What follows belongs to an exercise in optimizing a design on an open flow for small area, a short achievable clock period and few clock cycles; a production flow would make more cautious choices. Only simulation tests tie the RTL to the original design; equivalence was not proved. Some runs may be left out. An edit can pass the tests and still lose a function that they never use.

--- design.v ---
`timescale 1ns / 1ps
module ALU# (parameter WIDTH = 32)(input[WIDTH-1:0] a,
    input[WIDTH-1:0] b,
    output[WIDTH-1:0] Z,
    input[4:0] ALU_func
    );
wire [31:0] add_res, sub_res, and_res, or_res, xor_res, comp_res, shift_left_res,
            shift_right_log_res, shift_right_arith_res, add_4, sub_4;
wire slt_res,sgt_res,seq_res;
wire [31:0] nor_res;
wire [15:0] lui_res;
wire add_carry,add_4c;
wire [3:0] ALU;
wire [7:0] hamm_res;
assign ALU = ALU_func;
Adder_32 ADDER(add_res,add_carry,a,b,1'b0);
EightBitSubtractor SUB(a,b,sub_res);
AND_32 AND_inst(a,b,and_res);
OR_32 OR_inst(a,b,or_res);
XOR_32 XOR_inst(a,b,xor_res);
complementer COMP(comp_res,a);
left_shift_32bit sl(shift_left_res,a,{4'b0,b[0]});
logical_right_shift_32bit srl(shift_right_log_res,a,{4'b0,b[0]});
arithmetic_right_shift_32bit sra(shift_right_arith_res,a,{4'b0,b[0]});
Adder_32 ADDER_4(add_4,add_4c,a,32'd4,1'b0);
EightBitSubtractor Sub_4(a,32'd4,sub_4);
complementer COMP_nor(nor_res,or_res);
comparator_32 COMPARE(a,b,sgt_res,seq_res,slt_res);
HAMM_32bit h(hamm_res,a);
assign lui_res=a[31:16];
assign Z = (ALU_func == 5'b00000) ? add_res :                
       (ALU_func == 5'b00001) ? sub_res :                    
       (ALU_func == 5'b00010) ? and_res :                    
       (ALU_func == 5'b00011) ? or_res  :                    
       (ALU_func == 5'b00100) ? xor_res :                    
       (ALU_func == 5'b00101) ? nor_res :                    
       (ALU_func == 5'b00110) ? comp_res :                   
       (ALU_func == 5'b00111) ? shift_left_res  :            
       (ALU_func == 5'b01000) ? shift_right_log_res :        
       (ALU_func == 5'b01001) ? shift_right_arith_res :      
       (ALU_func == 5'b01010) ? add_4 :                      
       (ALU_func == 5'b01011) ? sub_4 :                      
       (ALU_func == 5'b01100) ? {31'b0,slt_res} :            
       (ALU_func == 5'b01101) ? {31'b0,sgt_res} :            
       (ALU_func == 5'b01110) ? {24'b0,hamm_res} :            
       (ALU_func == 5'b10001) ? {a} : 
       {ALU_func == 5'b10010} ? (b) :
       {ALU_func == 5'b10011} ? {16'b0,lui_res}    :
       {32'b0};
endmodule
`timescale 1ns / 1ps
module ALU_function(func,instr,AB_comp);
    output reg [4:0] func;
    input [31:0] instr;
    input [2:0] AB_comp;
    always @* begin 
        if(instr[31:27]==5'b00000) begin 
            if(instr[4:0]==5'b10000) begin 
                if(AB_comp[0]==1'b1)func=5'b10001;
                else func=5'b10010;
            end 
            else func=instr[4:0];
        end
        else begin 
            if(instr[31:27]<=5'b01010)func=instr[31:27]-1;
            else if(instr[31:27]<=5'b01100)func=instr[31:27]+1;
            else if(instr[31:27]==5'b01101)func=5'b10011;
            else if(instr[31:27]<=5'b10011)func=5'b00000;
            else if(instr[31:27]==5'b10100)func=5'b10001;
            else func=5'b01110;
        end
    end
endmodule
`timescale 1ns / 1ps
module AND # (parameter WIDTH = 8)(s,x,y);
    input[WIDTH-1:0] x,y;
    output [WIDTH-1:0] s;
    and(s[0],x[0],y[0]);
    and(s[1],x[1],y[1]);
    and(s[2],x[2],y[2]);
    and(s[3],x[3],y[3]);
    and(s[4],x[4],y[4]);
    and(s[5],x[5],y[5]);
    and(s[6],x[6],y[6]);
    and(s[7],x[7],y[7]);
endmodule
`timescale 1ns / 1ps
module AND_32 # (parameter WIDTH = 32) (input[WIDTH-1:0] x, 
    input[WIDTH-1:0] y,
    output[WIDTH-1:0] s
    );
    AND part1(s[7:0],x[7:0],y[7:0]);
    AND part2(s[15:8],x[15:8],y[15:8]);
    AND part3(s[23:16],x[23:16],y[23:16]);
    AND part4(s[31:24],x[31:24],y[31:24]);
endmodule
`timescale 1ns / 1ps
module Adder_32(s, cy32, x, y, cy_in);
    input [31:0] x, y;
    input cy_in;
    output [31:0] s;
    output cy32;
    wire cy_out;
    SixteenAdder lower_adder(s[15:0], cy_out, x[15:0], y[15:0], cy_in);
    SixteenAdder upper_adder(s[31:16], cy32, x[31:16], y[31:16], cy_out);
endmodule
`timescale 1ns / 1ps
module EightBitAdder(s, cy8, x, y, cy_in);
    input [7:0] x, y;
    input cy_in;
    output [7:0] s;
    output cy8;
    wire cy_out;
    FourBitAdder lower_adder(s[3:0], cy_out, x[3:0], y[3:0], cy_in);
    FourBitAdder upper_adder(s[7:4], cy8, x[7:4], y[7:4], cy_out);
endmodule
`timescale 1ns / 1ps
module EightBitSubtractor # (parameter WIDTH = 32) (
    input [WIDTH-1:0] x,   
    input [WIDTH-1:0] y,   
    output [WIDTH-1:0] s  
);
    wire [WIDTH-1:0] y_complement;  
    wire carry_out;  
    assign y_complement = ~y;
  wire tmp0;
  wire tmp1;
  assign tmp0=0;
  wire [WIDTH-1:0] partial;
    Adder_32 adder (
        .x(x),
        .y(y_complement),
      .cy_in(tmp0),  
      .s(partial),
        .cy32(carry_out)
    );
  wire [WIDTH-1:0] inp;
  assign inp=32'b1;
  Adder_32 adder1(s,carry_out,partial,inp,tmp0);
endmodule
`timescale 1ns / 1ps
module FourBitAdder(s, cy4, x, y, cy_in);
    input [3:0] x, y;
    input cy_in;
    output [3:0] s;
    output cy4;
    wire [2:0] cy_out;
    full_adder B0 (s[0],cy_out[0],x[0],y[0],cy_in);
    full_adder B1 (s[1],cy_out[1],x[1],y[1],cy_out[0]);
    full_adder B2 (s[2],cy_out[2],x[2],y[2],cy_out[1]);
    full_adder B3 (s[3],cy4,x[3],y[3],cy_out[2]);
endmodule
`timescale 1ns / 1ps
module HAMM(input[7:0] a,
    output [3:0] res
    );
    wire[3:0] s1,s2;
    assign s1[2]=0;
    assign s1[3]=0;
    assign s2[2]=0;
    assign s2[3]=0;
    full_adder FA1(s1[0],s1[1],a[7],a[6],a[5]);
    full_adder FA2(s2[0],s2[1],a[4],a[3],a[2]);
    wire[3:0] s3;
    wire cy;
    FourBitAdder F1(s3,cy,s1,s2,a[1]);
    wire[3:0] s4 = 4'b0;
    wire cy1;
    FourBitAdder F2(res,cy1,s3,s4,a[0]);
endmodule
`timescale 1ns / 1ps
module HAMM_32bit(res,in);
    input [31:0] in;
    output [7:0] res;
    wire [3:0] temp_res[3:0];
    HAMM h1(in[31:24],temp_res[0]);
    HAMM h2(in[23:16],temp_res[1]);
    HAMM h3(in[15:8],temp_res[2]);
    HAMM h4(in[7:0],temp_res[3]);
    wire cy[2:0];
    wire [7:0]partial_sum[1:0];
    EightBitAdder E0(partial_sum[0], cy[0], {4'b0,temp_res[0]}, {4'b0,temp_res[1]}, 1'b0);
    EightBitAdder E1(partial_sum[1], cy[1], {4'b0,temp_res[2]}, {4'b0,temp_res[3]}, 1'b0);
    EightBitAdder E(res,cy[2],partial_sum[0],partial_sum[1],1'b0);
endmodule
`timescale 1ns / 1ps
module IN_REG(input clk,
    input load_ir,
    input [31:0] inp_ins,
    output reg [31:0] out_ins
    );
    always @(posedge clk)
    begin
        if(load_ir) out_ins <= inp_ins;
        else out_ins <= out_ins;
    end
endmodule
`timescale 1ns / 1ps
module LMD(input clk,
    input lmd,
    input [31:0] d_in,
    output reg [31:0] d_out
    );
    always @(posedge clk)
    begin
        if(lmd) d_out <= d_in;
        else d_out <= d_out; 
    end
endmodule
`timescale 1ns / 1ps
module MUX(
    input [3:0] a,
    input [3:0] b,
    output [3:0] out,
    input sel
    );
    assign out = (sel == 1) ? a : b;
endmodule
`timescale 1ns / 1ps
module MUX1(
    input [31:0] a,
    input [31:0] b,
    output [31:0] out,
    input sel
    );
    assign out = (sel == 1) ? a : b;
endmodule
`timescale 1ns / 1ps
module MUX_2_to_1(out,sel,a);
    output out;
    input sel;
    input [1:0] a;
    wire t0,t1,tn;
    and A1(t1,a[1],sel);
    not N(tn,sel);
    and A0(t0,a[0],tn);
    or R(out,t0,t1);
endmodule
`timescale 1ns / 1ps
module MUX_4_to_1(out,sel,a);
    output out;
  	input [1:0] sel;
    input [3:0] a;
    wire [1:0] t;
    MUX_2_to_1 M0(t[0],sel[0],a[1:0]);
    MUX_2_to_1 M1(t[1],sel[0],a[3:2]);
    MUX_2_to_1 M(out,sel[1],t);
endmodule
`timescale 1ns / 1ps
module OR # (parameter WIDTH = 8)(s,x,y);
    input[WIDTH-1:0] x,y;
    output [WIDTH-1:0] s;
    or(s[0],x[0],y[0]);
    or(s[1],x[1],y[1]);
    or(s[2],x[2],y[2]);
    or(s[3],x[3],y[3]);
    or(s[4],x[4],y[4]);
    or(s[5],x[5],y[5]);
    or(s[6],x[6],y[6]);
    or(s[7],x[7],y[7]);
endmodule
`timescale 1ns / 1ps
module OR_32 #(parameter WIDTH = 32) (input[WIDTH-1:0] x, 
    input[WIDTH-1:0] y,
    output[WIDTH-1:0] s
    );
    OR part1(s[7:0],x[7:0],y[7:0]);
    OR part2(s[15:8],x[15:8],y[15:8]);
    OR part3(s[23:16],x[23:16],y[23:16]);
    OR part4(s[31:24],x[31:24],y[31:24]);
endmodule
`timescale 1ns / 1ps
module PC(input clk,
    input LoadPC,
    input [31:0] npc,
    input resetPC,
    output reg [31:0] pc
    );
    always @(posedge clk) 
    begin 
        if(resetPC) pc <= 32'b0;
        else if(LoadPC) pc <= npc;
    end 
endmodule
`timescale 1ns / 1ps
module RB(out1,out2,rs,rt,rd,in1,clk,read,enable,write,reset_all,out);
    input [3:0] rs;
    input [3:0] rt;
    input [3:0] rd;
    input clk;
    input [31:0] in1;
    input read,enable,write,reset_all;
    output reg [31:0] out1;
    output reg [31:0] out2;
    output [15:0] out;
    reg [31:0] R[15:0];
    assign out = {R[4][7:0],R[3][7:0]};
    always @(negedge clk) begin
      if(read && enable) 
      begin
            out1<=R[rs];
            out2<=R[rt];
       end        
    end
    always @(posedge clk) begin
    if(reset_all) begin
        R[0] <= 32'b0;
        R[1] <= 32'b0;
        R[2] <= 32'b0;
        R[3] <= 32'b0;
        R[4] <= 32'b0;
        R[5] <= 32'b0;
        R[6] <= 32'b0;
        R[7] <= 32'b0;
        R[8] <= 32'b0;
        R[9] <= 32'b0;
        R[14] <= 32'b0;
      end
    else if(write && enable) begin
            R[rd]<=in1;
        end
    end 
endmodule
`timescale 1ns / 1ps
module SixteenAdder(s, cy16, x, y, cy_in);
    input [15:0] x, y;
    input cy_in;
    output [15:0] s;
    output cy16;
    wire cy_out;
    EightBitAdder lower_adder(s[7:0], cy_out, x[7:0], y[7:0], cy_in);
    EightBitAdder upper_adder(s[15:8], cy16, x[15:8], y[15:8], cy_out);
endmodule
`timescale 1ns / 1ps
module XOR # (parameter WIDTH = 8)(s,x,y);
    input[WIDTH-1:0] x,y;
    output [WIDTH-1:0] s;
    xor(s[0],x[0],y[0]);
    xor(s[1],x[1],y[1]);
    xor(s[2],x[2],y[2]);
    xor(s[3],x[3],y[3]);
    xor(s[4],x[4],y[4]);
    xor(s[5],x[5],y[5]);
    xor(s[6],x[6],y[6]);
    xor(s[7],x[7],y[7]);
endmodule
`timescale 1ns / 1ps
module XOR_32#(parameter WIDTH = 32) (input[WIDTH-1:0] x, 
    input[WIDTH-1:0] y,
    output[WIDTH-1:0] s
    );
    XOR part1(s[7:0],x[7:0],y[7:0]);
    XOR part2(s[15:8],x[15:8],y[15:8]);
    XOR part3(s[23:16],x[23:16],y[23:16]);
    XOR part4(s[31:24],x[31:24],y[31:24]);
endmodule
`timescale 1ns / 1ps
module arithmetic_right_shift_32bit(out,a,b);
    input [31:0] a;
    input [4:0] b;
    output [31:0] out;
    assign out = $signed(a) >>> b;
endmodule
`timescale 1ns / 1ps
module comparator_32 (
    input [31:0] A,
    input [31:0] B,
    output reg A_gt_B,
    output reg A_eq_B,
    output reg A_lt_B
);
    always @* begin 
        if(A[31]!=B[31]) begin 
            A_eq_B=0;
            A_lt_B=A[31];
            A_gt_B=B[31];
        end
        else if(A[31]==1) begin 
            A_eq_B=(A==B);
            A_lt_B=(A>B);
            A_gt_B=(A<B);
        end
        else begin
            A_eq_B=(A==B);
            A_lt_B=(A<B);
            A_gt_B=(A>B);
        end
    end
endmodule
`timescale 1ns / 1ps
module complementer # (parameter WIDTH = 32)(output[WIDTH-1:0] y,
    input[WIDTH-1:0] x
    );
    assign y = ~x;
endmodule
`timescale 1ns / 1ps
module control_path(LoadIR,LoadPC,ResetPC,EN1,EN,R,W,Src1,Src2,func,SelComp,SelSignal,SelPC,EN2,WEA2,LoadLMD,WriteData,WritePort,isBranch,instr,AB_comp,reset_all,HALT_button,clk,halted);
    output reg LoadPC,ResetPC,EN1,LoadIR,EN,R,W,Src1,Src2;
    output [4:0] func;
    output reg SelComp;
    output reg [1:0] SelSignal;
    output reg SelPC, EN2,WEA2,LoadLMD;
    output reg WriteData,WritePort,isBranch;input [2:0] AB_comp; 
    input [31:0]instr;
    input reset_all,HALT_button,clk;
    output halted;
    wire run;
    wire [3:0] time_step, index;
    wire final_reset; 
    reg reset_SD; 
    step_decoder SD(time_step,final_reset,run,clk);
    instruction_decoder ID(index,instr);
    ALU_function F(func,instr,AB_comp);
    assign run=(((time_step==4'd3)&&(index==4'd10)&&(HALT_button==1'b0))?1'b0:1'b1);
    assign final_reset=(reset_all||reset_SD);
    assign halted=(time_step==4'd3)&&(index==4'd10);
    always @* begin
        LoadPC=1'b0;ResetPC=reset_all;EN1=1'b0;LoadIR=1'b0;EN=1'b0;R=1'b0;W=1'b0;Src1=1'b0;Src2=1'b0;SelComp=1'b0;EN2=1'b0;WEA2=1'b0;LoadLMD=1'b0;WritePort=1'b0;WriteData=1'b0;isBranch=1'b0;SelSignal=2'b00;SelPC=1'b0;reset_SD=1'b1;
        if(time_step<=4'd2)begin 
            LoadPC=1'b0;ResetPC=reset_all;EN1=1'b1;LoadIR=1'b1;
            EN=1'b0;R=1'b0;W=1'b0;Src1=1'b0;
            Src2=1'b0;SelComp=1'b0;EN2=1'b0;WEA2=1'b0;
            LoadLMD=1'b0;WritePort=1'b0;WriteData=1'b0;
            isBranch=1'b0;SelSignal=2'b00;SelPC=1'b0;
            reset_SD=1'b0;
        end
        else begin
            if(index==4'd1) begin 
                if(time_step==4'd3) begin 
                    LoadPC=1'b1;ResetPC=reset_all;EN1=1'b0;
                    LoadIR=1'b0;EN=1'b1;R=1'b0;W=1'b1;Src1=1'b1;Src2=1'b1;
                    SelComp=1'b0;EN2=1'b0;WEA2=1'b0;LoadLMD=1'b0;
                    WritePort=1'b0;WriteData=1'b0;isBranch=1'b1;SelSignal=2'b00;
                    SelPC=1'b1;reset_SD=1'b1; 
                end
                else begin
                    LoadPC=1'b0;ResetPC=reset_all;EN1=1'b0;LoadIR=1'b0;EN=1'b0;R=1'b0;W=1'b0;Src1=1'b0;Src2=1'b0;SelComp=1'b0;EN2=1'b0;WEA2=1'b0;LoadLMD=1'b0;WritePort=1'b0;WriteData=1'b0;isBranch=1'b0;SelSignal=2'b00;SelPC=1'b0;reset_SD=1'b1; 
                end
            end
            else if(index==4'd2) begin
                if(time_step==4'd3) begin 
                    LoadPC=1'b1;ResetPC=reset_all;EN1=1'b0;
                    LoadIR=1'b0;EN=1'b1;R=1'b1;
                    W=1'b1;Src1=1'b1;Src2=1'b1;SelComp=1'b0;EN2=1'b0;
                    WEA2=1'b0;LoadLMD=1'b0;WritePort=1'b0;
                    WriteData=1'b0;isBranch=1'b1;SelSignal=2'b01;
                    SelPC=1'b0;reset_SD=1'b1; 
                end
                else begin
                    LoadPC=1'b0;ResetPC=reset_all;EN1=1'b0;LoadIR=1'b0;EN=1'b0;R=1'b0;W=1'b0;Src1=1'b0;Src2=1'b0;SelComp=1'b0;EN2=1'b0;WEA2=1'b0;LoadLMD=1'b0;WritePort=1'b0;WriteData=1'b0;isBranch=1'b0;SelSignal=2'b00;SelPC=1'b0;reset_SD=1'b1; 
                end
            end
            else if(index==4'd3) begin
                if(time_step==4'd3) begin 
                    LoadPC=1'b1;ResetPC=reset_all;EN1=1'b0;LoadIR=1'b0;                    
                    EN=1'b1;R=1'b1;W=1'b1;Src1=1'b1;
                    Src2=1'b1;SelComp=1'b0;EN2=1'b0;WEA2=1'b0;LoadLMD=1'b0;WritePort=1'b0;
                    WriteData=1'b0;isBranch=1'b1;SelSignal=2'b11;
                    SelPC=1'b0;reset_SD=1'b1; 
                end
                else begin
                    LoadPC=1'b0;ResetPC=reset_all;EN1=1'b0;LoadIR=1'b0;EN=1'b0;R=1'b0;W=1'b0;Src1=1'b0;Src2=1'b0;SelComp=1'b0;EN2=1'b0;WEA2=1'b0;LoadLMD=1'b0;WritePort=1'b0;WriteData=1'b0;isBranch=1'b0;SelSignal=2'b00;SelPC=1'b0;reset_SD=1'b1; 
                end
            end
            else if(index==4'd4) begin
                if(time_step==4'd3) begin 
                    LoadPC=1'b1;ResetPC=reset_all;EN1=1'b0;LoadIR=1'b0;                    
                    EN=1'b1;R=1'b1;W=1'b1;Src1=1'b1;
                    Src2=1'b1;SelComp=1'b0;EN2=1'b0;
                    WEA2=1'b0;LoadLMD=1'b0;WritePort=1'b0;
                    WriteData=1'b0;isBranch=1'b1;
                    SelSignal=2'b10;SelPC=1'b0;
                    reset_SD=1'b1; 
                end
                else begin
                    LoadPC=1'b0;ResetPC=reset_all;EN1=1'b0;LoadIR=1'b0;EN=1'b0;R=1'b0;W=1'b0;Src1=1'b0;Src2=1'b0;SelComp=1'b0;EN2=1'b0;WEA2=1'b0;LoadLMD=1'b0;WritePort=1'b0;WriteData=1'b0;isBranch=1'b0;SelSignal=2'b00;SelPC=1'b0;reset_SD=1'b1; 
                end
            end
            else if(index==4'd5) begin
                if(time_step<=4'd5) begin 
                    LoadPC=1'b0;ResetPC=reset_all;EN1=1'b0;
                    LoadIR=1'b0;EN=1'b1;R=1'b1;W=1'b0;Src1=1'b0;
                    Src2=1'b1;SelComp=1'b0;EN2=1'b1;WEA2=1'b0;
                    LoadLMD=1'b1;WritePort=1'b0;WriteData=1'b0;isBranch=1'b1;
                    SelSignal=2'b10;SelPC=1'b0;reset_SD=1'b0; 
                end
                else if(time_step==4'd6) begin 
                    LoadPC=1'b1;ResetPC=reset_all;EN1=1'b0;
                    LoadIR=1'b0;EN=1'b1;R=1'b0;W=1'b1;Src1=1'b0;
                    Src2=1'b1;SelComp=1'b0;EN2=1'b0;
                    WEA2=1'b0;LoadLMD=1'b0;WritePort=1'b1;
                    WriteData=1'b1;isBranch=1'b0;SelSignal=2'b00;
                    SelPC=1'b0;reset_SD=1'b1; 
                end
                else begin
                    LoadPC=1'b0;ResetPC=reset_all;EN1=1'b0;LoadIR=1'b0;EN=1'b0;R=1'b0;W=1'b0;Src1=1'b0;Src2=1'b0;SelComp=1'b0;EN2=1'b0;WEA2=1'b0;LoadLMD=1'b0;WritePort=1'b0;WriteData=1'b0;isBranch=1'b0;SelSignal=2'b00;SelPC=1'b0;reset_SD=1'b1; 
                end
            end
            if(index==4'd6) begin 
                if(time_step==4'd3) begin 
                    LoadPC=1'b1;ResetPC=reset_all;EN1=1'b0;LoadIR=1'b0;
                    EN=1'b1;R=1'b1;W=1'b0;
                    Src1=1'b0;Src2=1'b1;SelComp=1'b0;EN2=1'b1;
                    WEA2=1'b1;LoadLMD=1'b0;WritePort=1'b0;
                    WriteData=1'b0;isBranch=1'b0;SelSignal=2'b00;
                    SelPC=1'b0;reset_SD=1'b0; 
                end
                else if(time_step==4'd4) begin 
                    LoadPC=1'b0;ResetPC=reset_all;EN1=1'b0;
                    LoadIR=1'b0;EN=1'b1;R=1'b1;W=1'b0;
                    Src1=1'b0;Src2=1'b1;SelComp=1'b0;EN2=1'b1;
                    WEA2=1'b1;LoadLMD=1'b0;WritePort=1'b0;
                    WriteData=1'b0;isBranch=1'b0;SelSignal=2'b00;
                    SelPC=1'b0;reset_SD=1'b1; 
                end
                else begin
                    LoadPC=1'b0;ResetPC=reset_all;EN1=1'b0;LoadIR=1'b0;EN=1'b0;R=1'b0;W=1'b0;Src1=1'b0;Src2=1'b0;SelComp=1'b0;EN2=1'b0;WEA2=1'b0;LoadLMD=1'b0;WritePort=1'b0;WriteData=1'b0;isBranch=1'b0;SelSignal=2'b00;SelPC=1'b0;reset_SD=1'b1; 
                end
            end
            if(index==4'd7) begin 
                if(time_step==4'd3) begin 
                    LoadPC=1'b1;ResetPC=reset_all;EN1=1'b0;
                    LoadIR=1'b0;EN=1'b1;R=1'b1;W=1'b1;
                    Src1=1'b0;Src2=1'b0;SelComp=1'b1;EN2=1'b0;WEA2=1'b0;
                    LoadLMD=1'b0;WritePort=1'b0;
                    WriteData=1'b0;isBranch=1'b0;SelSignal=2'b00;
                    SelPC=1'b0;reset_SD=1'b1; 
                end
                else begin
                    LoadPC=1'b0;ResetPC=reset_all;EN1=1'b0;LoadIR=1'b0;EN=1'b0;R=1'b0;W=1'b0;Src1=1'b0;Src2=1'b0;SelComp=1'b0;EN2=1'b0;WEA2=1'b0;LoadLMD=1'b0;WritePort=1'b0;WriteData=1'b0;isBranch=1'b0;SelSignal=2'b00;SelPC=1'b0;reset_SD=1'b1; 
                end
            end
            if(index==4'd8) begin 
                if(time_step==4'd3) begin 
                    LoadPC=1'b1;ResetPC=reset_all;EN1=1'b0;LoadIR=1'b0;
                    EN=1'b1;R=1'b1;W=1'b1;Src1=1'b0;
                    Src2=1'b0;SelComp=1'b1;EN2=1'b0;WEA2=1'b0;
                    LoadLMD=1'b0; WritePort=1'b0;WriteData=1'b0;isBranch=1'b0;
                    SelSignal=2'b00;SelPC=1'b0;reset_SD=1'b1; 
                end
                else begin
                    LoadPC=1'b0;ResetPC=reset_all;EN1=1'b0;LoadIR=1'b0;EN=1'b0;R=1'b0;W=1'b0;Src1=1'b0;Src2=1'b0;SelComp=1'b0;EN2=1'b0;WEA2=1'b0;LoadLMD=1'b0;WritePort=1'b0;WriteData=1'b0;isBranch=1'b0;SelSignal=2'b00;SelPC=1'b0;reset_SD=1'b1; 
                end
            end
            if(index==4'd9) begin 
                if(time_step==4'd3) begin 
                    LoadPC=1'b1;ResetPC=reset_all;EN1=1'b0;
                    LoadIR=1'b0;EN=1'b1;R=1'b1;
                    W=1'b1;Src1=1'b0;Src2=1'b1;SelComp=1'b1;
                    EN2=1'b0;WEA2=1'b0;LoadLMD=1'b0;WritePort=1'b1;
                    WriteData=1'b0;isBranch=1'b0;
                    SelSignal=2'b00;SelPC=1'b0;reset_SD=1'b1; 
                end
                else begin
                    LoadPC=1'b0;ResetPC=reset_all;EN1=1'b0;LoadIR=1'b0;EN=1'b0;R=1'b0;W=1'b0;Src1=1'b0;Src2=1'b0;SelComp=1'b0;EN2=1'b0;WEA2=1'b0;LoadLMD=1'b0;WritePort=1'b0;WriteData=1'b0;isBranch=1'b0;SelSignal=2'b00;SelPC=1'b0;reset_SD=1'b1; 
                end
            end
            if(index==4'd10) begin 
                if(HALT_button) begin reset_SD=1'b1;LoadPC=1'b1;ResetPC=reset_all;EN1=1'b0;LoadIR=1'b0;EN=1'b0;R=1'b0;W=1'b0;Src1=1'b0;Src2=1'b0;SelComp=1'b0;EN2=1'b0;WEA2=1'b0;LoadLMD=1'b0;WritePort=1'b0;WriteData=1'b0;isBranch=1'b0;SelSignal=2'b00;SelPC=1'b0; end
                else begin reset_SD=1'b0;LoadPC=1'b0;ResetPC=reset_all;EN1=1'b0;LoadIR=1'b0;EN=1'b0;R=1'b0;W=1'b0;Src1=1'b0;Src2=1'b0;SelComp=1'b0;EN2=1'b0;WEA2=1'b0;LoadLMD=1'b0;WritePort=1'b0;WriteData=1'b0;isBranch=1'b0;SelSignal=2'b00;SelPC=1'b0; end
            end
            if(index==4'd11) begin 
                if(time_step==4'd3) begin 
                    LoadPC=1'b0;ResetPC=reset_all;EN1=1'b0;LoadIR=1'b0;
                    EN=1'b0;R=1'b0;W=1'b0;Src1=1'b0;
                    Src2=1'b0;SelComp=1'b0;EN2=1'b0;
                    WEA2=1'b0;LoadLMD=1'b0;WritePort=1'b0;WriteData=1'b0;
                    isBranch=1'b0;SelSignal=2'b00;SelPC=1'b0;reset_SD=1'b1; 
                end
                else begin
                    LoadPC=1'b0;ResetPC=reset_all;EN1=1'b0;LoadIR=1'b0;EN=1'b0;R=1'b0;W=1'b0;Src1=1'b0;Src2=1'b0;SelComp=1'b0;EN2=1'b0;WEA2=1'b0;LoadLMD=1'b0;WritePort=1'b0;WriteData=1'b0;isBranch=1'b0;SelSignal=2'b00;SelPC=1'b0;reset_SD=1'b1; 
                end
            end
            if(index==4'd12) begin 
                if(time_step==4'd3) begin 
                    LoadPC=1'b1;ResetPC=reset_all;EN1=1'b0;
                    LoadIR=1'b0;EN=1'b1;R=1'b1;W=1'b0;
                    Src1=1'b0;Src2=1'b0;SelComp=1'b0;EN2=1'b0;
                    WEA2=1'b0;LoadLMD=1'b0;WritePort=1'b0;
                    WriteData=1'b0;isBranch=1'b0;SelSignal=2'b00;SelPC=1'b1;
                    reset_SD=1'b1; 
                end
                else begin
                    LoadPC=1'b0;ResetPC=reset_all;EN1=1'b0;LoadIR=1'b0;EN=1'b0;R=1'b0;W=1'b0;Src1=1'b0;Src2=1'b0;SelComp=1'b0;EN2=1'b0;WEA2=1'b0;LoadLMD=1'b0;WritePort=1'b0;WriteData=1'b0;isBranch=1'b0;SelSignal=2'b00;SelPC=1'b0;reset_SD=1'b1; 
                end
            end
        end
    end
endmodule
`timescale 1ns / 1ps
module data_path(
    input clk,en,read,write,
    input writeport,writedata,src1,src2,
    input ld_lmd,en_data_mem,wri_data_mem,
    input en_ins_mem,
    input [4:0] alu_func,
    input selcomp,
    input [1:0] selsig,
    input selPC,ld_pc,resetPC,reset_all, load_ir,
    input isbranch,
    output [31:0] out_ins,
    output [2:0] comp_res,
    output [15:0] out,
    output imem_en,
    output [10:0] imem_addr,
    input  [31:0] imem_rdata,
    output dmem_en,
    output dmem_we,
    output [10:0] dmem_addr,
    output [31:0] dmem_wdata,
    input  [31:0] dmem_rdata
    );
    wire [31:0] a,b;
    wire [3:0] rs,rt,rd;
    wire [3:0] m1_out;
    wire [31:0] m4_out,m2_out,m3_out,m7_out;
    wire [31:0] npc;
    wire [31:0] Z;
    wire [18:0] imm;
    wire [31:0] se_out, d_out, mux4_in, comp_in1, blue_out;
    wire [3:0]  yell_out;
    wire [31:0] instruction, pc;
    wire cout;    
    assign rs = instruction[26:23];
    assign rt = instruction[22:19];
    assign rd = instruction[18:15];
    assign imm = instruction[18:0];
    Adder_32 A1(npc,cout,pc,32'd1,1'b0);
    MUX M1(rt,rd,m1_out,writeport);
    MUX YELL_MUX(4'd15,m1_out,yell_out,isbranch);
    MUX1 M2(npc,a,m2_out,src1);
    RB rb(a,b,rs,rt,yell_out,blue_out,clk,read,en,write,reset_all,out);
    sign_ext SE(imm,se_out);
    ALU alu(m2_out,m3_out,Z,alu_func);
    MUX1 M3(se_out,b,m3_out,src2); 
    assign dmem_en = en_data_mem;
    assign dmem_we = wri_data_mem;
    assign dmem_addr = Z[10:0];
    assign dmem_wdata = b;
    assign d_out = dmem_rdata;
    LMD lmd(clk,ld_lmd,d_out,mux4_in);
    MUX1 M4(mux4_in,Z,m4_out,writedata);
    MUX1 BLUE_MUX(npc,m4_out,blue_out,isbranch);
    MUX1 M5(b,32'b0,comp_in1,selcomp);
    comparator_32 COMP(a,comp_in1,comp_res[2],comp_res[1],comp_res[0]);
    wire [3:0] temp = {comp_res[2],comp_res[1],comp_res[0],selPC};
    MUX_4_to_1 M6(m7_sel,selsig,temp);                
    MUX1 M7(Z,npc,m7_out,m7_sel);
    PC pc1(clk,ld_pc,m7_out,resetPC,pc);
    assign imem_en = en_ins_mem;
    assign imem_addr = pc[10:0];
    assign instruction = imem_rdata;
    IN_REG in_reg(clk,load_ir,instruction,out_ins); 
endmodule
`timescale 1ns / 1ps
module full_adder(S, Cy, A, B, C);
  input A, B, C;
  output S, Cy;
  wire S1, C1, C2;
  half_adder HA1 (S1, C1, A, B);
  half_adder HA2 (S, C2, S1, C);
  or g3 (Cy, C1, C2);
endmodule
`timescale 1ns / 1ps
module half_adder(S,Cy,A,B);
	input A,B;
	output S,Cy;
	xor g1 (S, A, B);
	and g2 (Cy, A, B); 
endmodule
`timescale 1ns / 1ps
module instruction_decoder(index,instr);
    output reg [3:0] index;
    input [31:0] instr;
    always @* begin 
        if(instr[31:27]==5'b00000) begin 
            if(instr[4:0]==5'b10000)index=4'd7;
            else index=4'd8;
        end
        else begin 
            if((instr[31:27]<=5'b01101)|| (instr[31:27]==5'b10101))index=4'd9;
            else if(instr[31:27]==5'b10110)index=4'd10;
            else if(instr[31:27]==5'b10111)index=4'd11;
            else if(instr[31:27]==5'b10100)index=4'd12;
            else if(instr[31:27]>=5'b10000)index=instr[31:27]-15;
            else if(instr[31:27]==5'b01110)index=4'd5;
            else index=4'd6;
        end
    end
endmodule
`timescale 1ns / 1ps
module left_shift_32bit(out,a,b);
    input [31:0] a;
    input [4:0] b;
    output [31:0] out;
    assign out = a << b;
endmodule
`timescale 1ns / 1ps
module logical_right_shift_32bit(out,a,b);
    input [31:0] a;
    input [4:0] b;
    output [31:0] out;
    assign out = a >> b;
endmodule
`timescale 1ns / 1ps
module sign_ext(input [18:0] imm,
    output [31:0] out
    );
    assign out = {{13{imm[18]}},imm};
endmodule
`timescale 1ns / 1ps
module step_decoder(out,reset,run,clk);
input reset,clk,run;
output reg [3:0]out;
always @(posedge clk) begin
   if(reset)out<=4'd0;
   else if(run) out<=out+1;
   else out<=out;
end
endmodule
`timescale 1ns / 1ps
module mips32_core(
    input clk,
    input reset_all,
    input HALT,
    output [15:0] out,
    output halted,
    output imem_en,
    output [10:0] imem_addr,
    input  [31:0] imem_rdata,
    output dmem_en,
    output dmem_we,
    output [10:0] dmem_addr,
    output [31:0] dmem_wdata,
    input  [31:0] dmem_rdata
    );
    wire resetPC,en,read,write;
    wire writeport,writedata,src1,src2,ld_lmd,en_data_mem;
    wire wri_data_mem,en_ins_mem;
    wire [4:0] alu_func;
    wire selcomp;
    wire [1:0] selsig;
    wire selPC,ld_pc,load_ir,isbranch;
    wire [31:0] out_ins;
    wire [2:0] comp_res;
    data_path DP(clk,en,read,write,writeport,writedata,src1,src2,ld_lmd,en_data_mem,wri_data_mem,en_ins_mem,alu_func,selcomp,selsig,selPC,ld_pc,resetPC,reset_all,load_ir,isbranch,out_ins,comp_res,out,
                 imem_en,imem_addr,imem_rdata,dmem_en,dmem_we,dmem_addr,dmem_wdata,dmem_rdata);
    control_path CP(load_ir,ld_pc,resetPC,en_ins_mem,en,read,write,src1,src2,alu_func,selcomp,selsig,selPC,en_data_mem,wri_data_mem,ld_lmd,writedata,writeport,isbranch,out_ins,comp_res,reset_all,HALT,clk,halted);
endmodule
--- run.sh ---
#!/bin/bash
# synth_recipe.tcl (not shown) runs the flow's synth.tcl, then flattens the netlist and writes it again
# the make line also repeats each setting of config.mk as NAME=value (left out here)
make -C /OpenROAD-flow-scripts/flow DESIGN_CONFIG=/design/flow/config.mk WORK_HOME=/design/flow/orfs CLKGATE_MAP_FILE= SYNTH_SCRIPT=/design/flow/synth_recipe.tcl finish
--- config.mk ---
export PLATFORM = sky130hd
export DESIGN_NAME = mips32_core
export DESIGN_NICKNAME = mips32_core
export VERILOG_FILES = /design/flow/design.v
export SDC_FILE = /design/flow/constraint.sdc
export NUM_CORES = 4
export LEC_CHECK = 0
export CAP_MARGIN = 20
export CORE_MARGIN = 2
export CORE_UTILIZATION = 40
export SLEW_MARGIN = 20
--- constraint.sdc ---
create_clock -name core_clock -period 34.0 [get_ports {clk}]
set_input_delay 6.8000 -clock core_clock [delete_from_list [all_inputs] [get_ports {clk}]]
set_output_delay 6.8000 -clock core_clock [all_outputs]
set_load 0.01 [all_outputs]
==> impl_metrics.json, run 1 <==
{
  "synth_largest_area_cell": "sky130_fd_sc_hd__edfxtp_1",
  "layout.comb_gates.multi_input": 2679,
  "hold_viol": 0,
  "globalRouteOverflowTotal": 0,
  "multi_input_area_um2": 24100,
  "clockNetworkAreaShare_pct": 5.40,
  "area_growth_syn_to_layout_pct": 13.0,
  "post_synth_instance_area_um2": 44800,
  "gr-usage-met2_pct": 48.2,
  "sequential_cell_area_um2": 19000,
  "num_rows": 122,
  "cp.required_ns": 27.20,
  "synth-async-reset-ratio_pct": 0,
  "boundaryPins": 141,
  "grt_most_used_layer": "met2",
  "hold_buffers": 0,
  "endpoint_kind": "primary output",
  "synthesis.instances": 3827,
  "number_of_max_capacitance_violations_reported": 0,
  "most_common_cell_after_layout_fill_and_taps_aside": "sky130_fd_sc_hd__edfxtp_1",
  "clk_latency_ns": 0.68,
  "post-synth-top-area-fraction_pct": 39.3,
  "wl_mm": 189,
  "final_net_count": 4373,
  "outcome": "complete, no violations",
  "critical_path.most_common_cell": "sky130_fd_sc_hd__fa_1",
  "num-fill-cells": 10200,
  "finalMaxSlewViolations": 0,
  "ctsLongestPathBuffers": 3,
  "critical_path.n_buffers_inverters": 3,
  "die_h_um": 339,
  "critical_path_class": "register to primary output",
  "repair_and_plain_buffers": 264,
  "largest_net_degree_at_the_start_of_global_routing": 83,
  "timing.setup.tns_ns": 0,
  "route.detailed.drc": 0,
  "grtUsageMet1_pct": 43.1,
  "synth_warnings": 11,
  "grt_pass1_vias": 35300,
  "synth_nets": 4278,
  "slowest_stage": "sky130_fd_sc_hd__nor2_1",
  "buffer_ports.inserted": 140,
  "nWellTaps": 1488,
  "first_pass_iters": 6,
  "signal_buffer_area_fraction_pct": 4.59,
  "drt_first_iter_violations": 5467,
  "tritoncts": "built",
  "numCtsBuffers": 75,
  "multi_input_area_share_pct": 47.5,
  "synth.ff_latch_count": 654,
  "timing.critical_path.max_delay_family": "adder cells",
  "critical_path_source_type": "register",
  "fp.dieArea_um2": 115000,
  "routabilityCongestion": 1.04,
  "ys_top_cells_by_area": "sky130_fd_sc_hd__edfxtp_1 39%, sky130_fd_sc_hd__mux4_2 16%, sky130_fd_sc_hd__ha_1 8.3%",
  "arrival_ns": 25.41,
  "floorplan.initialDensity_pct": 40.4,
  "crit_path_cell_trace": "a21boi_2, nor2_2, inv_1, ha_1, inv_1, fa_1, fa_1, fa_1, fa_1, fa_1, fa_1, fa_1, fa_1, fa_1, fa_1, o221ai_1, nor4b_1, and3_1, nor2_1, clkdlybuf4s50_1",
  "viasPerCell": 6.67,
  "rsz_0062_raised_after_global_routing": "no",
  "maxSlewHeadroom_pct": 13.1,
  "hold_class": "register to register",
  "grt_first_pass_wirelength_mm": 266,
  "route.met3.wl_mm": 25.6,
  "antenna_violations_before_repair": 8,
  "ant_nets": 0,
  "setup_viol": 0,
  "final_cell_mix": "586 x sky130_fd_sc_hd__edfxtp_1, 434 x sky130_fd_sc_hd__nor2_1, 320 x sky130_fd_sc_hd__mux4_2",
  "worst_pin_slew_ns": 1.30,
  "routed_wire_per_std_cell_um": 34.6,
  "critPathMaxFanout": 12,
  "grt_util_all_layers_pct": 32.4,
  "synth.distinct_cells": 106,
  "cts_setup_buffers": 0,
  "cts_root_buf": "sky130_fd_sc_hd__clkbuf_16",
  "ys_dominant_reg_cell": "sky130_fd_sc_hd__edfxtp_1",
  "yosysMostFrequentCell": "sky130_fd_sc_hd__edfxtp_1",
  "inverters": 184,
  "top_layer_used": "met5",
  "seq_area_frac_synth_pct": 42.3,
  "seq_share_pct": 37.4,
  "n_antenna_cell": 1,
  "fin_worst_hold_slack_ns": 0.466,
  "clk_transition_reported_paths_ns": 0.06,
  "routed-via-count": 36500,
  "dominant_cells": "multi-input gates",
  "placeableCoreArea_um2": 111000,
  "dpl_worst_slack_ns": 2.46,
  "post_synth.cell_area_avg_um2": 11.7,
  "worst_path_largest_cell_delay_ns": 0.70,
  "cts_resized": 0,
  "place.detailed.instances": 5270,
  "die_w_um": 339,
  "met3_track_demand_over_resource_pct": 9.38,
  "synth-edff-count": 586,
  "dp_hpwl_mm": 127,
  "detailroute.wirelength.met2_mm": 81.4,
  "htreeDepth": 3,
  "post_layout_worst_setup_margin_ns": 1.79,
  "drive_above_1_share_pct": 18.1,
  "wl_met1_mm": 70.7,
  "finish.cell_count_without_fillers": 5472,
  "synthTopCellsByCount": "586 x sky130_fd_sc_hd__edfxtp_1, 447 x sky130_fd_sc_hd__nor2_1, 320 x sky130_fd_sc_hd__mux4_2"
}
Testbench counts for the RTL of run 1, summed over its fixed seeds: cycles 190,042.
## run 1: kinds of logic after synthesis
group | synth area share, %
simple gates | 10.1
compound gates | 12.8
flops | 42.3
buf+inv | 4.64
mux | 17.8
fa+ha+maj | 12.2
xor+xnor | 0.215
## run 1: path summary, 6_finish.rpt
check	slack [ns]	cells after the start	endpoint	start
setup / recovery	1.79	20	dmem_addr[10]	DP.rb.out2[0]
hold / removal	0.47	2	DP.pc1.pc[14]	DP.pc1.pc[14]
hold reg to reg	0.47	2	DP.pc1.pc[14]	DP.pc1.pc[14]
setup reg to reg	2.26	48	DP.rb.R[11][31]	DP.rb.out2[0]
## run 1: registers in the layout (all words and copies together) (netlist names)
name and flops:
DP.rb.R 512, DP.lmd.d_out 32, DP.pc1.pc 32, DP.rb.out1 32, DP.rb.out2 32, DP.in_reg.out_ins 10
CP.SD.out 4
## run 1: metrics by stage
step / instance area, µm² / util (%)
floorplan: 44800 / -
global placement: 47900 / 43.2
detailed placement: 47900 / 43.2
CTS: 50600 / 45.7
global route: 50600 / 45.7
finish: 50600 / 45.7
run_1/gate_families.png
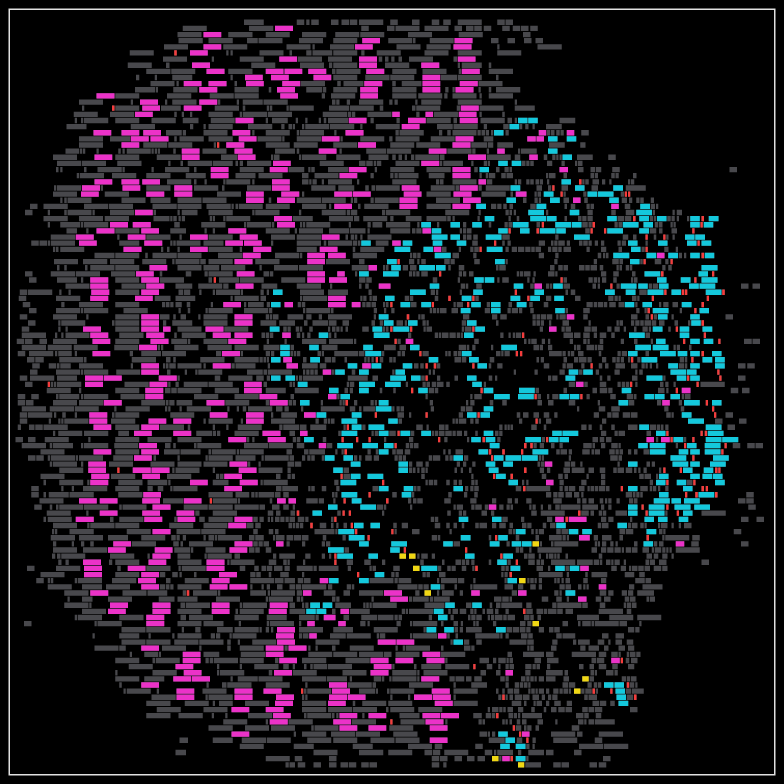
colour	family	cells	most used
cyan	adder and majority cells	384	ha_1
red	inverters	184	inv_1
yellow	XOR/XNOR gates	11	xnor2_1
magenta	multiplexers	388	mux4_2

run_1/final_clocks.png
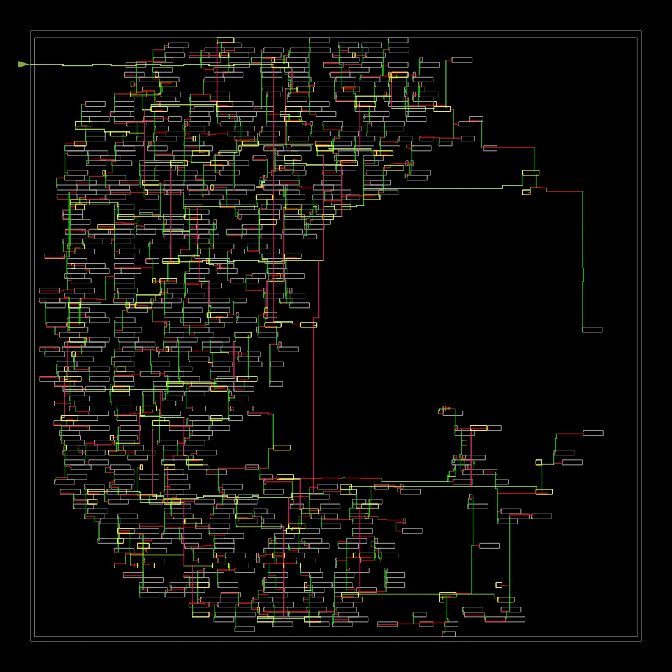
layout sequential cell count: 654
total number of clock tree sinks: 654
clock buffer instance count of the final layout: 100
final clock skew: 0.0645 ns

run_1/zoom.png
Region (144, 77) to (194, 127) µm. Cells in grey, sequential cells in the stronger grey; small squares are vias.
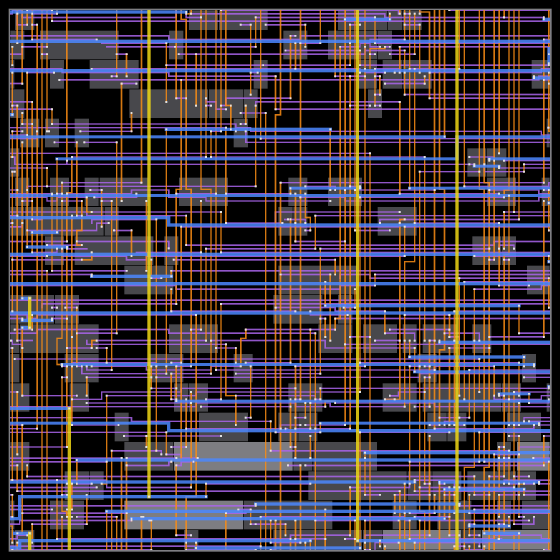
colour	layer
purple	met1
blue	met3
yellow	met4
orange	met2
sequential cells in the window	4
netlist names of flops here include	DP.rb.R (3), DP.pc1.pc (1)
cells with their middle in the window	108
most frequent	inv_1 (14), a21oi_1 (12), ha_1 (12)

run_1/port_nets.png
The bar under the picture is 100 µm long.
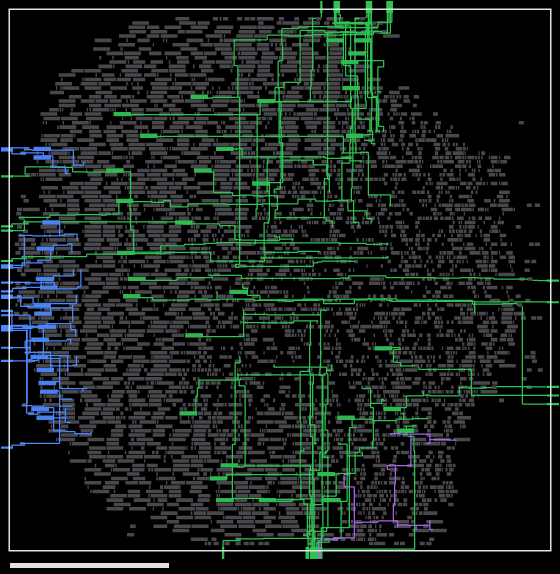
colour	port	bits	direction	end cells	buffers	wire
purple	imem_en	1	output	1	1	271 µm
blue	out	16	output	16	16	1170 µm
green	dmem_wdata	32	output	32	32	6870 µm

run_1/registers.png
Other sequential cells in the stronger grey, the rest of the logic in the fainter grey.
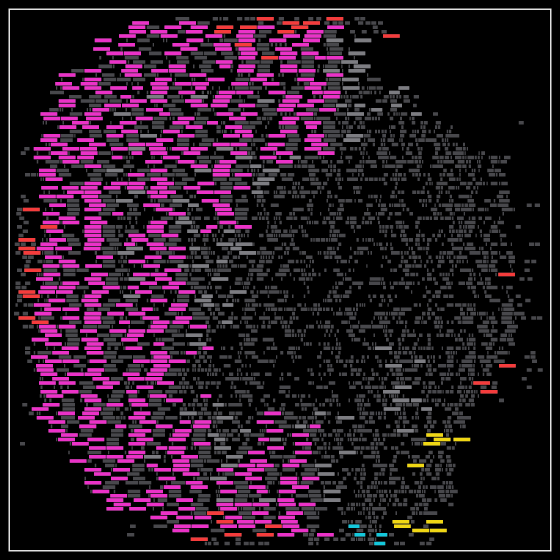

==> run 2, diff against run 1 <==
--- a/design.v
+++ b/design.v
@@ -736,14 +736,137 @@
     );
-    wire resetPC,en,read,write;
-    wire writeport,writedata,src1,src2,ld_lmd,en_data_mem;
-    wire wri_data_mem,en_ins_mem;
-    wire [4:0] alu_func;
-    wire selcomp;
-    wire [1:0] selsig;
-    wire selPC,ld_pc,load_ir,isbranch;
-    wire [31:0] out_ins;
-    wire [2:0] comp_res;
-    data_path DP(clk,en,read,write,writeport,writedata,src1,src2,ld_lmd,en_data_mem,wri_data_mem,en_ins_mem,alu_func,selcomp,selsig,selPC,ld_pc,resetPC,reset_all,load_ir,isbranch,out_ins,comp_res,out,
-                 imem_en,imem_addr,imem_rdata,dmem_en,dmem_we,dmem_addr,dmem_wdata,dmem_rdata);
-    control_path CP(load_ir,ld_pc,resetPC,en_ins_mem,en,read,write,src1,src2,alu_func,selcomp,selsig,selPC,en_data_mem,wri_data_mem,ld_lmd,writedata,writeport,isbranch,out_ins,comp_res,reset_all,HALT,clk,halted);
+    reg [31:0] R [0:15];
+    reg [31:0] pc;       
+    reg [31:0] ir;
+    reg        irv;      
+    reg        mv;       
+    reg [10:0] fa;       
+    reg        fen;      
+    reg        hlt;      
+    reg [1:0]  lds;      
+    reg [3:0]  ldr;      
+    reg        den, dwe;
+    reg [10:0] dad;
+    reg [31:0] dwd;
+    assign out = {R[4][7:0], R[3][7:0]};
+    assign halted = hlt;
+    assign imem_en = fen;
+    assign imem_addr = fa;
+    assign dmem_en = den;
+    assign dmem_we = dwe;
+    assign dmem_addr = dad;
+    assign dmem_wdata = dwd;
+    wire [4:0] op = ir[31:27];
+    wire [3:0] rs = ir[26:23];
+    wire [3:0] rt = ir[22:19];
+    wire [3:0] rd = ir[18:15];
+    wire [31:0] imm = {{13{ir[18]}}, ir[18:0]};
+    wire is_r   = (op == 5'd0);
+    wire is_i   = ((op >= 5'd1) && (op <= 5'd13)) || (op == 5'd21);
+    wire is_ld  = (op == 5'd14);
+    wire is_st  = (op == 5'd15);
+    wire is_br  = (op[4:2] == 3'b100);
+    wire is_ret = (op == 5'd20);
+    wire is_hlt = (op == 5'd22);
+    wire busy = (lds != 2'd0) || hlt;
+    wire ex   = irv && !busy;        
+    reg [4:0] fn;
+    always @* begin
+        if (is_r) fn = ir[4:0];
+        else if (op <= 5'd10) fn = op - 5'd1;
+        else if (op == 5'd11) fn = 5'd12;
+        else if (op == 5'd12) fn = 5'd13;
+        else if (op == 5'd13) fn = 5'd19;
+        else fn = 5'd14;
+    end
+    wire [31:0] A  = R[rs];
+    wire [31:0] B  = R[rt];
+    wire [31:0] B2 = is_r ? B : imm;
+    wire alu  = is_r | is_i;
+    wire inv  = alu && ((fn == 5'd1) || (fn == 5'd11) || (fn == 5'd12) || (fn == 5'd13) || (fn == 5'd16));
+    wire four = alu && ((fn == 5'd10) || (fn == 5'd11));
+    wire [31:0] ax = is_br ? pc : A;
+    wire [31:0] bx = four ? 32'd4 : B2;
+    wire [32:0] sum = {1'b0, ax} + {1'b0, inv ? ~bx : bx} + {32'd0, inv | is_br};
+    wire cout = sum[32];
+    wire eq  = (A == B2);
+    wire ugt = cout & ~eq;           
+    wire ult = ~cout;                
+    wire sd  = A[31] ^ B2[31];
+    wire lt  = sd ? A[31]  : (A[31] ? ugt : ult);
+    wire gt  = sd ? B2[31] : (A[31] ? ult : ugt);
+    reg [5:0] ham;
+    integer k;
+    always @* begin
+        ham = 6'd0;
+        for (k = 0; k < 32; k = k + 1) ham = ham + {5'd0, A[k]};
+    end
+    reg [31:0] res;
+    always @* begin
+        case (fn)
+            5'd0, 5'd1, 5'd10, 5'd11: res = sum[31:0];
+            5'd2:  res = A & B2;
+            5'd3:  res = A | B2;
+            5'd4:  res = A ^ B2;
+            5'd5:  res = ~(A | B2);
+            5'd6:  res = ~A;
+            5'd7:  res = B2[0] ? {A[30:0], 1'b0} : A;
+            5'd8:  res = B2[0] ? {1'b0, A[31:1]} : A;
+            5'd9:  res = B2[0] ? {A[31], A[31:1]} : A;
+            5'd12: res = {31'd0, lt};
+            5'd13: res = {31'd0, gt};
+            5'd14: res = {26'd0, ham};
+            5'd16: res = lt ? A : B2;
+            5'd17: res = A;
+            5'd18: res = B2;
+            5'd19: res = {16'd0, A[31:16]};
+            default: res = 32'd0;
+        endcase
+    end
+    wire [31:0] pc1 = pc + 32'd1;
+    wire taken = is_br && ((op[1:0] == 2'd0) ||
+                           ((op[1:0] == 2'd1) && A[31]) ||
+                           ((op[1:0] == 2'd2) && !A[31] && (A != 32'd0)) ||
+                           ((op[1:0] == 2'd3) && (A == 32'd0)));
+    wire redirect = ex && (taken || is_ret);
+    wire [31:0] target = is_ret ? A : sum[31:0];
+    wire        ldw = (lds == 2'd2);
+    wire        wen = ldw || (ex && (alu || is_br));
+    wire [3:0]  wa  = ldw ? ldr : (is_r ? rd : (is_br ? 4'd15 : rt));
+    wire [31:0] wd  = ldw ? dmem_rdata : (is_br ? pc1 : res);
+    wire adv = !irv || ex;           
+    wire hlt_n = hlt ? !HALT : (ex && is_hlt);
+    wire busy_n = (ex && is_ld) || (lds == 2'd1) || hlt_n;
+    always @(posedge clk) begin
+        if (reset_all) begin
+            pc <= 32'd0; irv <= 1'b0; mv <= 1'b0; fa <= 11'd0; fen <= 1'b1;
+            hlt <= 1'b0; lds <= 2'd0; den <= 1'b0;
+        end else begin
+            if (redirect) begin
+                fa <= target[10:0]; mv <= 1'b0; irv <= 1'b0; pc <= target;
+            end else begin
+                if (fen) fa <= fa + 11'd1;
+                mv <= fen | (mv & !adv);
+                if (adv) irv <= mv;
+                if (ex) pc <= pc1;
+            end
+            fen <= !busy_n;
+            hlt <= hlt_n;
+            if (ex && is_ld) lds <= 2'd1;
+            else if (lds == 2'd1) lds <= 2'd2;
+            else lds <= 2'd0;
+            den <= ex && (is_ld || is_st);
+        end
+        if (adv) ir <= imem_rdata;
+        if (ex && is_ld) ldr <= rt;
+        dwe <= is_st;
+        dad <= sum[10:0];
+        dwd <= B;
+    end
+    always @(posedge clk) begin
+        if (reset_all) begin
+            R[0] <= 32'd0; R[1] <= 32'd0; R[2] <= 32'd0; R[3] <= 32'd0;
+            R[4] <= 32'd0; R[5] <= 32'd0; R[6] <= 32'd0; R[7] <= 32'd0;
+            R[8] <= 32'd0; R[9] <= 32'd0; R[14] <= 32'd0;
+        end else if (wen) R[wa] <= wd;
+    end
 endmodule
run_2/registers.png
Other sequential cells in the stronger grey, the rest of the logic in the fainter grey.
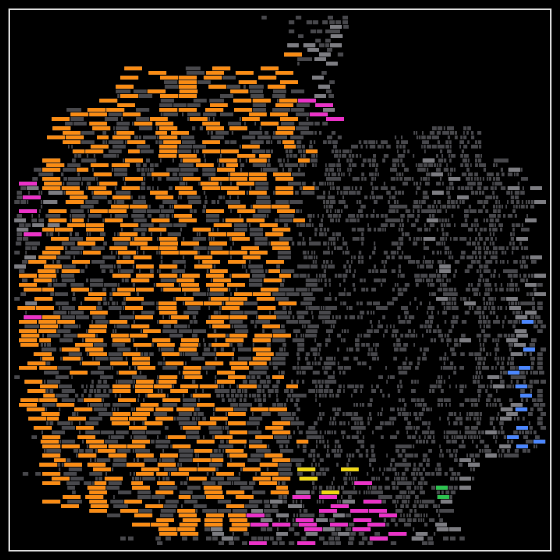
colour	name in the netlist	placed flops
blue	fa	11
yellow	ldr	4
orange	R	512
magenta	ir	32
green	lds	2
area taken by flip-flops and latches: 18200 µm²
final cell utilization of the core: 45.7%

run_2/zoom.png
Region (134, 71) to (184, 121) µm. Cells in grey, sequential cells in the stronger grey; small squares are vias.
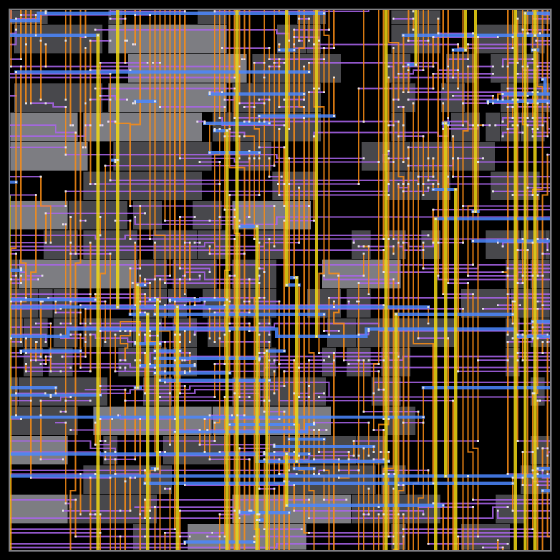
colour	layer
purple	met1
blue	met3
orange	met2
yellow	met4
sequential cells in the window	13
netlist names of flops here include	R (13)
cells with their middle in the window	128
most frequent	buf_4 (20), mux4_2 (12), edfxtp_1 (11)

==> run 2 against run 1 <==
- count of clock-buffer cells in the layout up 2
- via count down 13%
- area after synthesis down 12%
- register-to-register slack better by 22 ns
==> impl_metrics.json, run 2 <==
{
  "drive_above_1_share_pct": 17.4,
  "drt_first_iter_violations": 4927,
  "slowest_stage": "sky130_fd_sc_hd__buf_4",
  "top_layer_used": "met5",
  "synth.distinct_cells": 95,
  "grt_most_used_layer": "met2",
  "grtUsageMet1_pct": 40.0,
  "final_cell_mix": "516 x sky130_fd_sc_hd__edfxtp_1, 447 x sky130_fd_sc_hd__nor2_1, 293 x sky130_fd_sc_hd__mux4_2",
  "ys_top_cells_by_area": "sky130_fd_sc_hd__edfxtp_1 39%, sky130_fd_sc_hd__mux4_2 17%, sky130_fd_sc_hd__dfxtp_1 6.8%",
  "floorplan.initialDensity_pct": 40.3,
  "route.met3.wl_mm": 16.5,
  "globalRouteOverflowTotal": 0,
  "finalClockSkew_ns": 0.0271,
  "hold_class": "register to register",
  "outcome": "complete, no violations",
  "final_min_period_over_clock_period_pct": 28.0,
  "grt_util_all_layers_pct": 29.5,
  "area_share_of_fa_ha_maj_cells_after_synthesis_pct": 4.82,
  "synth-compound-area-share_pct": 12.3,
  "gr-usage-met2_pct": 45.8,
  "cp_num_cells": 24,
  "dp_hpwl_mm": 107,
  "grt_first_pass_wirelength_mm": 218,
  "critPathMaxFanout": 43,
  "routed-via-count": 31600,
  "critical_path.most_common_cell": "sky130_fd_sc_hd__fa_1",
  "wl_met1_mm": 58.2,
  "hold_buffers": 0,
  "maxSlewHeadroom_pct": 15.2,
  "most_common_cell_after_layout_fill_and_taps_aside": "sky130_fd_sc_hd__edfxtp_1",
  "first_pass_iters": 6,
  "placeableCoreArea_um2": 98300,
  "yosysMostFrequentCell": "sky130_fd_sc_hd__edfxtp_1",
  "muxShareOfSynthArea_pct": 17.6,
  "die_w_um": 319,
  "timing.critical_path.max_delay_family": "adder cells",
  "critical_path.n_buffers_inverters": 8,
  "synth.ff_latch_count": 650,
  "synth_largest_area_cell": "sky130_fd_sc_hd__edfxtp_1",
  "fp.dieArea_um2": 102000,
  "ant_nets": 0,
  "worst_r2r_endpoint": "R[12][5]",
  "routed_wire_per_std_cell_um": 31.2,
  "hold_viol": 0,
  "post-synth-top-area-fraction_pct": 39.1,
  "largest_net_degree_at_the_start_of_global_routing": 72,
  "synth_xor_xnor_area_share_pct": 2.23,
  "synth-edff-count": 516,
  "synth_simple_gate_area_share_pct": 12.3,
  "cp.required_ns": 34.37,
  "min-delay-start": "ir[23]",
  "final_net_count": 3706,
  "dominant_combinational_cell_family_by_area_after_synthesis": "multiplexers",
  "rsz_0062_raised_after_global_routing": "no",
  "timing.setup.tns_ns": 0,
  "ys_dominant_reg_cell": "sky130_fd_sc_hd__edfxtp_1",
  "numCtsBuffers": 75,
  "synth_warnings": 1,
  "finalMaxSlewViolations": 0,
  "area_growth_syn_to_layout_pct": 13.4,
  "cts_resized": 0,
  "post_synth_instance_area_um2": 39600,
  "place.detailed.instances": 4712,
  "r2r_setup_slack_ns": 24.49,
  "synth-async-reset-ratio_pct": 0,
  "timing_limited_maximum_frequency_ghz": 0.105,
  "route.detailed.drc": 0,
  "largest_reg_flops": 512,
  "cts_setup_buffers": 0,
  "endpoint_kind": "register",
  "die_h_um": 319,
  "synthTopCellsByCount": "516 x sky130_fd_sc_hd__edfxtp_1, 453 x sky130_fd_sc_hd__nor2_1, 293 x sky130_fd_sc_hd__mux4_2",
  "worst_pin_slew_ns": 1.27,
  "total_cell_area_at_the_placement_stage_um2": 42400,
  "synthesis.instances": 3458,
  "post_synth.cell_area_avg_um2": 11.5,
  "tritoncts": "built",
  "antenna_violations_before_repair": 4,
  "htreeDepth": 3,
  "synth_nets": 3662,
  "worst_path_largest_cell_delay_ns": 0.71,
  "worst-r2r-cell-count": 24,
  "num_rows": 115,
  "post_layout_worst_setup_margin_ns": 24.49,
  "critical_path_source_type": "register",
  "final_area_um2": 44900,
  "cts_root_buf": "sky130_fd_sc_hd__clkbuf_16",
  "arrival_ns": 9.88,
  "finish.cell_count_without_fillers": 4856,
  "viasPerCell": 6.51,
  "crit_path_cell_trace": "buf_4, buf_4, mux4_2, mux4_2, inv_1, fa_1, inv_1, fa_1, fa_1, fa_1, fa_1, inv_1, fa_1, inv_1, ha_1, a21o_1, a21oi_1, nor2b_1, o211ai_1, nand4_1, or4_1, o31ai_1, buf_4, inv_1",
  "fin_crit_period_ns": 9.51,
  "wl_mm": 152,
  "met3_track_demand_over_resource_pct": 5.81,
  "registers.top_by_ff_count": "R",
  "seq_area_frac_synth_pct": 45.9,
  "num-fill-cells": 9020,
  "setup_viol": 0,
  "routabilityCongestion": 0.999,
  "fin_worst_hold_slack_ns": 0.431,
  "ctsLongestPathBuffers": 3,
  "clk_transition_reported_paths_ns": 0.06,
  "critical_path_class": "register to register",
  "number_of_max_capacitance_violations_reported": 0,
  "grt_pass1_vias": 30400,
  "detailroute.wirelength.met2_mm": 68.8,
  "timing.hold.worst_path_depth": 2,
  "dpl_worst_slack_ns": 24.16
}
Testbench counts for the RTL of run 2, summed over its fixed seeds: cycles 61,412.
run_2/final_clocks.png
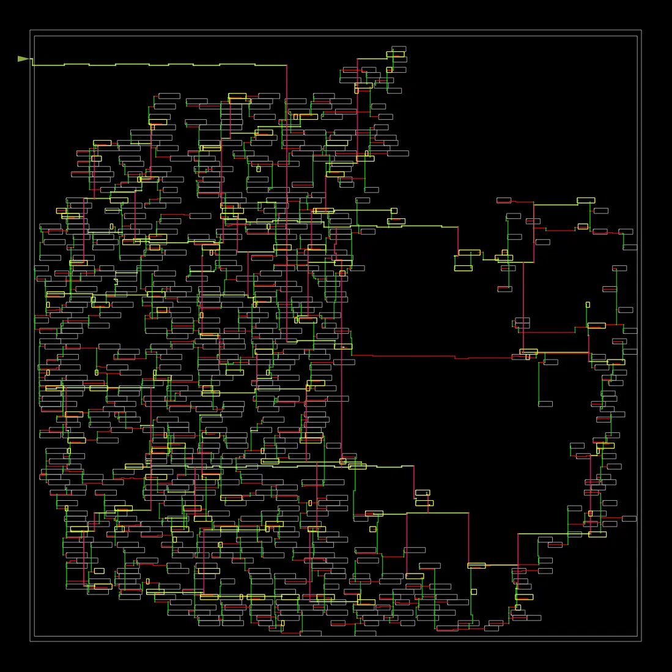
clock latency at the later pin of the worst-skew pair: 0.66 ns
total number of clock tree sinks: 650

run_2/port_nets.png
The bar under the picture is 100 µm long.
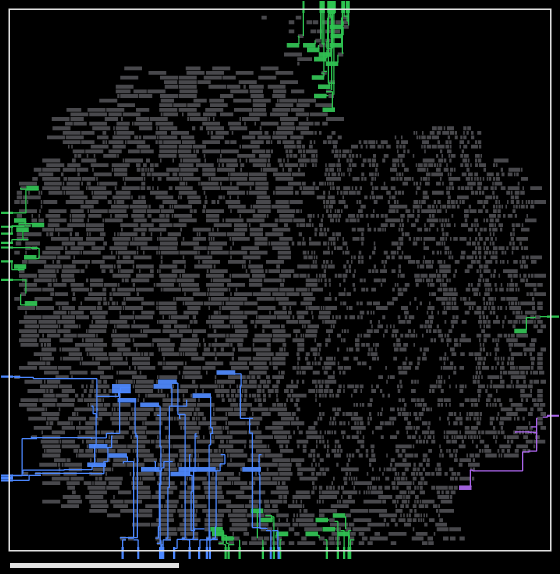
colour	port	bits	direction	end cells	buffers	wire
blue	out	16	output	16	16	1490 µm
green	dmem_wdata	32	output	32	32	774 µm
purple	imem_en	1	output	1	1	102 µm
number of buffer cells added on primary ports: 140
I/O pins: 141

==> run 2: cell count changes after synthesis, sizes merged, moves of 23 or more <==
| cell | change |
|---|---|
| buf | -28 |
| a22oi | +46 |
| dfxtp | +66 |
| nand3b | +28 |
| xnor2 | +71 |
| a21oi | -72 |
| fa | -60 |
| edfxtp | -70 |
| mux4 | -27 |
| ha | -187 |
| o21ai | -40 |
| inv | -46 |
| mux2 | -23 |
==> run 2: worst max path at each step <==
stage | endpoint | slack, ns
4_1_cts | R[9][5] | 24.58
6_report | R[12][5] | 24.49
5_1_grt | R[11][12] | 24.03
2_1_floorplan | R[11][0] | 24.12
3_5_place_dp | R[1][24] | 24.16
3_3_place_gp | R[1][28] | 24.16
==> run 2: area by class of cell <==
cell class,instances,area (µm²),area share (%)
Inverter,140,526,1.17
Clock buffer,102,2080,4.63
Multi-Input combinational cell,2379,19800,44.1
Timing Repair Buffer,256,2270,5.06
Antenna cell,6,15.0,0.0334
Sequential cell,650,18200,40.5
Tap cell,1287,1610,3.59
Clock inverter,36,410,0.914
run_2/gate_families.png
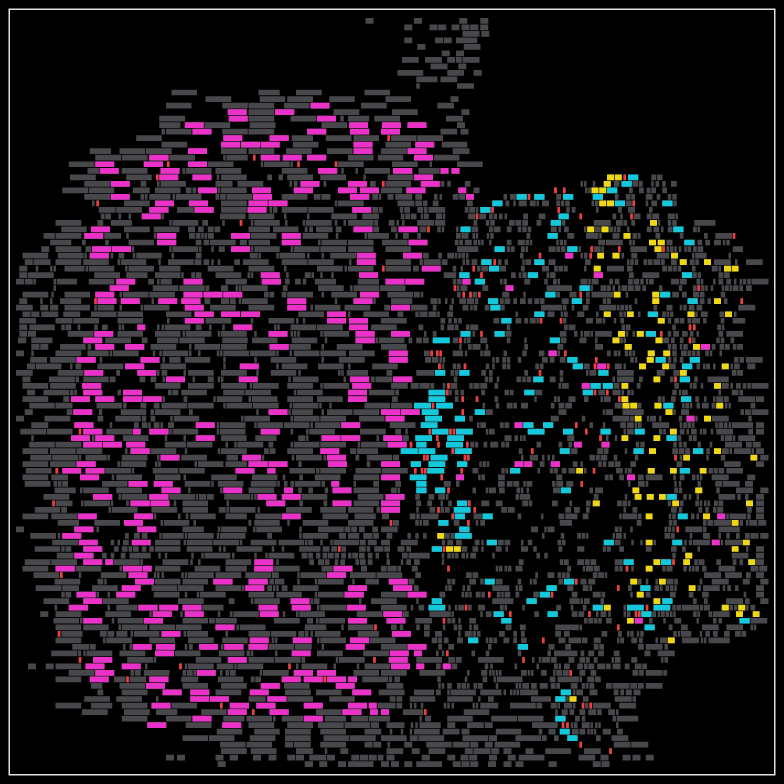

==> run 3, diff against run 2 <==
--- a/design.v
+++ b/design.v
@@ -738,3 +738,4 @@
     reg [31:0] pc;       
-    reg [31:0] ir;
+    reg [31:0] ir;       
+    reg [15:0] rso, rto;
     reg        irv;      
@@ -744,4 +745,6 @@
     reg        hlt;      
-    reg [1:0]  lds;      
-    reg [3:0]  ldr;      
+    reg        l1v;      
+    reg [3:0]  l1r;      
+    reg        l2v;      
+    reg [3:0]  l2r;      
     reg        den, dwe;
@@ -758,4 +761,4 @@
     wire [4:0] op = ir[31:27];
-    wire [3:0] rs = ir[26:23];
-    wire [3:0] rt = ir[22:19];
+    wire [3:0] rt = {|rto[15:8], |{rto[15:12], rto[7:4]}, |{rto[15:14], rto[11:10], rto[7:6], rto[3:2]},
+                     |{rto[15], rto[13], rto[11], rto[9], rto[7], rto[5], rto[3], rto[1]}};
     wire [3:0] rd = ir[18:15];
@@ -769,4 +772,5 @@
     wire is_hlt = (op == 5'd22);
-    wire busy = (lds != 2'd0) || hlt;
-    wire ex   = irv && !busy;        
+    wire busy = l2v || hlt;
+    wire hz   = l1v && (rso[l1r] || ((is_r || is_st) && rto[l1r]) || is_hlt);
+    wire ex   = irv && !busy && !hz;    
     reg [4:0] fn;
@@ -780,4 +784,13 @@
     end
-    wire [31:0] A  = R[rs];
-    wire [31:0] B  = R[rt];
+    wire [15:0] rs_oh = rso;
+    wire [15:0] rt_oh = rto;
+    reg  [31:0] A, B;
+    integer q;
+    always @* begin
+        A = 32'd0; B = 32'd0;
+        for (q = 0; q < 16; q = q + 1) begin
+            A = A | (R[q] & {32{rs_oh[q]}});
+            B = B | (R[q] & {32{rt_oh[q]}});
+        end
+    end
     wire [31:0] B2 = is_r ? B : imm;
@@ -796,8 +809,21 @@
     wire gt  = sd ? B2[31] : (A[31] ? ult : ugt);
-    reg [5:0] ham;
-    integer k;
-    always @* begin
-        ham = 6'd0;
-        for (k = 0; k < 32; k = k + 1) ham = ham + {5'd0, A[k]};
-    end
+    function [2:0] pc4(input [3:0] x);
+        case (x)
+            4'h0: pc4 = 3'd0; 4'h1, 4'h2, 4'h4, 4'h8: pc4 = 3'd1;
+            4'h7, 4'hb, 4'hd, 4'he: pc4 = 3'd3; 4'hf: pc4 = 3'd4;
+            default: pc4 = 3'd2;
+        endcase
+    endfunction
+    wire [3:0] h3 [0:3];
+    wire [4:0] h4 [0:1];
+    genvar gh;
+    generate
+        for (gh = 0; gh < 4; gh = gh + 1) begin : hl3
+            assign h3[gh] = {1'b0, pc4(A[8*gh+3:8*gh])} + {1'b0, pc4(A[8*gh+7:8*gh+4])};
+        end
+        for (gh = 0; gh < 2; gh = gh + 1) begin : hl4
+            assign h4[gh] = {1'b0, h3[2*gh]} + {1'b0, h3[2*gh+1]};
+        end
+    endgenerate
+    wire [5:0] ham = {1'b0, h4[0]} + {1'b0, h4[1]};
     reg [31:0] res;
@@ -831,9 +857,15 @@
     wire [31:0] target = is_ret ? A : sum[31:0];
-    wire        ldw = (lds == 2'd2);
-    wire        wen = ldw || (ex && (alu || is_br));
-    wire [3:0]  wa  = ldw ? ldr : (is_r ? rd : (is_br ? 4'd15 : rt));
-    wire [31:0] wd  = ldw ? dmem_rdata : (is_br ? pc1 : res);
-    wire adv = !irv || ex;           
+    wire        xw  = ex && (alu || is_br);
+    wire [3:0]  xa  = is_r ? rd : (is_br ? 4'd15 : rt);
+    wire        wen = l2v || xw;
+    wire [3:0]  wa  = l2v ? l2r : xa;
+    wire [31:0] wd  = l2v ? dmem_rdata : (is_br ? pc1 : res);
+    wire [31:0] wdz = reset_all ? 32'd0 : wd;
+    wire adv  = !irv || ex;           
+    wire lost = fen && mv && !adv;    
     wire hlt_n = hlt ? !HALT : (ex && is_hlt);
-    wire busy_n = (ex && is_ld) || (lds == 2'd1) || hlt_n;
+    wire l2v_n = l1v && !(xw && (xa == l1r));    
+    wire mv_n  = !redirect && !lost && (fen || (mv && !adv));
+    wire irv_n = !redirect && (adv ? mv : irv);
+    wire busy_n = l2v_n || hlt_n;
     always @(posedge clk) begin
@@ -841,21 +873,24 @@
             pc <= 32'd0; irv <= 1'b0; mv <= 1'b0; fa <= 11'd0; fen <= 1'b1;
-            hlt <= 1'b0; lds <= 2'd0; den <= 1'b0;
+            hlt <= 1'b0; l1v <= 1'b0; l2v <= 1'b0; den <= 1'b0;
         end else begin
-            if (redirect) begin
-                fa <= target[10:0]; mv <= 1'b0; irv <= 1'b0; pc <= target;
-            end else begin
-                if (fen) fa <= fa + 11'd1;
-                mv <= fen | (mv & !adv);
-                if (adv) irv <= mv;
-                if (ex) pc <= pc1;
-            end
-            fen <= !busy_n;
+            if (redirect) fa <= target[10:0];
+            else if (lost) fa <= fa - 11'd1;
+            else if (fen) fa <= fa + 11'd1;
+            if (redirect) pc <= target;
+            else if (ex) pc <= pc1;
+            mv <= mv_n;
+            irv <= irv_n;
+            fen <= !(busy_n && irv_n && mv_n);
             hlt <= hlt_n;
-            if (ex && is_ld) lds <= 2'd1;
-            else if (lds == 2'd1) lds <= 2'd2;
-            else lds <= 2'd0;
+            l1v <= ex && is_ld;
+            l2v <= l2v_n;
             den <= ex && (is_ld || is_st);
         end
-        if (adv) ir <= imem_rdata;
-        if (ex && is_ld) ldr <= rt;
+        if (adv) begin
+            ir <= {imem_rdata[31:27], 8'd0, imem_rdata[18:0]};
+            rso <= 16'd1 << imem_rdata[26:23];
+            rto <= 16'd1 << imem_rdata[22:19];
+        end
+        l1r <= rt;
+        l2r <= l1r;
         dwe <= is_st;
@@ -864,9 +899,12 @@
     end
-    always @(posedge clk) begin
-        if (reset_all) begin
-            R[0] <= 32'd0; R[1] <= 32'd0; R[2] <= 32'd0; R[3] <= 32'd0;
-            R[4] <= 32'd0; R[5] <= 32'd0; R[6] <= 32'd0; R[7] <= 32'd0;
-            R[8] <= 32'd0; R[9] <= 32'd0; R[14] <= 32'd0;
-        end else if (wen) R[wa] <= wd;
-    end
+    genvar g;
+    generate for (g = 0; g < 16; g = g + 1) begin : rf
+        if (g <= 9 || g == 14) begin : z
+            always @(posedge clk)
+                if (reset_all || (wen && wa == g)) R[g] <= wdz;
+        end else begin : n
+            always @(posedge clk)
+                if (!reset_all && wen && wa == g) R[g] <= wd;
+        end
+    end endgenerate
 endmodule
--- a/config.mk
+++ b/config.mk
@@ -7,5 +7,5 @@
 export LEC_CHECK = 0
-export CAP_MARGIN = 20
+export CAP_MARGIN = 50
 export CORE_MARGIN = 2
 export CORE_UTILIZATION = 40
-export SLEW_MARGIN = 20
+export SLEW_MARGIN = 70
run_3/gate_families.png
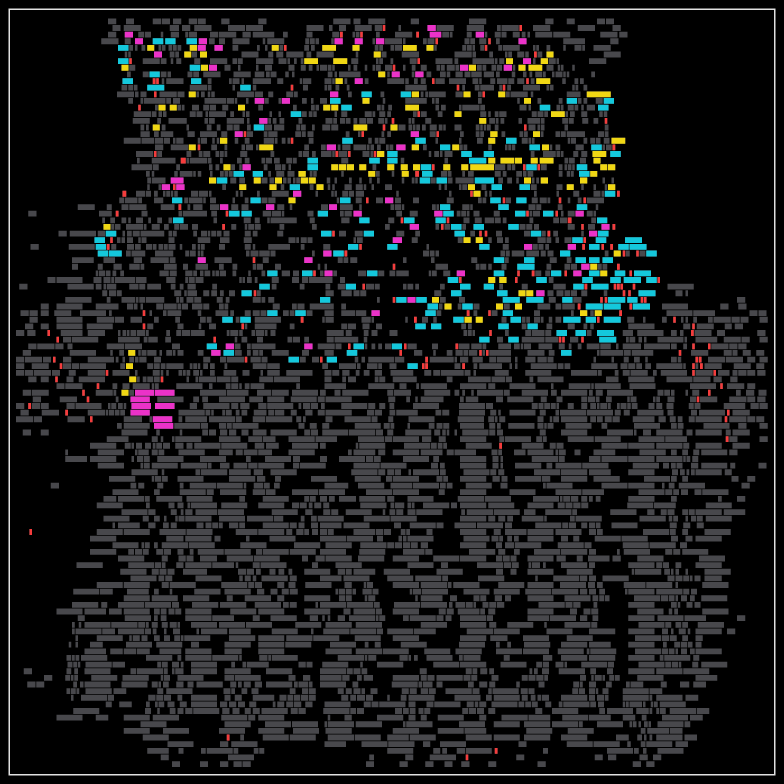
colour	family	cells	most used
red	inverters	166	inv_1
cyan	adder and majority cells	168	ha_1
magenta	multiplexers	67	mux2i_1
yellow	XOR/XNOR gates	115	xnor2_1
fraction of area in multi-input gates: 40.8%
Final Non-Filler Cells: 5036
most common cell after layout, fill and taps aside: sky130_fd_sc_hd__edfxtp_1

run_3/registers.png
Other sequential cells in the stronger grey, the rest of the logic in the fainter grey.
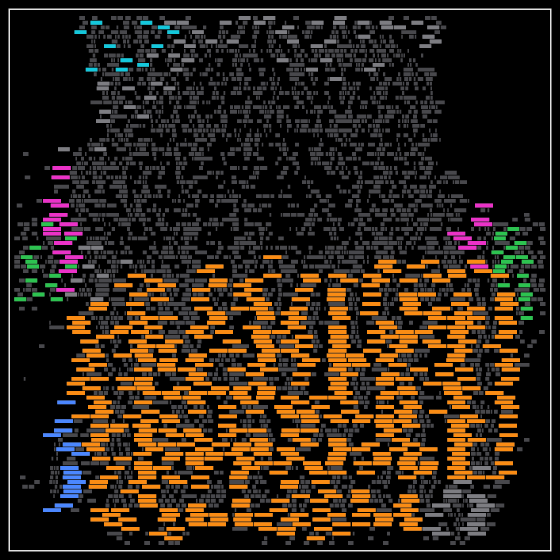
colour	name in the netlist	placed flops
magenta	ir	24
cyan	fa	11
blue	rto	16
orange	R	512
green	dwd	32
not coloured	75
sequential portion of the cell area: 41.4%
final cell utilization of the core: 48.7%
area taken by flip-flops and latches: 19100 µm²

==> run 3 against run 2 <==
- still clean on timing, DRC and antenna
- register-to-register slack better by 0.93 ns
- global-route usage increased by 4.5 points
- first-iteration DRC count is 22% higher
- synthesized cell count up 2.1%
- sequential share of layout area up 0.83 points
- final cell count increased by 3.7%
- routed wire length is 14% higher
- fmax increased by 10%
- via count is 8.9% higher
- critical path type is now register to primary output
==> impl_metrics.json, run 3 <==
{
  "outcome": "complete, no violations",
  "endpoint_kind": "primary output",
  "multi_input_area_um2": 18900,
  "r2r_setup_slack_ns": 25.42,
  "cts_num_sinks": 670,
  "critical_path.reg2reg.startpoint": "ir[27]",
  "first_pass_iters": 6,
  "globalRouteOverflowTotal": 0,
  "inverters": 166,
  "timing.setup.tns_ns": 0,
  "viasPerCell": 6.84,
  "clk_latency_ns": 0.67,
  "timing_limited_maximum_frequency_ghz": 0.116,
  "fp.dieArea_um2": 98200,
  "synth-edff-count": 568,
  "route.detailed.drc": 0,
  "hold_viol": 0,
  "repair_and_plain_buffers": 378,
  "number_of_max_capacitance_violations_reported": 0,
  "layout.comb_gates.multi_input": 2418,
  "yosysMostFrequentCell": "sky130_fd_sc_hd__edfxtp_1",
  "cts_setup_buffers": 0,
  "post-synth-top-area-fraction_pct": 44.5,
  "synth-async-reset-ratio_pct": 0,
  "ctsLongestPathBuffers": 3,
  "route.met3.wl_mm": 25.2,
  "dpl_worst_slack_ns": 25.00,
  "grt_pass1_vias": 33000,
  "critical_path_class": "register to primary output",
  "antenna_violations_before_repair": 4,
  "top_layer_used": "met5",
  "htreeDepth": 3,
  "registers.top_by_ff_count": "R",
  "timing.hold.worst_path_depth": 0,
  "met3_track_demand_over_resource_pct": 11.1,
  "detailroute.wirelength.met2_mm": 70.8,
  "routabilityCongestion": 1.04,
  "die_h_um": 313,
  "finalMaxSlewViolations": 0,
  "largestRegisters": "R (512), dwd (32), pc (32)",
  "maxSlewHeadroom_pct": 63.0,
  "worst_path_largest_cell_delay_ns": 0.61,
  "synth_warnings": 2,
  "hold_class": "register to register",
  "synthesis.instances": 3532,
  "hold_buffers": 0,
  "grt_most_used_layer": "met2",
  "numCtsBuffers": 75,
  "final_area_um2": 46200,
  "n_antenna_cell": 2,
  "drt_first_iter_violations": 6002,
  "gr-usage-met2_pct": 48.7,
  "critical_path.n_buffers_inverters": 1,
  "synth.ff_latch_count": 670,
  "wl_met1_mm": 65.5,
  "timing.critical_path.max_delay_family": "buffers and inverters",
  "num-fill-cells": 8483,
  "min-delay-start": "l1r[3]",
  "largest_net_degree_at_the_start_of_global_routing": 64,
  "worst_pin_slew_ns": 0.554,
  "synth_largest_area_cell": "sky130_fd_sc_hd__edfxtp_1",
  "boundaryPins": 141,
  "synthTopCellsByCount": "568 x sky130_fd_sc_hd__edfxtp_1, 312 x sky130_fd_sc_hd__a22oi_1, 227 x sky130_fd_sc_hd__nor2_1",
  "ys_top_cells_by_area": "sky130_fd_sc_hd__edfxtp_1 45%, sky130_fd_sc_hd__a22oi_1 6.1%, sky130_fd_sc_hd__dfxtp_1 5.3%",
  "grtUsageMet1_pct": 45.4,
  "final_min_period_over_clock_period_pct": 25.4,
  "die_w_um": 313,
  "critPathMaxFanout": 14,
  "nWellTaps": 1265,
  "final_net_count": 3944,
  "ant_nets": 0,
  "final_cell_mix": "568 x sky130_fd_sc_hd__edfxtp_1, 312 x sky130_fd_sc_hd__a22oi_1, 218 x sky130_fd_sc_hd__nand2_1",
  "whs_endpoint": "l2r[3]",
  "critical_path_source_type": "register",
  "cts_resized": 0,
  "clockNetworkAreaShare_pct": 5.38,
  "routed-via-count": 34400,
  "placeableCoreArea_um2": 94900,
  "total_cell_area_at_the_placement_stage_um2": 43400,
  "largest_reg_flops": 512,
  "clk_transition_reported_paths_ns": 0.06,
  "synth_nets": 3767,
  "routed_wire_per_std_cell_um": 34.3,
  "post_layout_worst_setup_margin_ns": 25.36,
  "crit_path_cell_trace": "clkdlybuf4s50_1",
  "worst-r2r-cell-count": 28,
  "cts_root_buf": "sky130_fd_sc_hd__clkbuf_16",
  "wl_mm": 173,
  "worst_r2r_endpoint": "R[4][23]",
  "grt_util_all_layers_pct": 34.0,
  "seq_area_frac_synth_pct": 49.9,
  "post_synth_instance_area_um2": 38300,
  "area_growth_syn_to_layout_pct": 20.7,
  "dp_hpwl_mm": 113,
  "tritoncts": "built",
  "synth.distinct_cells": 106,
  "cp.required_ns": 27.20,
  "fin_worst_hold_slack_ns": 0.394,
  "setup_viol": 0,
  "rsz_0062_raised_after_global_routing": "no",
  "grt_first_pass_wirelength_mm": 241,
  "buffer_ports.inserted": 140,
  "dominant_cells": "sequential cells",
  "num_rows": 113,
  "place.detailed.instances": 4885,
  "floorplan.initialDensity_pct": 40.4,
  "ys_dominant_reg_cell": "sky130_fd_sc_hd__edfxtp_1",
  "n_sequential_cell": 670,
  "post_synth.cell_area_avg_um2": 10.8,
  "signal_buffer_area_fraction_pct": 7.64,
  "drive_above_1_share_pct": 16.7,
  "arrival_ns": 1.84,
  "fin_crit_period_ns": 8.64,
  "slowest_stage": "sky130_fd_sc_hd__clkdlybuf4s50_1"
}
Testbench counts for the RTL of run 3, summed over its fixed seeds: cycles 57,618.
run_3/final_clocks.png
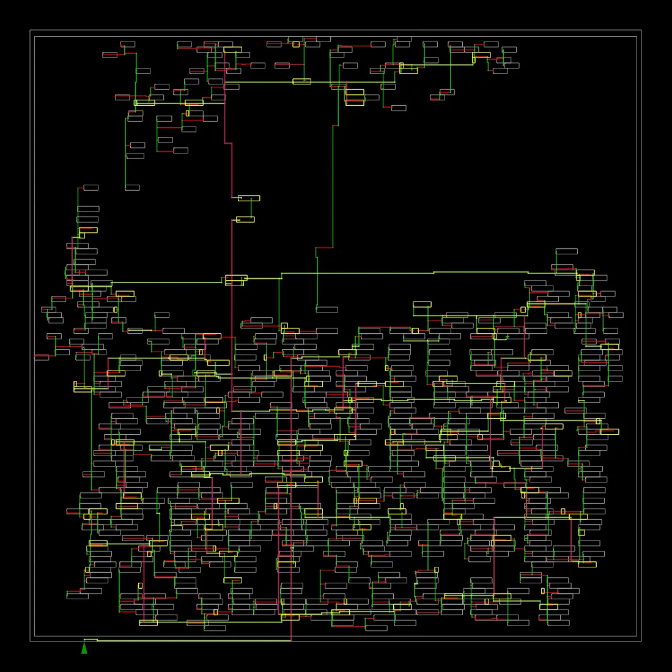
final clock skew: 0.0621 ns
clock buffer instance count of the final layout: 98

run_3/port_nets.png
The bar under the picture is 100 µm long.
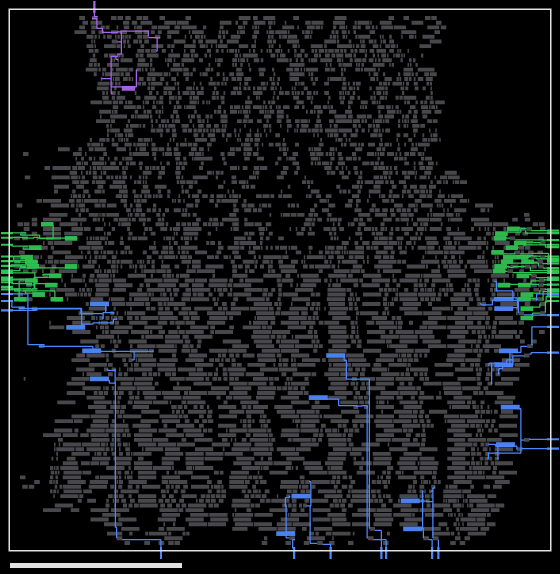
colour	port	bits	direction	end cells	buffers	wire
green	dmem_wdata	32	output	32	32	714 µm
blue	out	16	output	16	16	1170 µm
purple	imem_en	1	output	1	1	143 µm

==> run 3: changes by cell type after synthesis, sizes merged, moves of 34 or more <==
cell	previous run	this run
a22o	10	118
clkbuf	189	147
nand3	66	115
nand2	257	223
a22oi	59	313
nor2	455	228
ha	111	148
nand4	29	73
mux4	293	8
a221oi	26	158
o21ai	189	92
edfxtp	516	568
==> run 3: cells by family after synthesis <==
kind of cell,after synthesis,synth area share [%]
flops,670,49.9
mux,67,2.05
xor+xnor,115,2.63
fa+ha+maj,168,5.88
compound gates,1144,22.6
simple gates,924,12.0
buf+inv,444,4.94
==> run 3: worst max path at each step <==
stage / startpoint / to / slack (ns) / cells after the start
after floorplan: reset_all / R[11][0] / 24.09 / 3
after global placement: reset_all / R[12][5] / 24.76 / 6
after detailed placement: reset_all / R[15][6] / 25.00 / 6
after CTS: fen / imem_en / 25.35 / 1
after global routing: ir[27] / R[4][23] / 24.98 / 28
final: fen / imem_en / 25.36 / 1
run_3/zoom.png
Region (132, 69) to (182, 119) µm. Cells in grey, sequential cells in the stronger grey; small squares are vias.
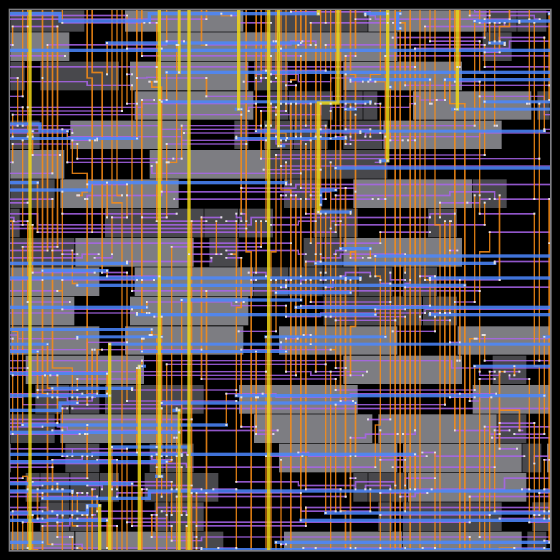

==> run 4, diff against run 3 <==
--- a/design.v
+++ b/design.v
@@ -738,4 +738,2 @@
     reg [31:0] pc;       
-    reg [31:0] ir;       
-    reg [15:0] rso, rto;
     reg        irv;      
@@ -750,2 +748,3 @@
     reg        den, dwe;
+    reg        rq;       
     reg [10:0] dad;
@@ -760,28 +759,71 @@
     assign dmem_wdata = dwd;
-    wire [4:0] op = ir[31:27];
-    wire [3:0] rt = {|rto[15:8], |{rto[15:12], rto[7:4]}, |{rto[15:14], rto[11:10], rto[7:6], rto[3:2]},
-                     |{rto[15], rto[13], rto[11], rto[9], rto[7], rto[5], rto[3], rto[1]}};
-    wire [3:0] rd = ir[18:15];
-    wire [31:0] imm = {{13{ir[18]}}, ir[18:0]};
-    wire is_r   = (op == 5'd0);
-    wire is_i   = ((op >= 5'd1) && (op <= 5'd13)) || (op == 5'd21);
-    wire is_ld  = (op == 5'd14);
-    wire is_st  = (op == 5'd15);
-    wire is_br  = (op[4:2] == 3'b100);
-    wire is_ret = (op == 5'd20);
-    wire is_hlt = (op == 5'd22);
-    wire busy = l2v || hlt;
-    wire hz   = l1v && (rso[l1r] || ((is_r || is_st) && rto[l1r]) || is_hlt);
-    wire ex   = irv && !busy && !hz;    
-    reg [4:0] fn;
+    reg [4:0]  op;
+    reg [18:0] imm19;
+    reg [15:0] rso, rto;
+    reg [3:0]  xa;
+    wire c_r   = (op == 5'd0);
+    wire c_ld  = (op == 5'd14);
+    wire c_st  = (op == 5'd15);
+    wire c_br  = (op[4:2] == 3'b100);
+    wire c_ret = (op == 5'd20);
+    wire c_hlt = (op == 5'd22);
+    wire c_bal = (op == 5'd16);
+    wire c_bmi = (op == 5'd17);
+    wire c_bpl = (op == 5'd18);
+    wire c_bz  = (op == 5'd19);
+    reg [4:0] fn;        
     always @* begin
-        if (is_r) fn = ir[4:0];
-        else if (op <= 5'd10) fn = op - 5'd1;
-        else if (op == 5'd11) fn = 5'd12;
-        else if (op == 5'd12) fn = 5'd13;
-        else if (op == 5'd13) fn = 5'd19;
-        else fn = 5'd14;
+        case (op)
+            5'd0:  fn = imm19[4:0];
+            5'd1:  fn = 5'd0;
+            5'd2:  fn = 5'd1;
+            5'd3:  fn = 5'd2;
+            5'd4:  fn = 5'd3;
+            5'd5:  fn = 5'd4;
+            5'd6:  fn = 5'd5;
+            5'd7:  fn = 5'd6;
+            5'd8:  fn = 5'd7;
+            5'd9:  fn = 5'd8;
+            5'd10: fn = 5'd9;
+            5'd11: fn = 5'd12;
+            5'd12: fn = 5'd13;
+            5'd13: fn = 5'd19;
+            5'd21: fn = 5'd14;
+            default: fn = 5'd31;
+        endcase
     end
-    wire [15:0] rs_oh = rso;
-    wire [15:0] rt_oh = rto;
+    wire c_wr = c_wr0;
+    reg c_inv, c_four, c_sum, c_shl, c_shr, c_sra, c_lt, c_gt, c_ham, c_lui, c_cmov;
+    reg [3:0] c_tt;      
+    always @* begin
+        c_inv = 1'b0; c_four = 1'b0; c_sum = 1'b0; c_shl = 1'b0; c_shr = 1'b0; c_sra = 1'b0;
+        c_lt = 1'b0; c_gt = 1'b0; c_ham = 1'b0; c_lui = 1'b0; c_cmov = 1'b0; c_tt = 4'b0000;
+        case (fn)
+            5'd0:  c_sum = 1'b1;
+            5'd1:  begin c_sum = 1'b1; c_inv = 1'b1; end
+            5'd2:  c_tt = 4'b1000;
+            5'd3:  c_tt = 4'b1110;
+            5'd4:  c_tt = 4'b0110;
+            5'd5:  c_tt = 4'b0001;
+            5'd6:  c_tt = 4'b0011;
+            5'd7:  c_shl = 1'b1;
+            5'd8:  c_shr = 1'b1;
+            5'd9:  begin c_shr = 1'b1; c_sra = 1'b1; end
+            5'd10: begin c_sum = 1'b1; c_four = 1'b1; end
+            5'd11: begin c_sum = 1'b1; c_four = 1'b1; c_inv = 1'b1; end
+            5'd12: begin c_lt = 1'b1; c_inv = 1'b1; end
+            5'd13: begin c_gt = 1'b1; c_inv = 1'b1; end
+            5'd14: c_ham = 1'b1;
+            5'd16: begin c_cmov = 1'b1; c_inv = 1'b1; end
+            5'd17: c_tt = 4'b1100;
+            5'd18: c_tt = 4'b1010;
+            5'd19: c_lui = 1'b1;
+            default: ;
+        endcase
+    end
+    wire c_wr0 = c_br | c_r | (fn != 5'd31);
+    wire busy = (l2v && c_wr0) || hlt;
+    wire hz   = (l1v && (rso[l1r] || ((c_r || c_st) && rto[l1r]) || c_hlt)) ||
+                (l2v && (rso[l2r] || ((c_r || c_st) && rto[l2r])));
+    wire ex   = irv && !busy && !hz;
     reg  [31:0] A, B;
@@ -791,13 +833,11 @@
         for (q = 0; q < 16; q = q + 1) begin
-            A = A | (R[q] & {32{rs_oh[q]}});
-            B = B | (R[q] & {32{rt_oh[q]}});
+            A = A | (R[q] & {32{rso[q]}});
+            B = B | (R[q] & {32{rto[q]}});
         end
     end
-    wire [31:0] B2 = is_r ? B : imm;
-    wire alu  = is_r | is_i;
-    wire inv  = alu && ((fn == 5'd1) || (fn == 5'd11) || (fn == 5'd12) || (fn == 5'd13) || (fn == 5'd16));
-    wire four = alu && ((fn == 5'd10) || (fn == 5'd11));
-    wire [31:0] ax = is_br ? pc : A;
-    wire [31:0] bx = four ? 32'd4 : B2;
-    wire [32:0] sum = {1'b0, ax} + {1'b0, inv ? ~bx : bx} + {32'd0, inv | is_br};
+    wire [31:0] imm = {{13{imm19[18]}}, imm19};
+    wire [31:0] B2  = c_r ? B : imm;
+    wire [31:0] ax = c_br ? pc : A;
+    wire [31:0] bx = c_four ? 32'd4 : B2;
+    wire [32:0] sum = {1'b0, ax} + {1'b0, c_inv ? ~bx : bx} + {32'd0, c_inv | c_br};
     wire cout = sum[32];
@@ -828,40 +868,41 @@
     wire [5:0] ham = {1'b0, h4[0]} + {1'b0, h4[1]};
+    wire sh   = B2[0];
+    wire s_a  = (c_shl | c_shr) & ~sh;
+    wire s_sl = c_shl & sh;
+    wire s_sr = c_shr & sh;
+    wire msb  = c_sra & A[31];
     reg [31:0] res;
+    integer j;
     always @* begin
-        case (fn)
-            5'd0, 5'd1, 5'd10, 5'd11: res = sum[31:0];
-            5'd2:  res = A & B2;
-            5'd3:  res = A | B2;
-            5'd4:  res = A ^ B2;
-            5'd5:  res = ~(A | B2);
-            5'd6:  res = ~A;
-            5'd7:  res = B2[0] ? {A[30:0], 1'b0} : A;
-            5'd8:  res = B2[0] ? {1'b0, A[31:1]} : A;
-            5'd9:  res = B2[0] ? {A[31], A[31:1]} : A;
-            5'd12: res = {31'd0, lt};
-            5'd13: res = {31'd0, gt};
-            5'd14: res = {26'd0, ham};
-            5'd16: res = lt ? A : B2;
-            5'd17: res = A;
-            5'd18: res = B2;
-            5'd19: res = {16'd0, A[31:16]};
-            default: res = 32'd0;
-        endcase
+        for (j = 0; j < 32; j = j + 1)
+            res[j] = (A[j] ? (B2[j] ? c_tt[3] : c_tt[2]) : (B2[j] ? c_tt[1] : c_tt[0])) |
+                     (c_sum & sum[j]) | (s_a & A[j]) |
+                     (c_cmov & (lt ? A[j] : B2[j])) |
+                     (s_sl & ((j == 0) ? 1'b0 : A[(j + 31) % 32])) |
+                     (s_sr & ((j == 31) ? msb : A[(j + 1) % 32])) |
+                     (c_lui & ((j < 16) ? A[(j + 16) % 32] : 1'b0)) |
+                     (c_ham & ((j < 6) ? ham[j % 6] : 1'b0)) |
+                     ((j == 0) & ((c_lt & lt) | (c_gt & gt)));
     end
     wire [31:0] pc1 = pc + 32'd1;
-    wire taken = is_br && ((op[1:0] == 2'd0) ||
-                           ((op[1:0] == 2'd1) && A[31]) ||
-                           ((op[1:0] == 2'd2) && !A[31] && (A != 32'd0)) ||
-                           ((op[1:0] == 2'd3) && (A == 32'd0)));
-    wire redirect = ex && (taken || is_ret);
-    wire [31:0] target = is_ret ? A : sum[31:0];
-    wire        xw  = ex && (alu || is_br);
-    wire [3:0]  xa  = is_r ? rd : (is_br ? 4'd15 : rt);
+    wire az = (A == 32'd0);
+    wire taken = c_bal | (c_bmi & A[31]) | (c_bpl & ~A[31] & ~az) | (c_bz & az);
+    wire redirect = ex && (taken || c_ret);
+    wire [31:0] target = c_ret ? A : sum[31:0];
+    wire        xw  = ex && c_wr;
     wire        wen = l2v || xw;
     wire [3:0]  wa  = l2v ? l2r : xa;
-    wire [31:0] wd  = l2v ? dmem_rdata : (is_br ? pc1 : res);
-    wire [31:0] wdz = reset_all ? 32'd0 : wd;
+    wire s_ld  = l2v & ~rq;
+    wire s_br  = ~l2v & c_br & ~rq;
+    wire s_alu = ~l2v & ~c_br & ~rq;
+    wire [31:0] wd  = ({32{s_ld}} & dmem_rdata) | ({32{s_br}} & pc1) | ({32{s_alu}} & res);
+    wire jump = ex && (taken || c_ret);
+    wire pj = jump & ~rq;
+    wire px = ex & ~jump & ~rq;
+    wire fr = redirect & ~rq;
+    wire fl = ~redirect & lost & ~rq;
+    wire fi = ~redirect & ~lost & fen & ~rq;
     wire adv  = !irv || ex;           
     wire lost = fen && mv && !adv;    
-    wire hlt_n = hlt ? !HALT : (ex && is_hlt);
+    wire hlt_n = hlt ? !HALT : (ex && c_hlt);
     wire l2v_n = l1v && !(xw && (xa == l1r));    
@@ -869,13 +910,15 @@
     wire irv_n = !redirect && (adv ? mv : irv);
-    wire busy_n = l2v_n || hlt_n;
+    wire [4:0] nop_ = imem_rdata[31:27];
+    wire nwr = adv ? ((nop_ <= 5'd13) || (nop_[4:2] == 3'b100) || (nop_ == 5'd21)) : c_wr0;
+    wire busy_n = (l2v_n && nwr) || hlt_n;
     always @(posedge clk) begin
-        if (reset_all) begin
-            pc <= 32'd0; irv <= 1'b0; mv <= 1'b0; fa <= 11'd0; fen <= 1'b1;
+        if (rq || jump || ex)
+            pc <= ({32{pj}} & target) | ({32{px}} & pc1);
+        if (rq || redirect || lost || fen)
+            fa <= ({11{fr}} & target[10:0]) | ({11{fl}} & (fa - 11'd1)) | ({11{fi}} & (fa + 11'd1));
+        rq <= reset_all;
+        if (reset_all || rq) begin
+            irv <= 1'b0; mv <= 1'b0; fen <= 1'b1;
             hlt <= 1'b0; l1v <= 1'b0; l2v <= 1'b0; den <= 1'b0;
         end else begin
-            if (redirect) fa <= target[10:0];
-            else if (lost) fa <= fa - 11'd1;
-            else if (fen) fa <= fa + 11'd1;
-            if (redirect) pc <= target;
-            else if (ex) pc <= pc1;
             mv <= mv_n;
@@ -884,14 +927,16 @@
             hlt <= hlt_n;
-            l1v <= ex && is_ld;
+            l1v <= ex && c_ld;
             l2v <= l2v_n;
-            den <= ex && (is_ld || is_st);
+            den <= ex && (c_ld || c_st);
         end
         if (adv) begin
-            ir <= {imem_rdata[31:27], 8'd0, imem_rdata[18:0]};
+            op <= imem_rdata[31:27];
+            imm19 <= imem_rdata[18:0];
             rso <= 16'd1 << imem_rdata[26:23];
             rto <= 16'd1 << imem_rdata[22:19];
+            xa <= (imem_rdata[31:27] == 5'd0) ? imem_rdata[18:15] : ((imem_rdata[31:29] == 3'b100) ? 4'd15 : imem_rdata[22:19]);
         end
-        l1r <= rt;
+        l1r <= xa;
         l2r <= l1r;
-        dwe <= is_st;
+        dwe <= c_st;
         dad <= sum[10:0];
@@ -903,6 +948,6 @@
             always @(posedge clk)
-                if (reset_all || (wen && wa == g)) R[g] <= wdz;
+                if (rq || (wen && wa == g)) R[g] <= wd;
         end else begin : n
             always @(posedge clk)
-                if (!reset_all && wen && wa == g) R[g] <= wd;
+                if (wen && wa == g) R[g] <= wd;
         end
==> flow/run.sh (new file) <==
#!/bin/bash
# The standard layout, with two changes after synthesis (which runs
# unchanged): the port buffers are buf_4 cells rather than the default
# delay-buffer cells, and the resizer may not use the clkdlybuf4s* /
# dlymetal6s* delay cells when it buffers nets.
set -o pipefail
bash standard.sh synth > synth.log 2>&1 || exit 1
export BUFFER_PORTS_ARGS="-buffer_cell sky130_fd_sc_hd__buf_4"
export DONT_USE_CELLS="sky130_fd_sc_hd__clkdlybuf4s15_1 sky130_fd_sc_hd__clkdlybuf4s15_2 sky130_fd_sc_hd__clkdlybuf4s18_1 sky130_fd_sc_hd__clkdlybuf4s18_2 sky130_fd_sc_hd__clkdlybuf4s25_1 sky130_fd_sc_hd__clkdlybuf4s25_2 sky130_fd_sc_hd__clkdlybuf4s50_1 sky130_fd_sc_hd__clkdlybuf4s50_2 sky130_fd_sc_hd__dlymetal6s2s_1 sky130_fd_sc_hd__dlymetal6s4s_1 sky130_fd_sc_hd__dlymetal6s6s_1"
bash standard.sh finish > layout.log 2>&1
==> standard.sh (new file) <==
#!/bin/bash
# synth_recipe.tcl (not shown) runs the flow's synth.tcl, then flattens the netlist and writes it again
# the make line also repeats each setting of config.mk as NAME=value (left out here)
make -C /OpenROAD-flow-scripts/flow DESIGN_CONFIG=/design/flow/config.mk WORK_HOME=/design/flow/orfs CLKGATE_MAP_FILE= SYNTH_SCRIPT=/design/flow/synth_recipe.tcl "${@:-finish}"
--- a/config.mk
+++ b/config.mk
@@ -7,5 +7,5 @@
 export LEC_CHECK = 0
-export CAP_MARGIN = 50
+export CAP_MARGIN = 20
 export CORE_MARGIN = 2
-export CORE_UTILIZATION = 40
-export SLEW_MARGIN = 70
+export CORE_UTILIZATION = 65
+export SLEW_MARGIN = 55
removed: run.sh
run_4/zoom.png
Region (95, 47) to (145, 97) µm. Cells in grey, sequential cells in the stronger grey; small squares are vias.
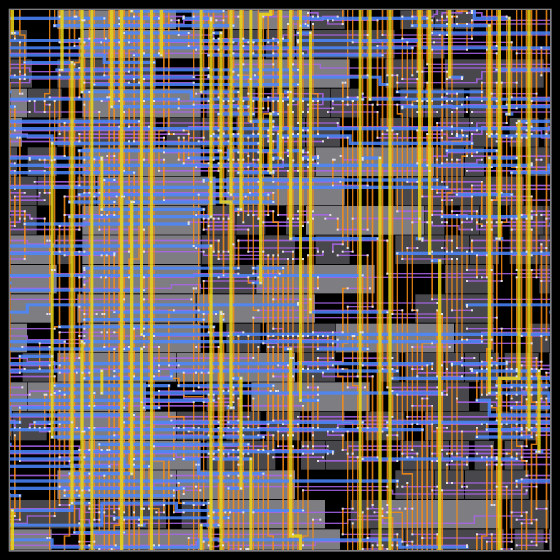
colour	layer
blue	met3
yellow	met4
purple	met1
orange	met2
most frequent	edfxtp_1 (30), a221oi_1 (15), a22oi_1 (14)
sequential cells in the window	30
netlist names of flops here include	R (30)
cells with their middle in the window	146

run_4/final_clocks.png
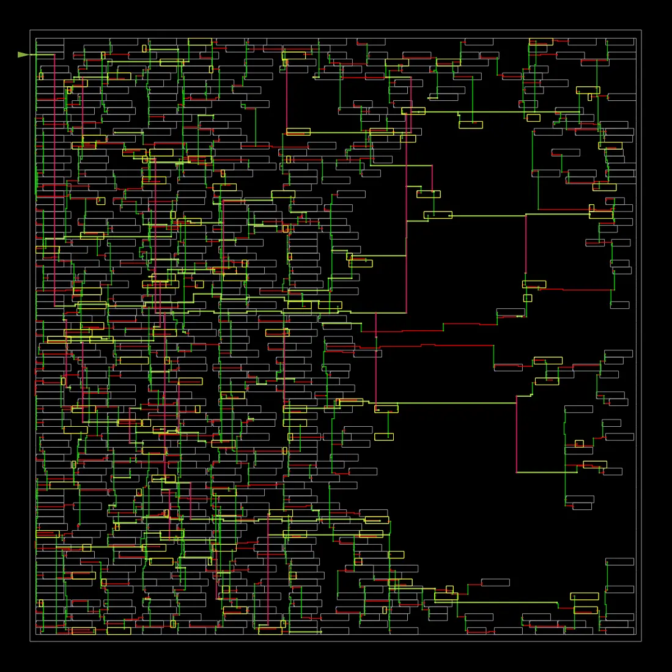
layout sequential cell count: 675
clock buffer instance count of the final layout: 90
final clock skew: 0.0398 ns

run_4/registers.png
Other sequential cells in the stronger grey, the rest of the logic in the fainter grey.
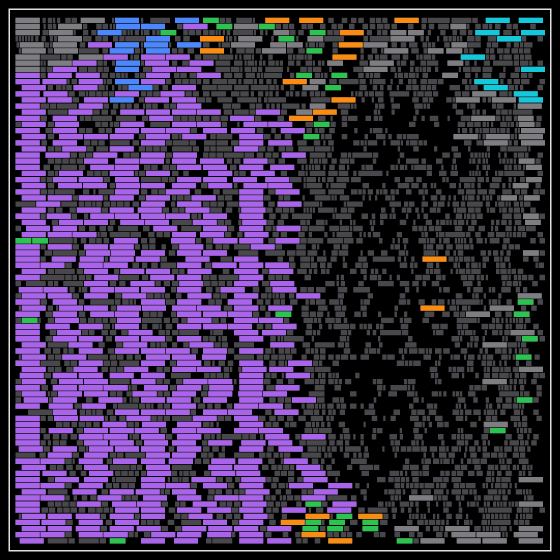
colour	name in the netlist	placed flops
cyan	fa	11
orange	imm19	19
green	dwd	32
blue	rto	16
purple	R	512
not coloured	85

run_4/gate_families.png
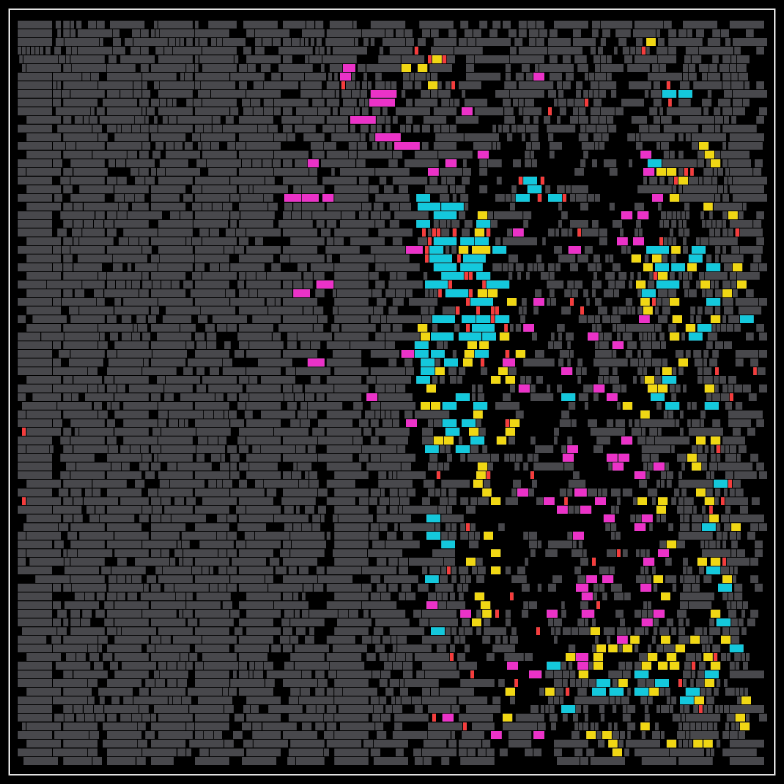
colour	family	cells	most used
yellow	XOR/XNOR gates	138	xnor2_1
cyan	adder and majority cells	92	ha_1
magenta	multiplexers	81	mux2i_1
red	inverters	82	inv_1
Final Non-Filler Cells: 4083
fraction of area in multi-input gates: 37.7%

==> run 4 against run 3 <==
- via count is 2.2% lower
- non-clock buffer count is 52 lower
- global-route usage is 19 points higher
- routed wire length is 9.0% lower
- core utilization is 27 points higher
- die area is 41% lower
- critical path depth is 26 higher
- largest cell class unchanged
- highest routed layer unchanged
==> impl_metrics.json, run 4 <==
{
  "outcome": "complete, no violations",
  "first_pass_iters": 10,
  "drt_first_iter_violations": 7064,
  "largest_net_degree_at_the_start_of_global_routing": 84,
  "largestRegisters": "R (512), dwd (32), pc (32)",
  "synth.ff_latch_count": 675,
  "muxShareOfSynthArea_pct": 2.53,
  "grt_first_pass_wirelength_mm": 217,
  "grt_util_all_layers_pct": 53.0,
  "critical_path_class": "register to register",
  "worst_setup_path_startpoint": "op[3]",
  "worst_r2r_endpoint": "R[5][11]",
  "rsz_0062_raised_after_global_routing": "no",
  "hold_class": "register to register",
  "sequential_cell_area_um2": 19700,
  "dpl_worst_slack_ns": 25.39,
  "clockNetworkAreaShare_pct": 5.75,
  "synth_simple_gate_area_share_pct": 9.60,
  "placeableCoreArea_um2": 55100,
  "most_common_cell_after_layout_fill_and_taps_aside": "sky130_fd_sc_hd__edfxtp_1",
  "layout.comb_gates.multi_input": 2116,
  "critical_path.n_buffers_inverters": 5,
  "seq_area_frac_synth_pct": 54.4,
  "area_growth_syn_to_layout_pct": 15.1,
  "synth_nets": 3282,
  "final_min_period_over_clock_period_pct": 25.9,
  "synth_warnings": 2,
  "wl_mm": 157,
  "die_h_um": 240,
  "final_net_count": 3430,
  "fp.dieArea_um2": 57500,
  "timing.setup.tns_ns": 0,
  "post-synth-top-area-fraction_pct": 51.1,
  "cts_root_buf": "sky130_fd_sc_hd__clkbuf_16",
  "post_synth_instance_area_um2": 36200,
  "total_cell_area_at_the_placement_stage_um2": 38900,
  "multi_input_area_um2": 15700,
  "dp_hpwl_mm": 95.0,
  "route.detailed.drc": 0,
  "repair_and_plain_buffers": 326,
  "synth-edff-count": 615,
  "cp.required_ns": 34.49,
  "num-fill-cells": 3458,
  "synth-async-reset-ratio_pct": 0,
  "number_of_max_capacitance_violations_reported": 0,
  "synth_largest_area_cell": "sky130_fd_sc_hd__edfxtp_1",
  "synthTopCellsByCount": "615 x sky130_fd_sc_hd__edfxtp_1, 228 x sky130_fd_sc_hd__a221oi_1, 218 x sky130_fd_sc_hd__nor2_1",
  "critical_path_source_type": "register",
  "post_layout_worst_setup_margin_ns": 25.18,
  "ys_dominant_reg_cell": "sky130_fd_sc_hd__edfxtp_1",
  "ant_nets": 0,
  "maxSlewHeadroom_pct": 43.9,
  "routed_wire_per_std_cell_um": 38.5,
  "cts_num_sinks": 675,
  "place.detailed.instances": 3934,
  "ctsLongestPathBuffers": 3,
  "viasPerCell": 8.24,
  "dominant_combinational_cell_family_by_area_after_synthesis": "compound AO/OA/AOI/OAI gates",
  "fin_worst_hold_slack_ns": 0.436,
  "synth_xor_xnor_area_share_pct": 3.34,
  "numCtsBuffers": 70,
  "globalRouteOverflowTotal": 0,
  "inverters": 82,
  "cts_resized": 0,
  "endpoint_kind": "register",
  "timing.hold.worst_path_depth": 0,
  "hold_viol": 0,
  "buffer_ports.inserted": 140,
  "signal_buffer_area_fraction_pct": 6.30,
  "critPathMaxFanout": 33,
  "post_synth.cell_area_avg_um2": 11.6,
  "n_antenna_cell": 7,
  "seq_share_pct": 47.2,
  "die_w_um": 240,
  "htreeDepth": 3,
  "drive_above_1_share_pct": 16.9,
  "worst-r2r-cell-count": 27,
  "synthesis.instances": 3123,
  "floorplan.initialDensity_pct": 65.6,
  "clk_latency_ns": 0.66
}
Testbench counts for the RTL of run 4, summed over its fixed seeds: cycles 56,485.
run 4: changes by cell type in the layout (fill, tap and decap cells not counted), sizes merged, moves of 53 or more:
cell           delta
clkdlybuf4s50   -139
inv              -81
a22oi           -201
nand3            -53
ha               -75
buf              +86
a221oi           +70
nand2            -71
a22o             +91
run 4: worst max-delay path by stage:
stage / end / depth (start not counted)
after detailed placement: R[5][11] / 27
after global placement: R[6][28] / 21
after CTS: R[14][11] / 27
final: R[5][11] / 27
after global routing: R[5][11] / 27
after floorplan: R[0][25] / 4
run 4: cells by family after synthesis:
| kind of cell | after synthesis |
|---|---|
| compound gates | 1100 |
| xor+xnor | 138 |
| fa+ha+maj | 92 |
| buf+inv | 332 |
| flops | 675 |
| mux | 81 |
| simple gates | 705 |
run 4: per-layer routing:
layer  vias up  GRT usage, %  share of wire (%)
met3      1386          23.3                 18
met1     15500          62.8                 30
li1      12800             -                  -
met2      4004          74.3                 40
met4        10          44.0                 11
met5         -             0              0.036
run_4/port_nets.png
The bar under the picture is 50 µm long.
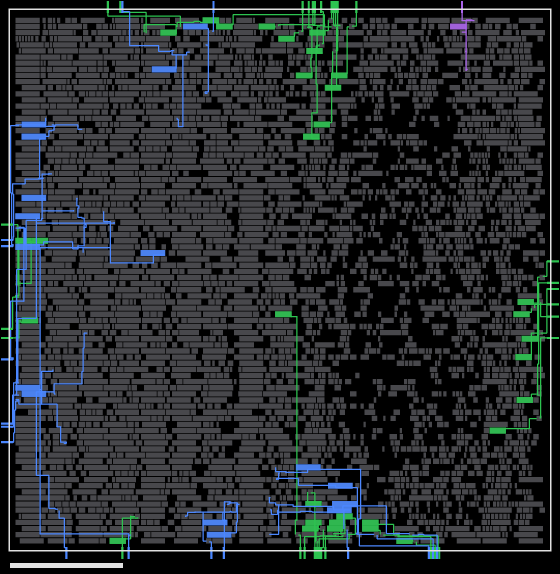

==> run 5, diff against run 4 <==
--- a/config.mk
+++ b/config.mk
@@ -10,2 +10,2 @@
 export CORE_UTILIZATION = 65
-export SLEW_MARGIN = 55
+export SLEW_MARGIN = 70
run_5/port_nets.png
The bar under the picture is 50 µm long.
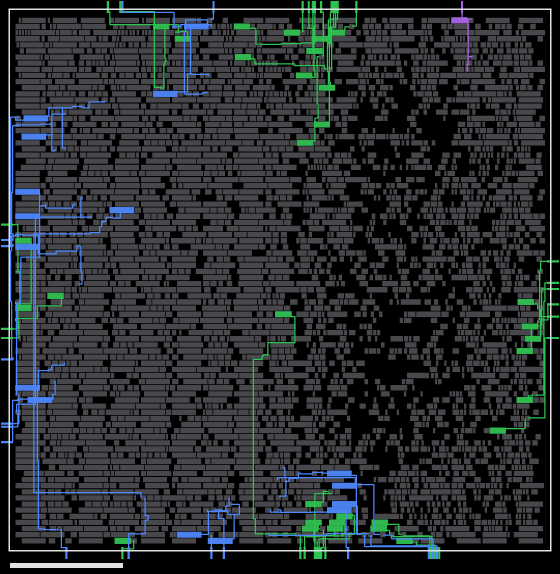
colour	port	bits	direction	end cells	buffers	wire
purple	imem_en	1	output	1	1	34.7 µm
green	dmem_wdata	32	output	32	32	1230 µm
blue	out	16	output	16	16	1660 µm

run_5/gate_families.png
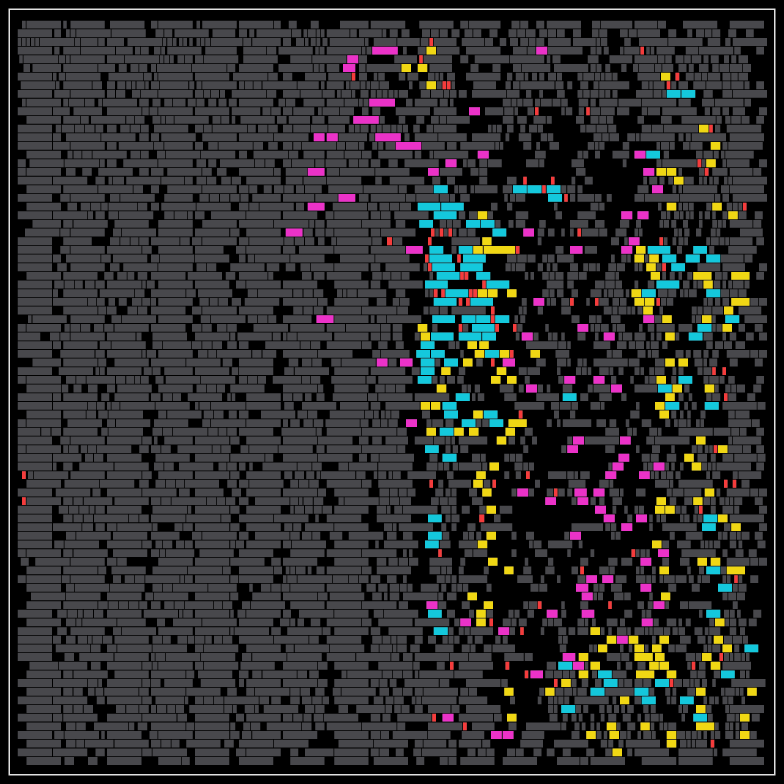
colour	family	cells	most used
magenta	multiplexers	81	mux2i_1
yellow	XOR/XNOR gates	138	xnor2_1
cyan	adder and majority cells	92	ha_1
red	inverters	82	inv_1

run_5/final_clocks.png
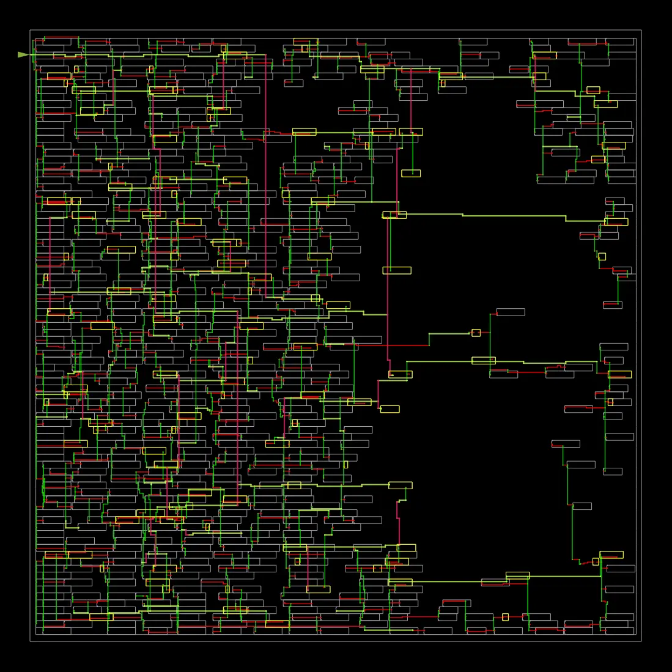
Inserted Clock Buffers: 69
clock buffer instance count of the final layout: 85
clock latency at the later pin of the worst-skew pair: 0.65 ns

run_5/registers.png
Other sequential cells in the stronger grey, the rest of the logic in the fainter grey.
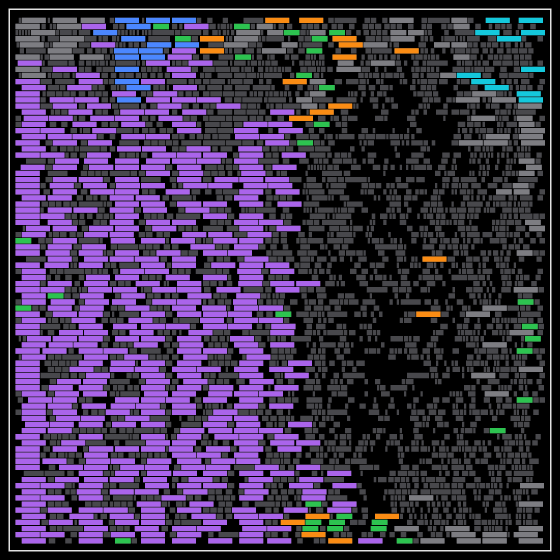
colour	name in the netlist	placed flops
orange	imm19	19
green	dwd	32
cyan	fa	11
blue	rto	16
purple	R	512
final cell utilization of the core: 76.8%
sequential portion of the cell area: 46.5%

==> run 5 against run 4 <==
- still clean
- first-iteration DRC count grew 0.99%
- design area increased by 1.6%
- critical path type is now register to primary output
==> impl_metrics.json, run 5 <==
{
  "outcome": "complete, no violations",
  "area_growth_syn_to_layout_pct": 17.0,
  "globalRouteOverflowTotal": 0,
  "largest_net_degree_at_the_start_of_global_routing": 53,
  "setup_viol": 0,
  "die_h_um": 240,
  "worst_pin_slew_ns": 0.552,
  "timing.critical_path.max_delay_family": "flip-flops",
  "registers.top_by_ff_count": "R",
  "largest_reg_flops": 512,
  "hold_buffers": 0,
  "floorplan.initialDensity_pct": 65.6,
  "critical_path_source_type": "register",
  "htreeDepth": 3,
  "hold_viol": 0,
  "wl_mm": 157,
  "critical_path.n_buffers_inverters": 1,
  "rsz_0062_raised_after_global_routing": "no",
  "placeableCoreArea_um2": 55100,
  "post_layout_worst_setup_margin_ns": 25.71,
  "number_of_max_capacitance_violations_reported": 0,
  "cts_setup_buffers": 0,
  "critical_path_class": "register to primary output",
  "clk_transition_reported_paths_ns": 0.07,
  "worst_path_largest_cell_delay_ns": 0.64,
  "most_common_cell_after_layout_fill_and_taps_aside": "sky130_fd_sc_hd__edfxtp_1",
  "slowest_stage": "sky130_fd_sc_hd__edfxtp_1",
  "r2r_setup_slack_ns": 25.78,
  "timing_limited_maximum_frequency_ghz": 0.121,
  "finalMaxSlewViolations": 0,
  "synthTopCellsByCount": "615 x sky130_fd_sc_hd__edfxtp_1, 228 x sky130_fd_sc_hd__a221oi_1, 218 x sky130_fd_sc_hd__nor2_1",
  "final_area_um2": 42300,
  "total_cell_area_at_the_placement_stage_um2": 39800,
  "dp_hpwl_mm": 97.2,
  "cts_root_buf": "sky130_fd_sc_hd__clkbuf_16",
  "drive_above_1_share_pct": 19.4,
  "synth_largest_area_cell": "sky130_fd_sc_hd__edfxtp_1",
  "place.detailed.instances": 3991,
  "largestRegisters": "R (512), dwd (32), pc (32)",
  "drt_first_iter_violations": 7134,
  "ys_top_cells_by_area": "sky130_fd_sc_hd__edfxtp_1 51%, sky130_fd_sc_hd__a221oi_1 5.5%, sky130_fd_sc_hd__a22o_1 5.1%",
  "final_cell_mix": "615 x sky130_fd_sc_hd__edfxtp_1, 276 x sky130_fd_sc_hd__buf_4, 226 x sky130_fd_sc_hd__a221oi_1",
  "first_pass_iters": 12,
  "synth.distinct_cells": 83,
  "synth_warnings": 2,
  "synth_nets": 3282,
  "critPathMaxFanout": 3,
  "fin_crit_period_ns": 8.29,
  "buffer_ports.inserted": 140,
  "routabilityCongestion": 1.04,
  "hold_class": "register to register",
  "ant_nets": 0,
  "ctsLongestPathBuffers": 3,
  "tritoncts": "built",
  "final_min_period_over_clock_period_pct": 24.4,
  "die_w_um": 240,
  "timing.setup.tns_ns": 0,
  "grt_pass1_vias": 32600,
  "final_net_count": 3497,
  "yosysMostFrequentCell": "sky130_fd_sc_hd__edfxtp_1",
  "grt_util_all_layers_pct": 53.2,
  "grt_first_pass_wirelength_mm": 218,
  "crit_path_cell_trace": "buf_4",
  "synthesis.instances": 3123,
  "routed_wire_per_std_cell_um": 37.9,
  "post_synth_instance_area_um2": 36200,
  "seq_area_frac_synth_pct": 54.4,
  "arrival_ns": 1.49,
  "cts_resized": 0,
  "post-synth-top-area-fraction_pct": 51.1,
  "maxSlewHeadroom_pct": 63.2,
  "viasPerCell": 8.14,
  "finish.cell_count_without_fillers": 4137,
  "endpoint_kind": "primary output",
  "num_rows": 86,
  "cts_num_sinks": 675,
  "dpl_worst_slack_ns": 25.61,
  "finalClockSkew_ns": 0.0356,
  "route.detailed.drc": 0,
  "post_synth.cell_area_avg_um2": 11.6,
  "antenna_violations_before_repair": 9,
  "cp.required_ns": 27.20,
  "ys_dominant_reg_cell": "sky130_fd_sc_hd__edfxtp_1",
  "synth-async-reset-ratio_pct": 0,
  "fin_worst_hold_slack_ns": 0.422,
  "boundaryPins": 141,
  "synth-edff-count": 615,
  "routed-via-count": 33700,
  "synth.ff_latch_count": 675,
  "fp.dieArea_um2": 57500
}
[run 5: logic make-up after synthesis]
family / count (synthesis) / synth area share, %
compound gates: 1100 / 22.8
mux: 81 / 2.53
xor+xnor: 138 / 3.34
simple gates: 705 / 9.60
buf+inv: 332 / 3.79
fa+ha+maj: 92 / 3.58
flops: 675 / 54.4
[run 5: routing by layer]
metal  track usage [%]  vias up  share of wire (%)
met4              43.0        8                 11
met5             0.606        -              0.052
met3              23.6     1275                 18
met2              76.1     3943                 41
li1                  -    12900                  -
met1              62.1    15500                 30
[run 5: path summary, 6_finish.rpt]
check,from,cells after the start,end
min reg2reg,l1r[0],0,l2r[0]
max reg2reg,op[2],28,R[2][28]
min,l1r[0],0,l2r[0]
max,R[3][7],1,out[7]
[run 5: area by class of cell]
cell class	instances	area [µm²]
multi-input combinational	2116	16000
tap	748	936
fill	3353	12800
inverter	82	310
clock inverter	34	339
clock buffer	85	1850
sequential	675	19700
timing repair buffer	394	3180
antenna	3	7.51

what the ideal ports hide:
Ports are ideal in the flow. The routed layouts listed here were re-timed in OpenROAD.
Step 1 (the two cells are an assumption about what drives the block):
set clk [get_ports {clk}]
set_driving_cell -lib_cell sky130_fd_sc_hd__clkbuf_16 $clk
set_driving_cell -lib_cell sky130_fd_sc_hd__buf_2 [delete_from_list [all_inputs] $clk]
Step 2 times the ports against the registers' clock, not the clock port: input delays grow and output delays shrink by t, the midpoint of the rising clock arrivals with the driver on.
a / b / c = ideal ports / drivers / drivers and shift; a / b = the first two.
run	t (ns)	slack for setup (ns)	hold slack, ns	worst register clock-pin slew, ns	worst data-port slew with drivers (ns)
run 2	0.710	24.489 / 24.489 / 24.015	0.431 / 0.431 / 0.431	0.07 / 0.07	0.04
run 3	0.699	25.359 / 25.295 / 24.970	0.394 / 0.394 / 0.394	0.08 / 0.08	0.06
run 4	0.704	25.184 / 25.184 / 25.184	0.436 / 0.436 / 0.436	0.08 / 0.08	0.10
run 5	0.694	25.708 / 25.645 / 25.405	0.422 / 0.422 / 0.422	0.08 / 0.08	0.11
After both steps every run listed still meets setup and hold. For run 2, which loses most, drivers alone change the setup slack by 0.000 ns; drivers and shift together by -0.474 ns.
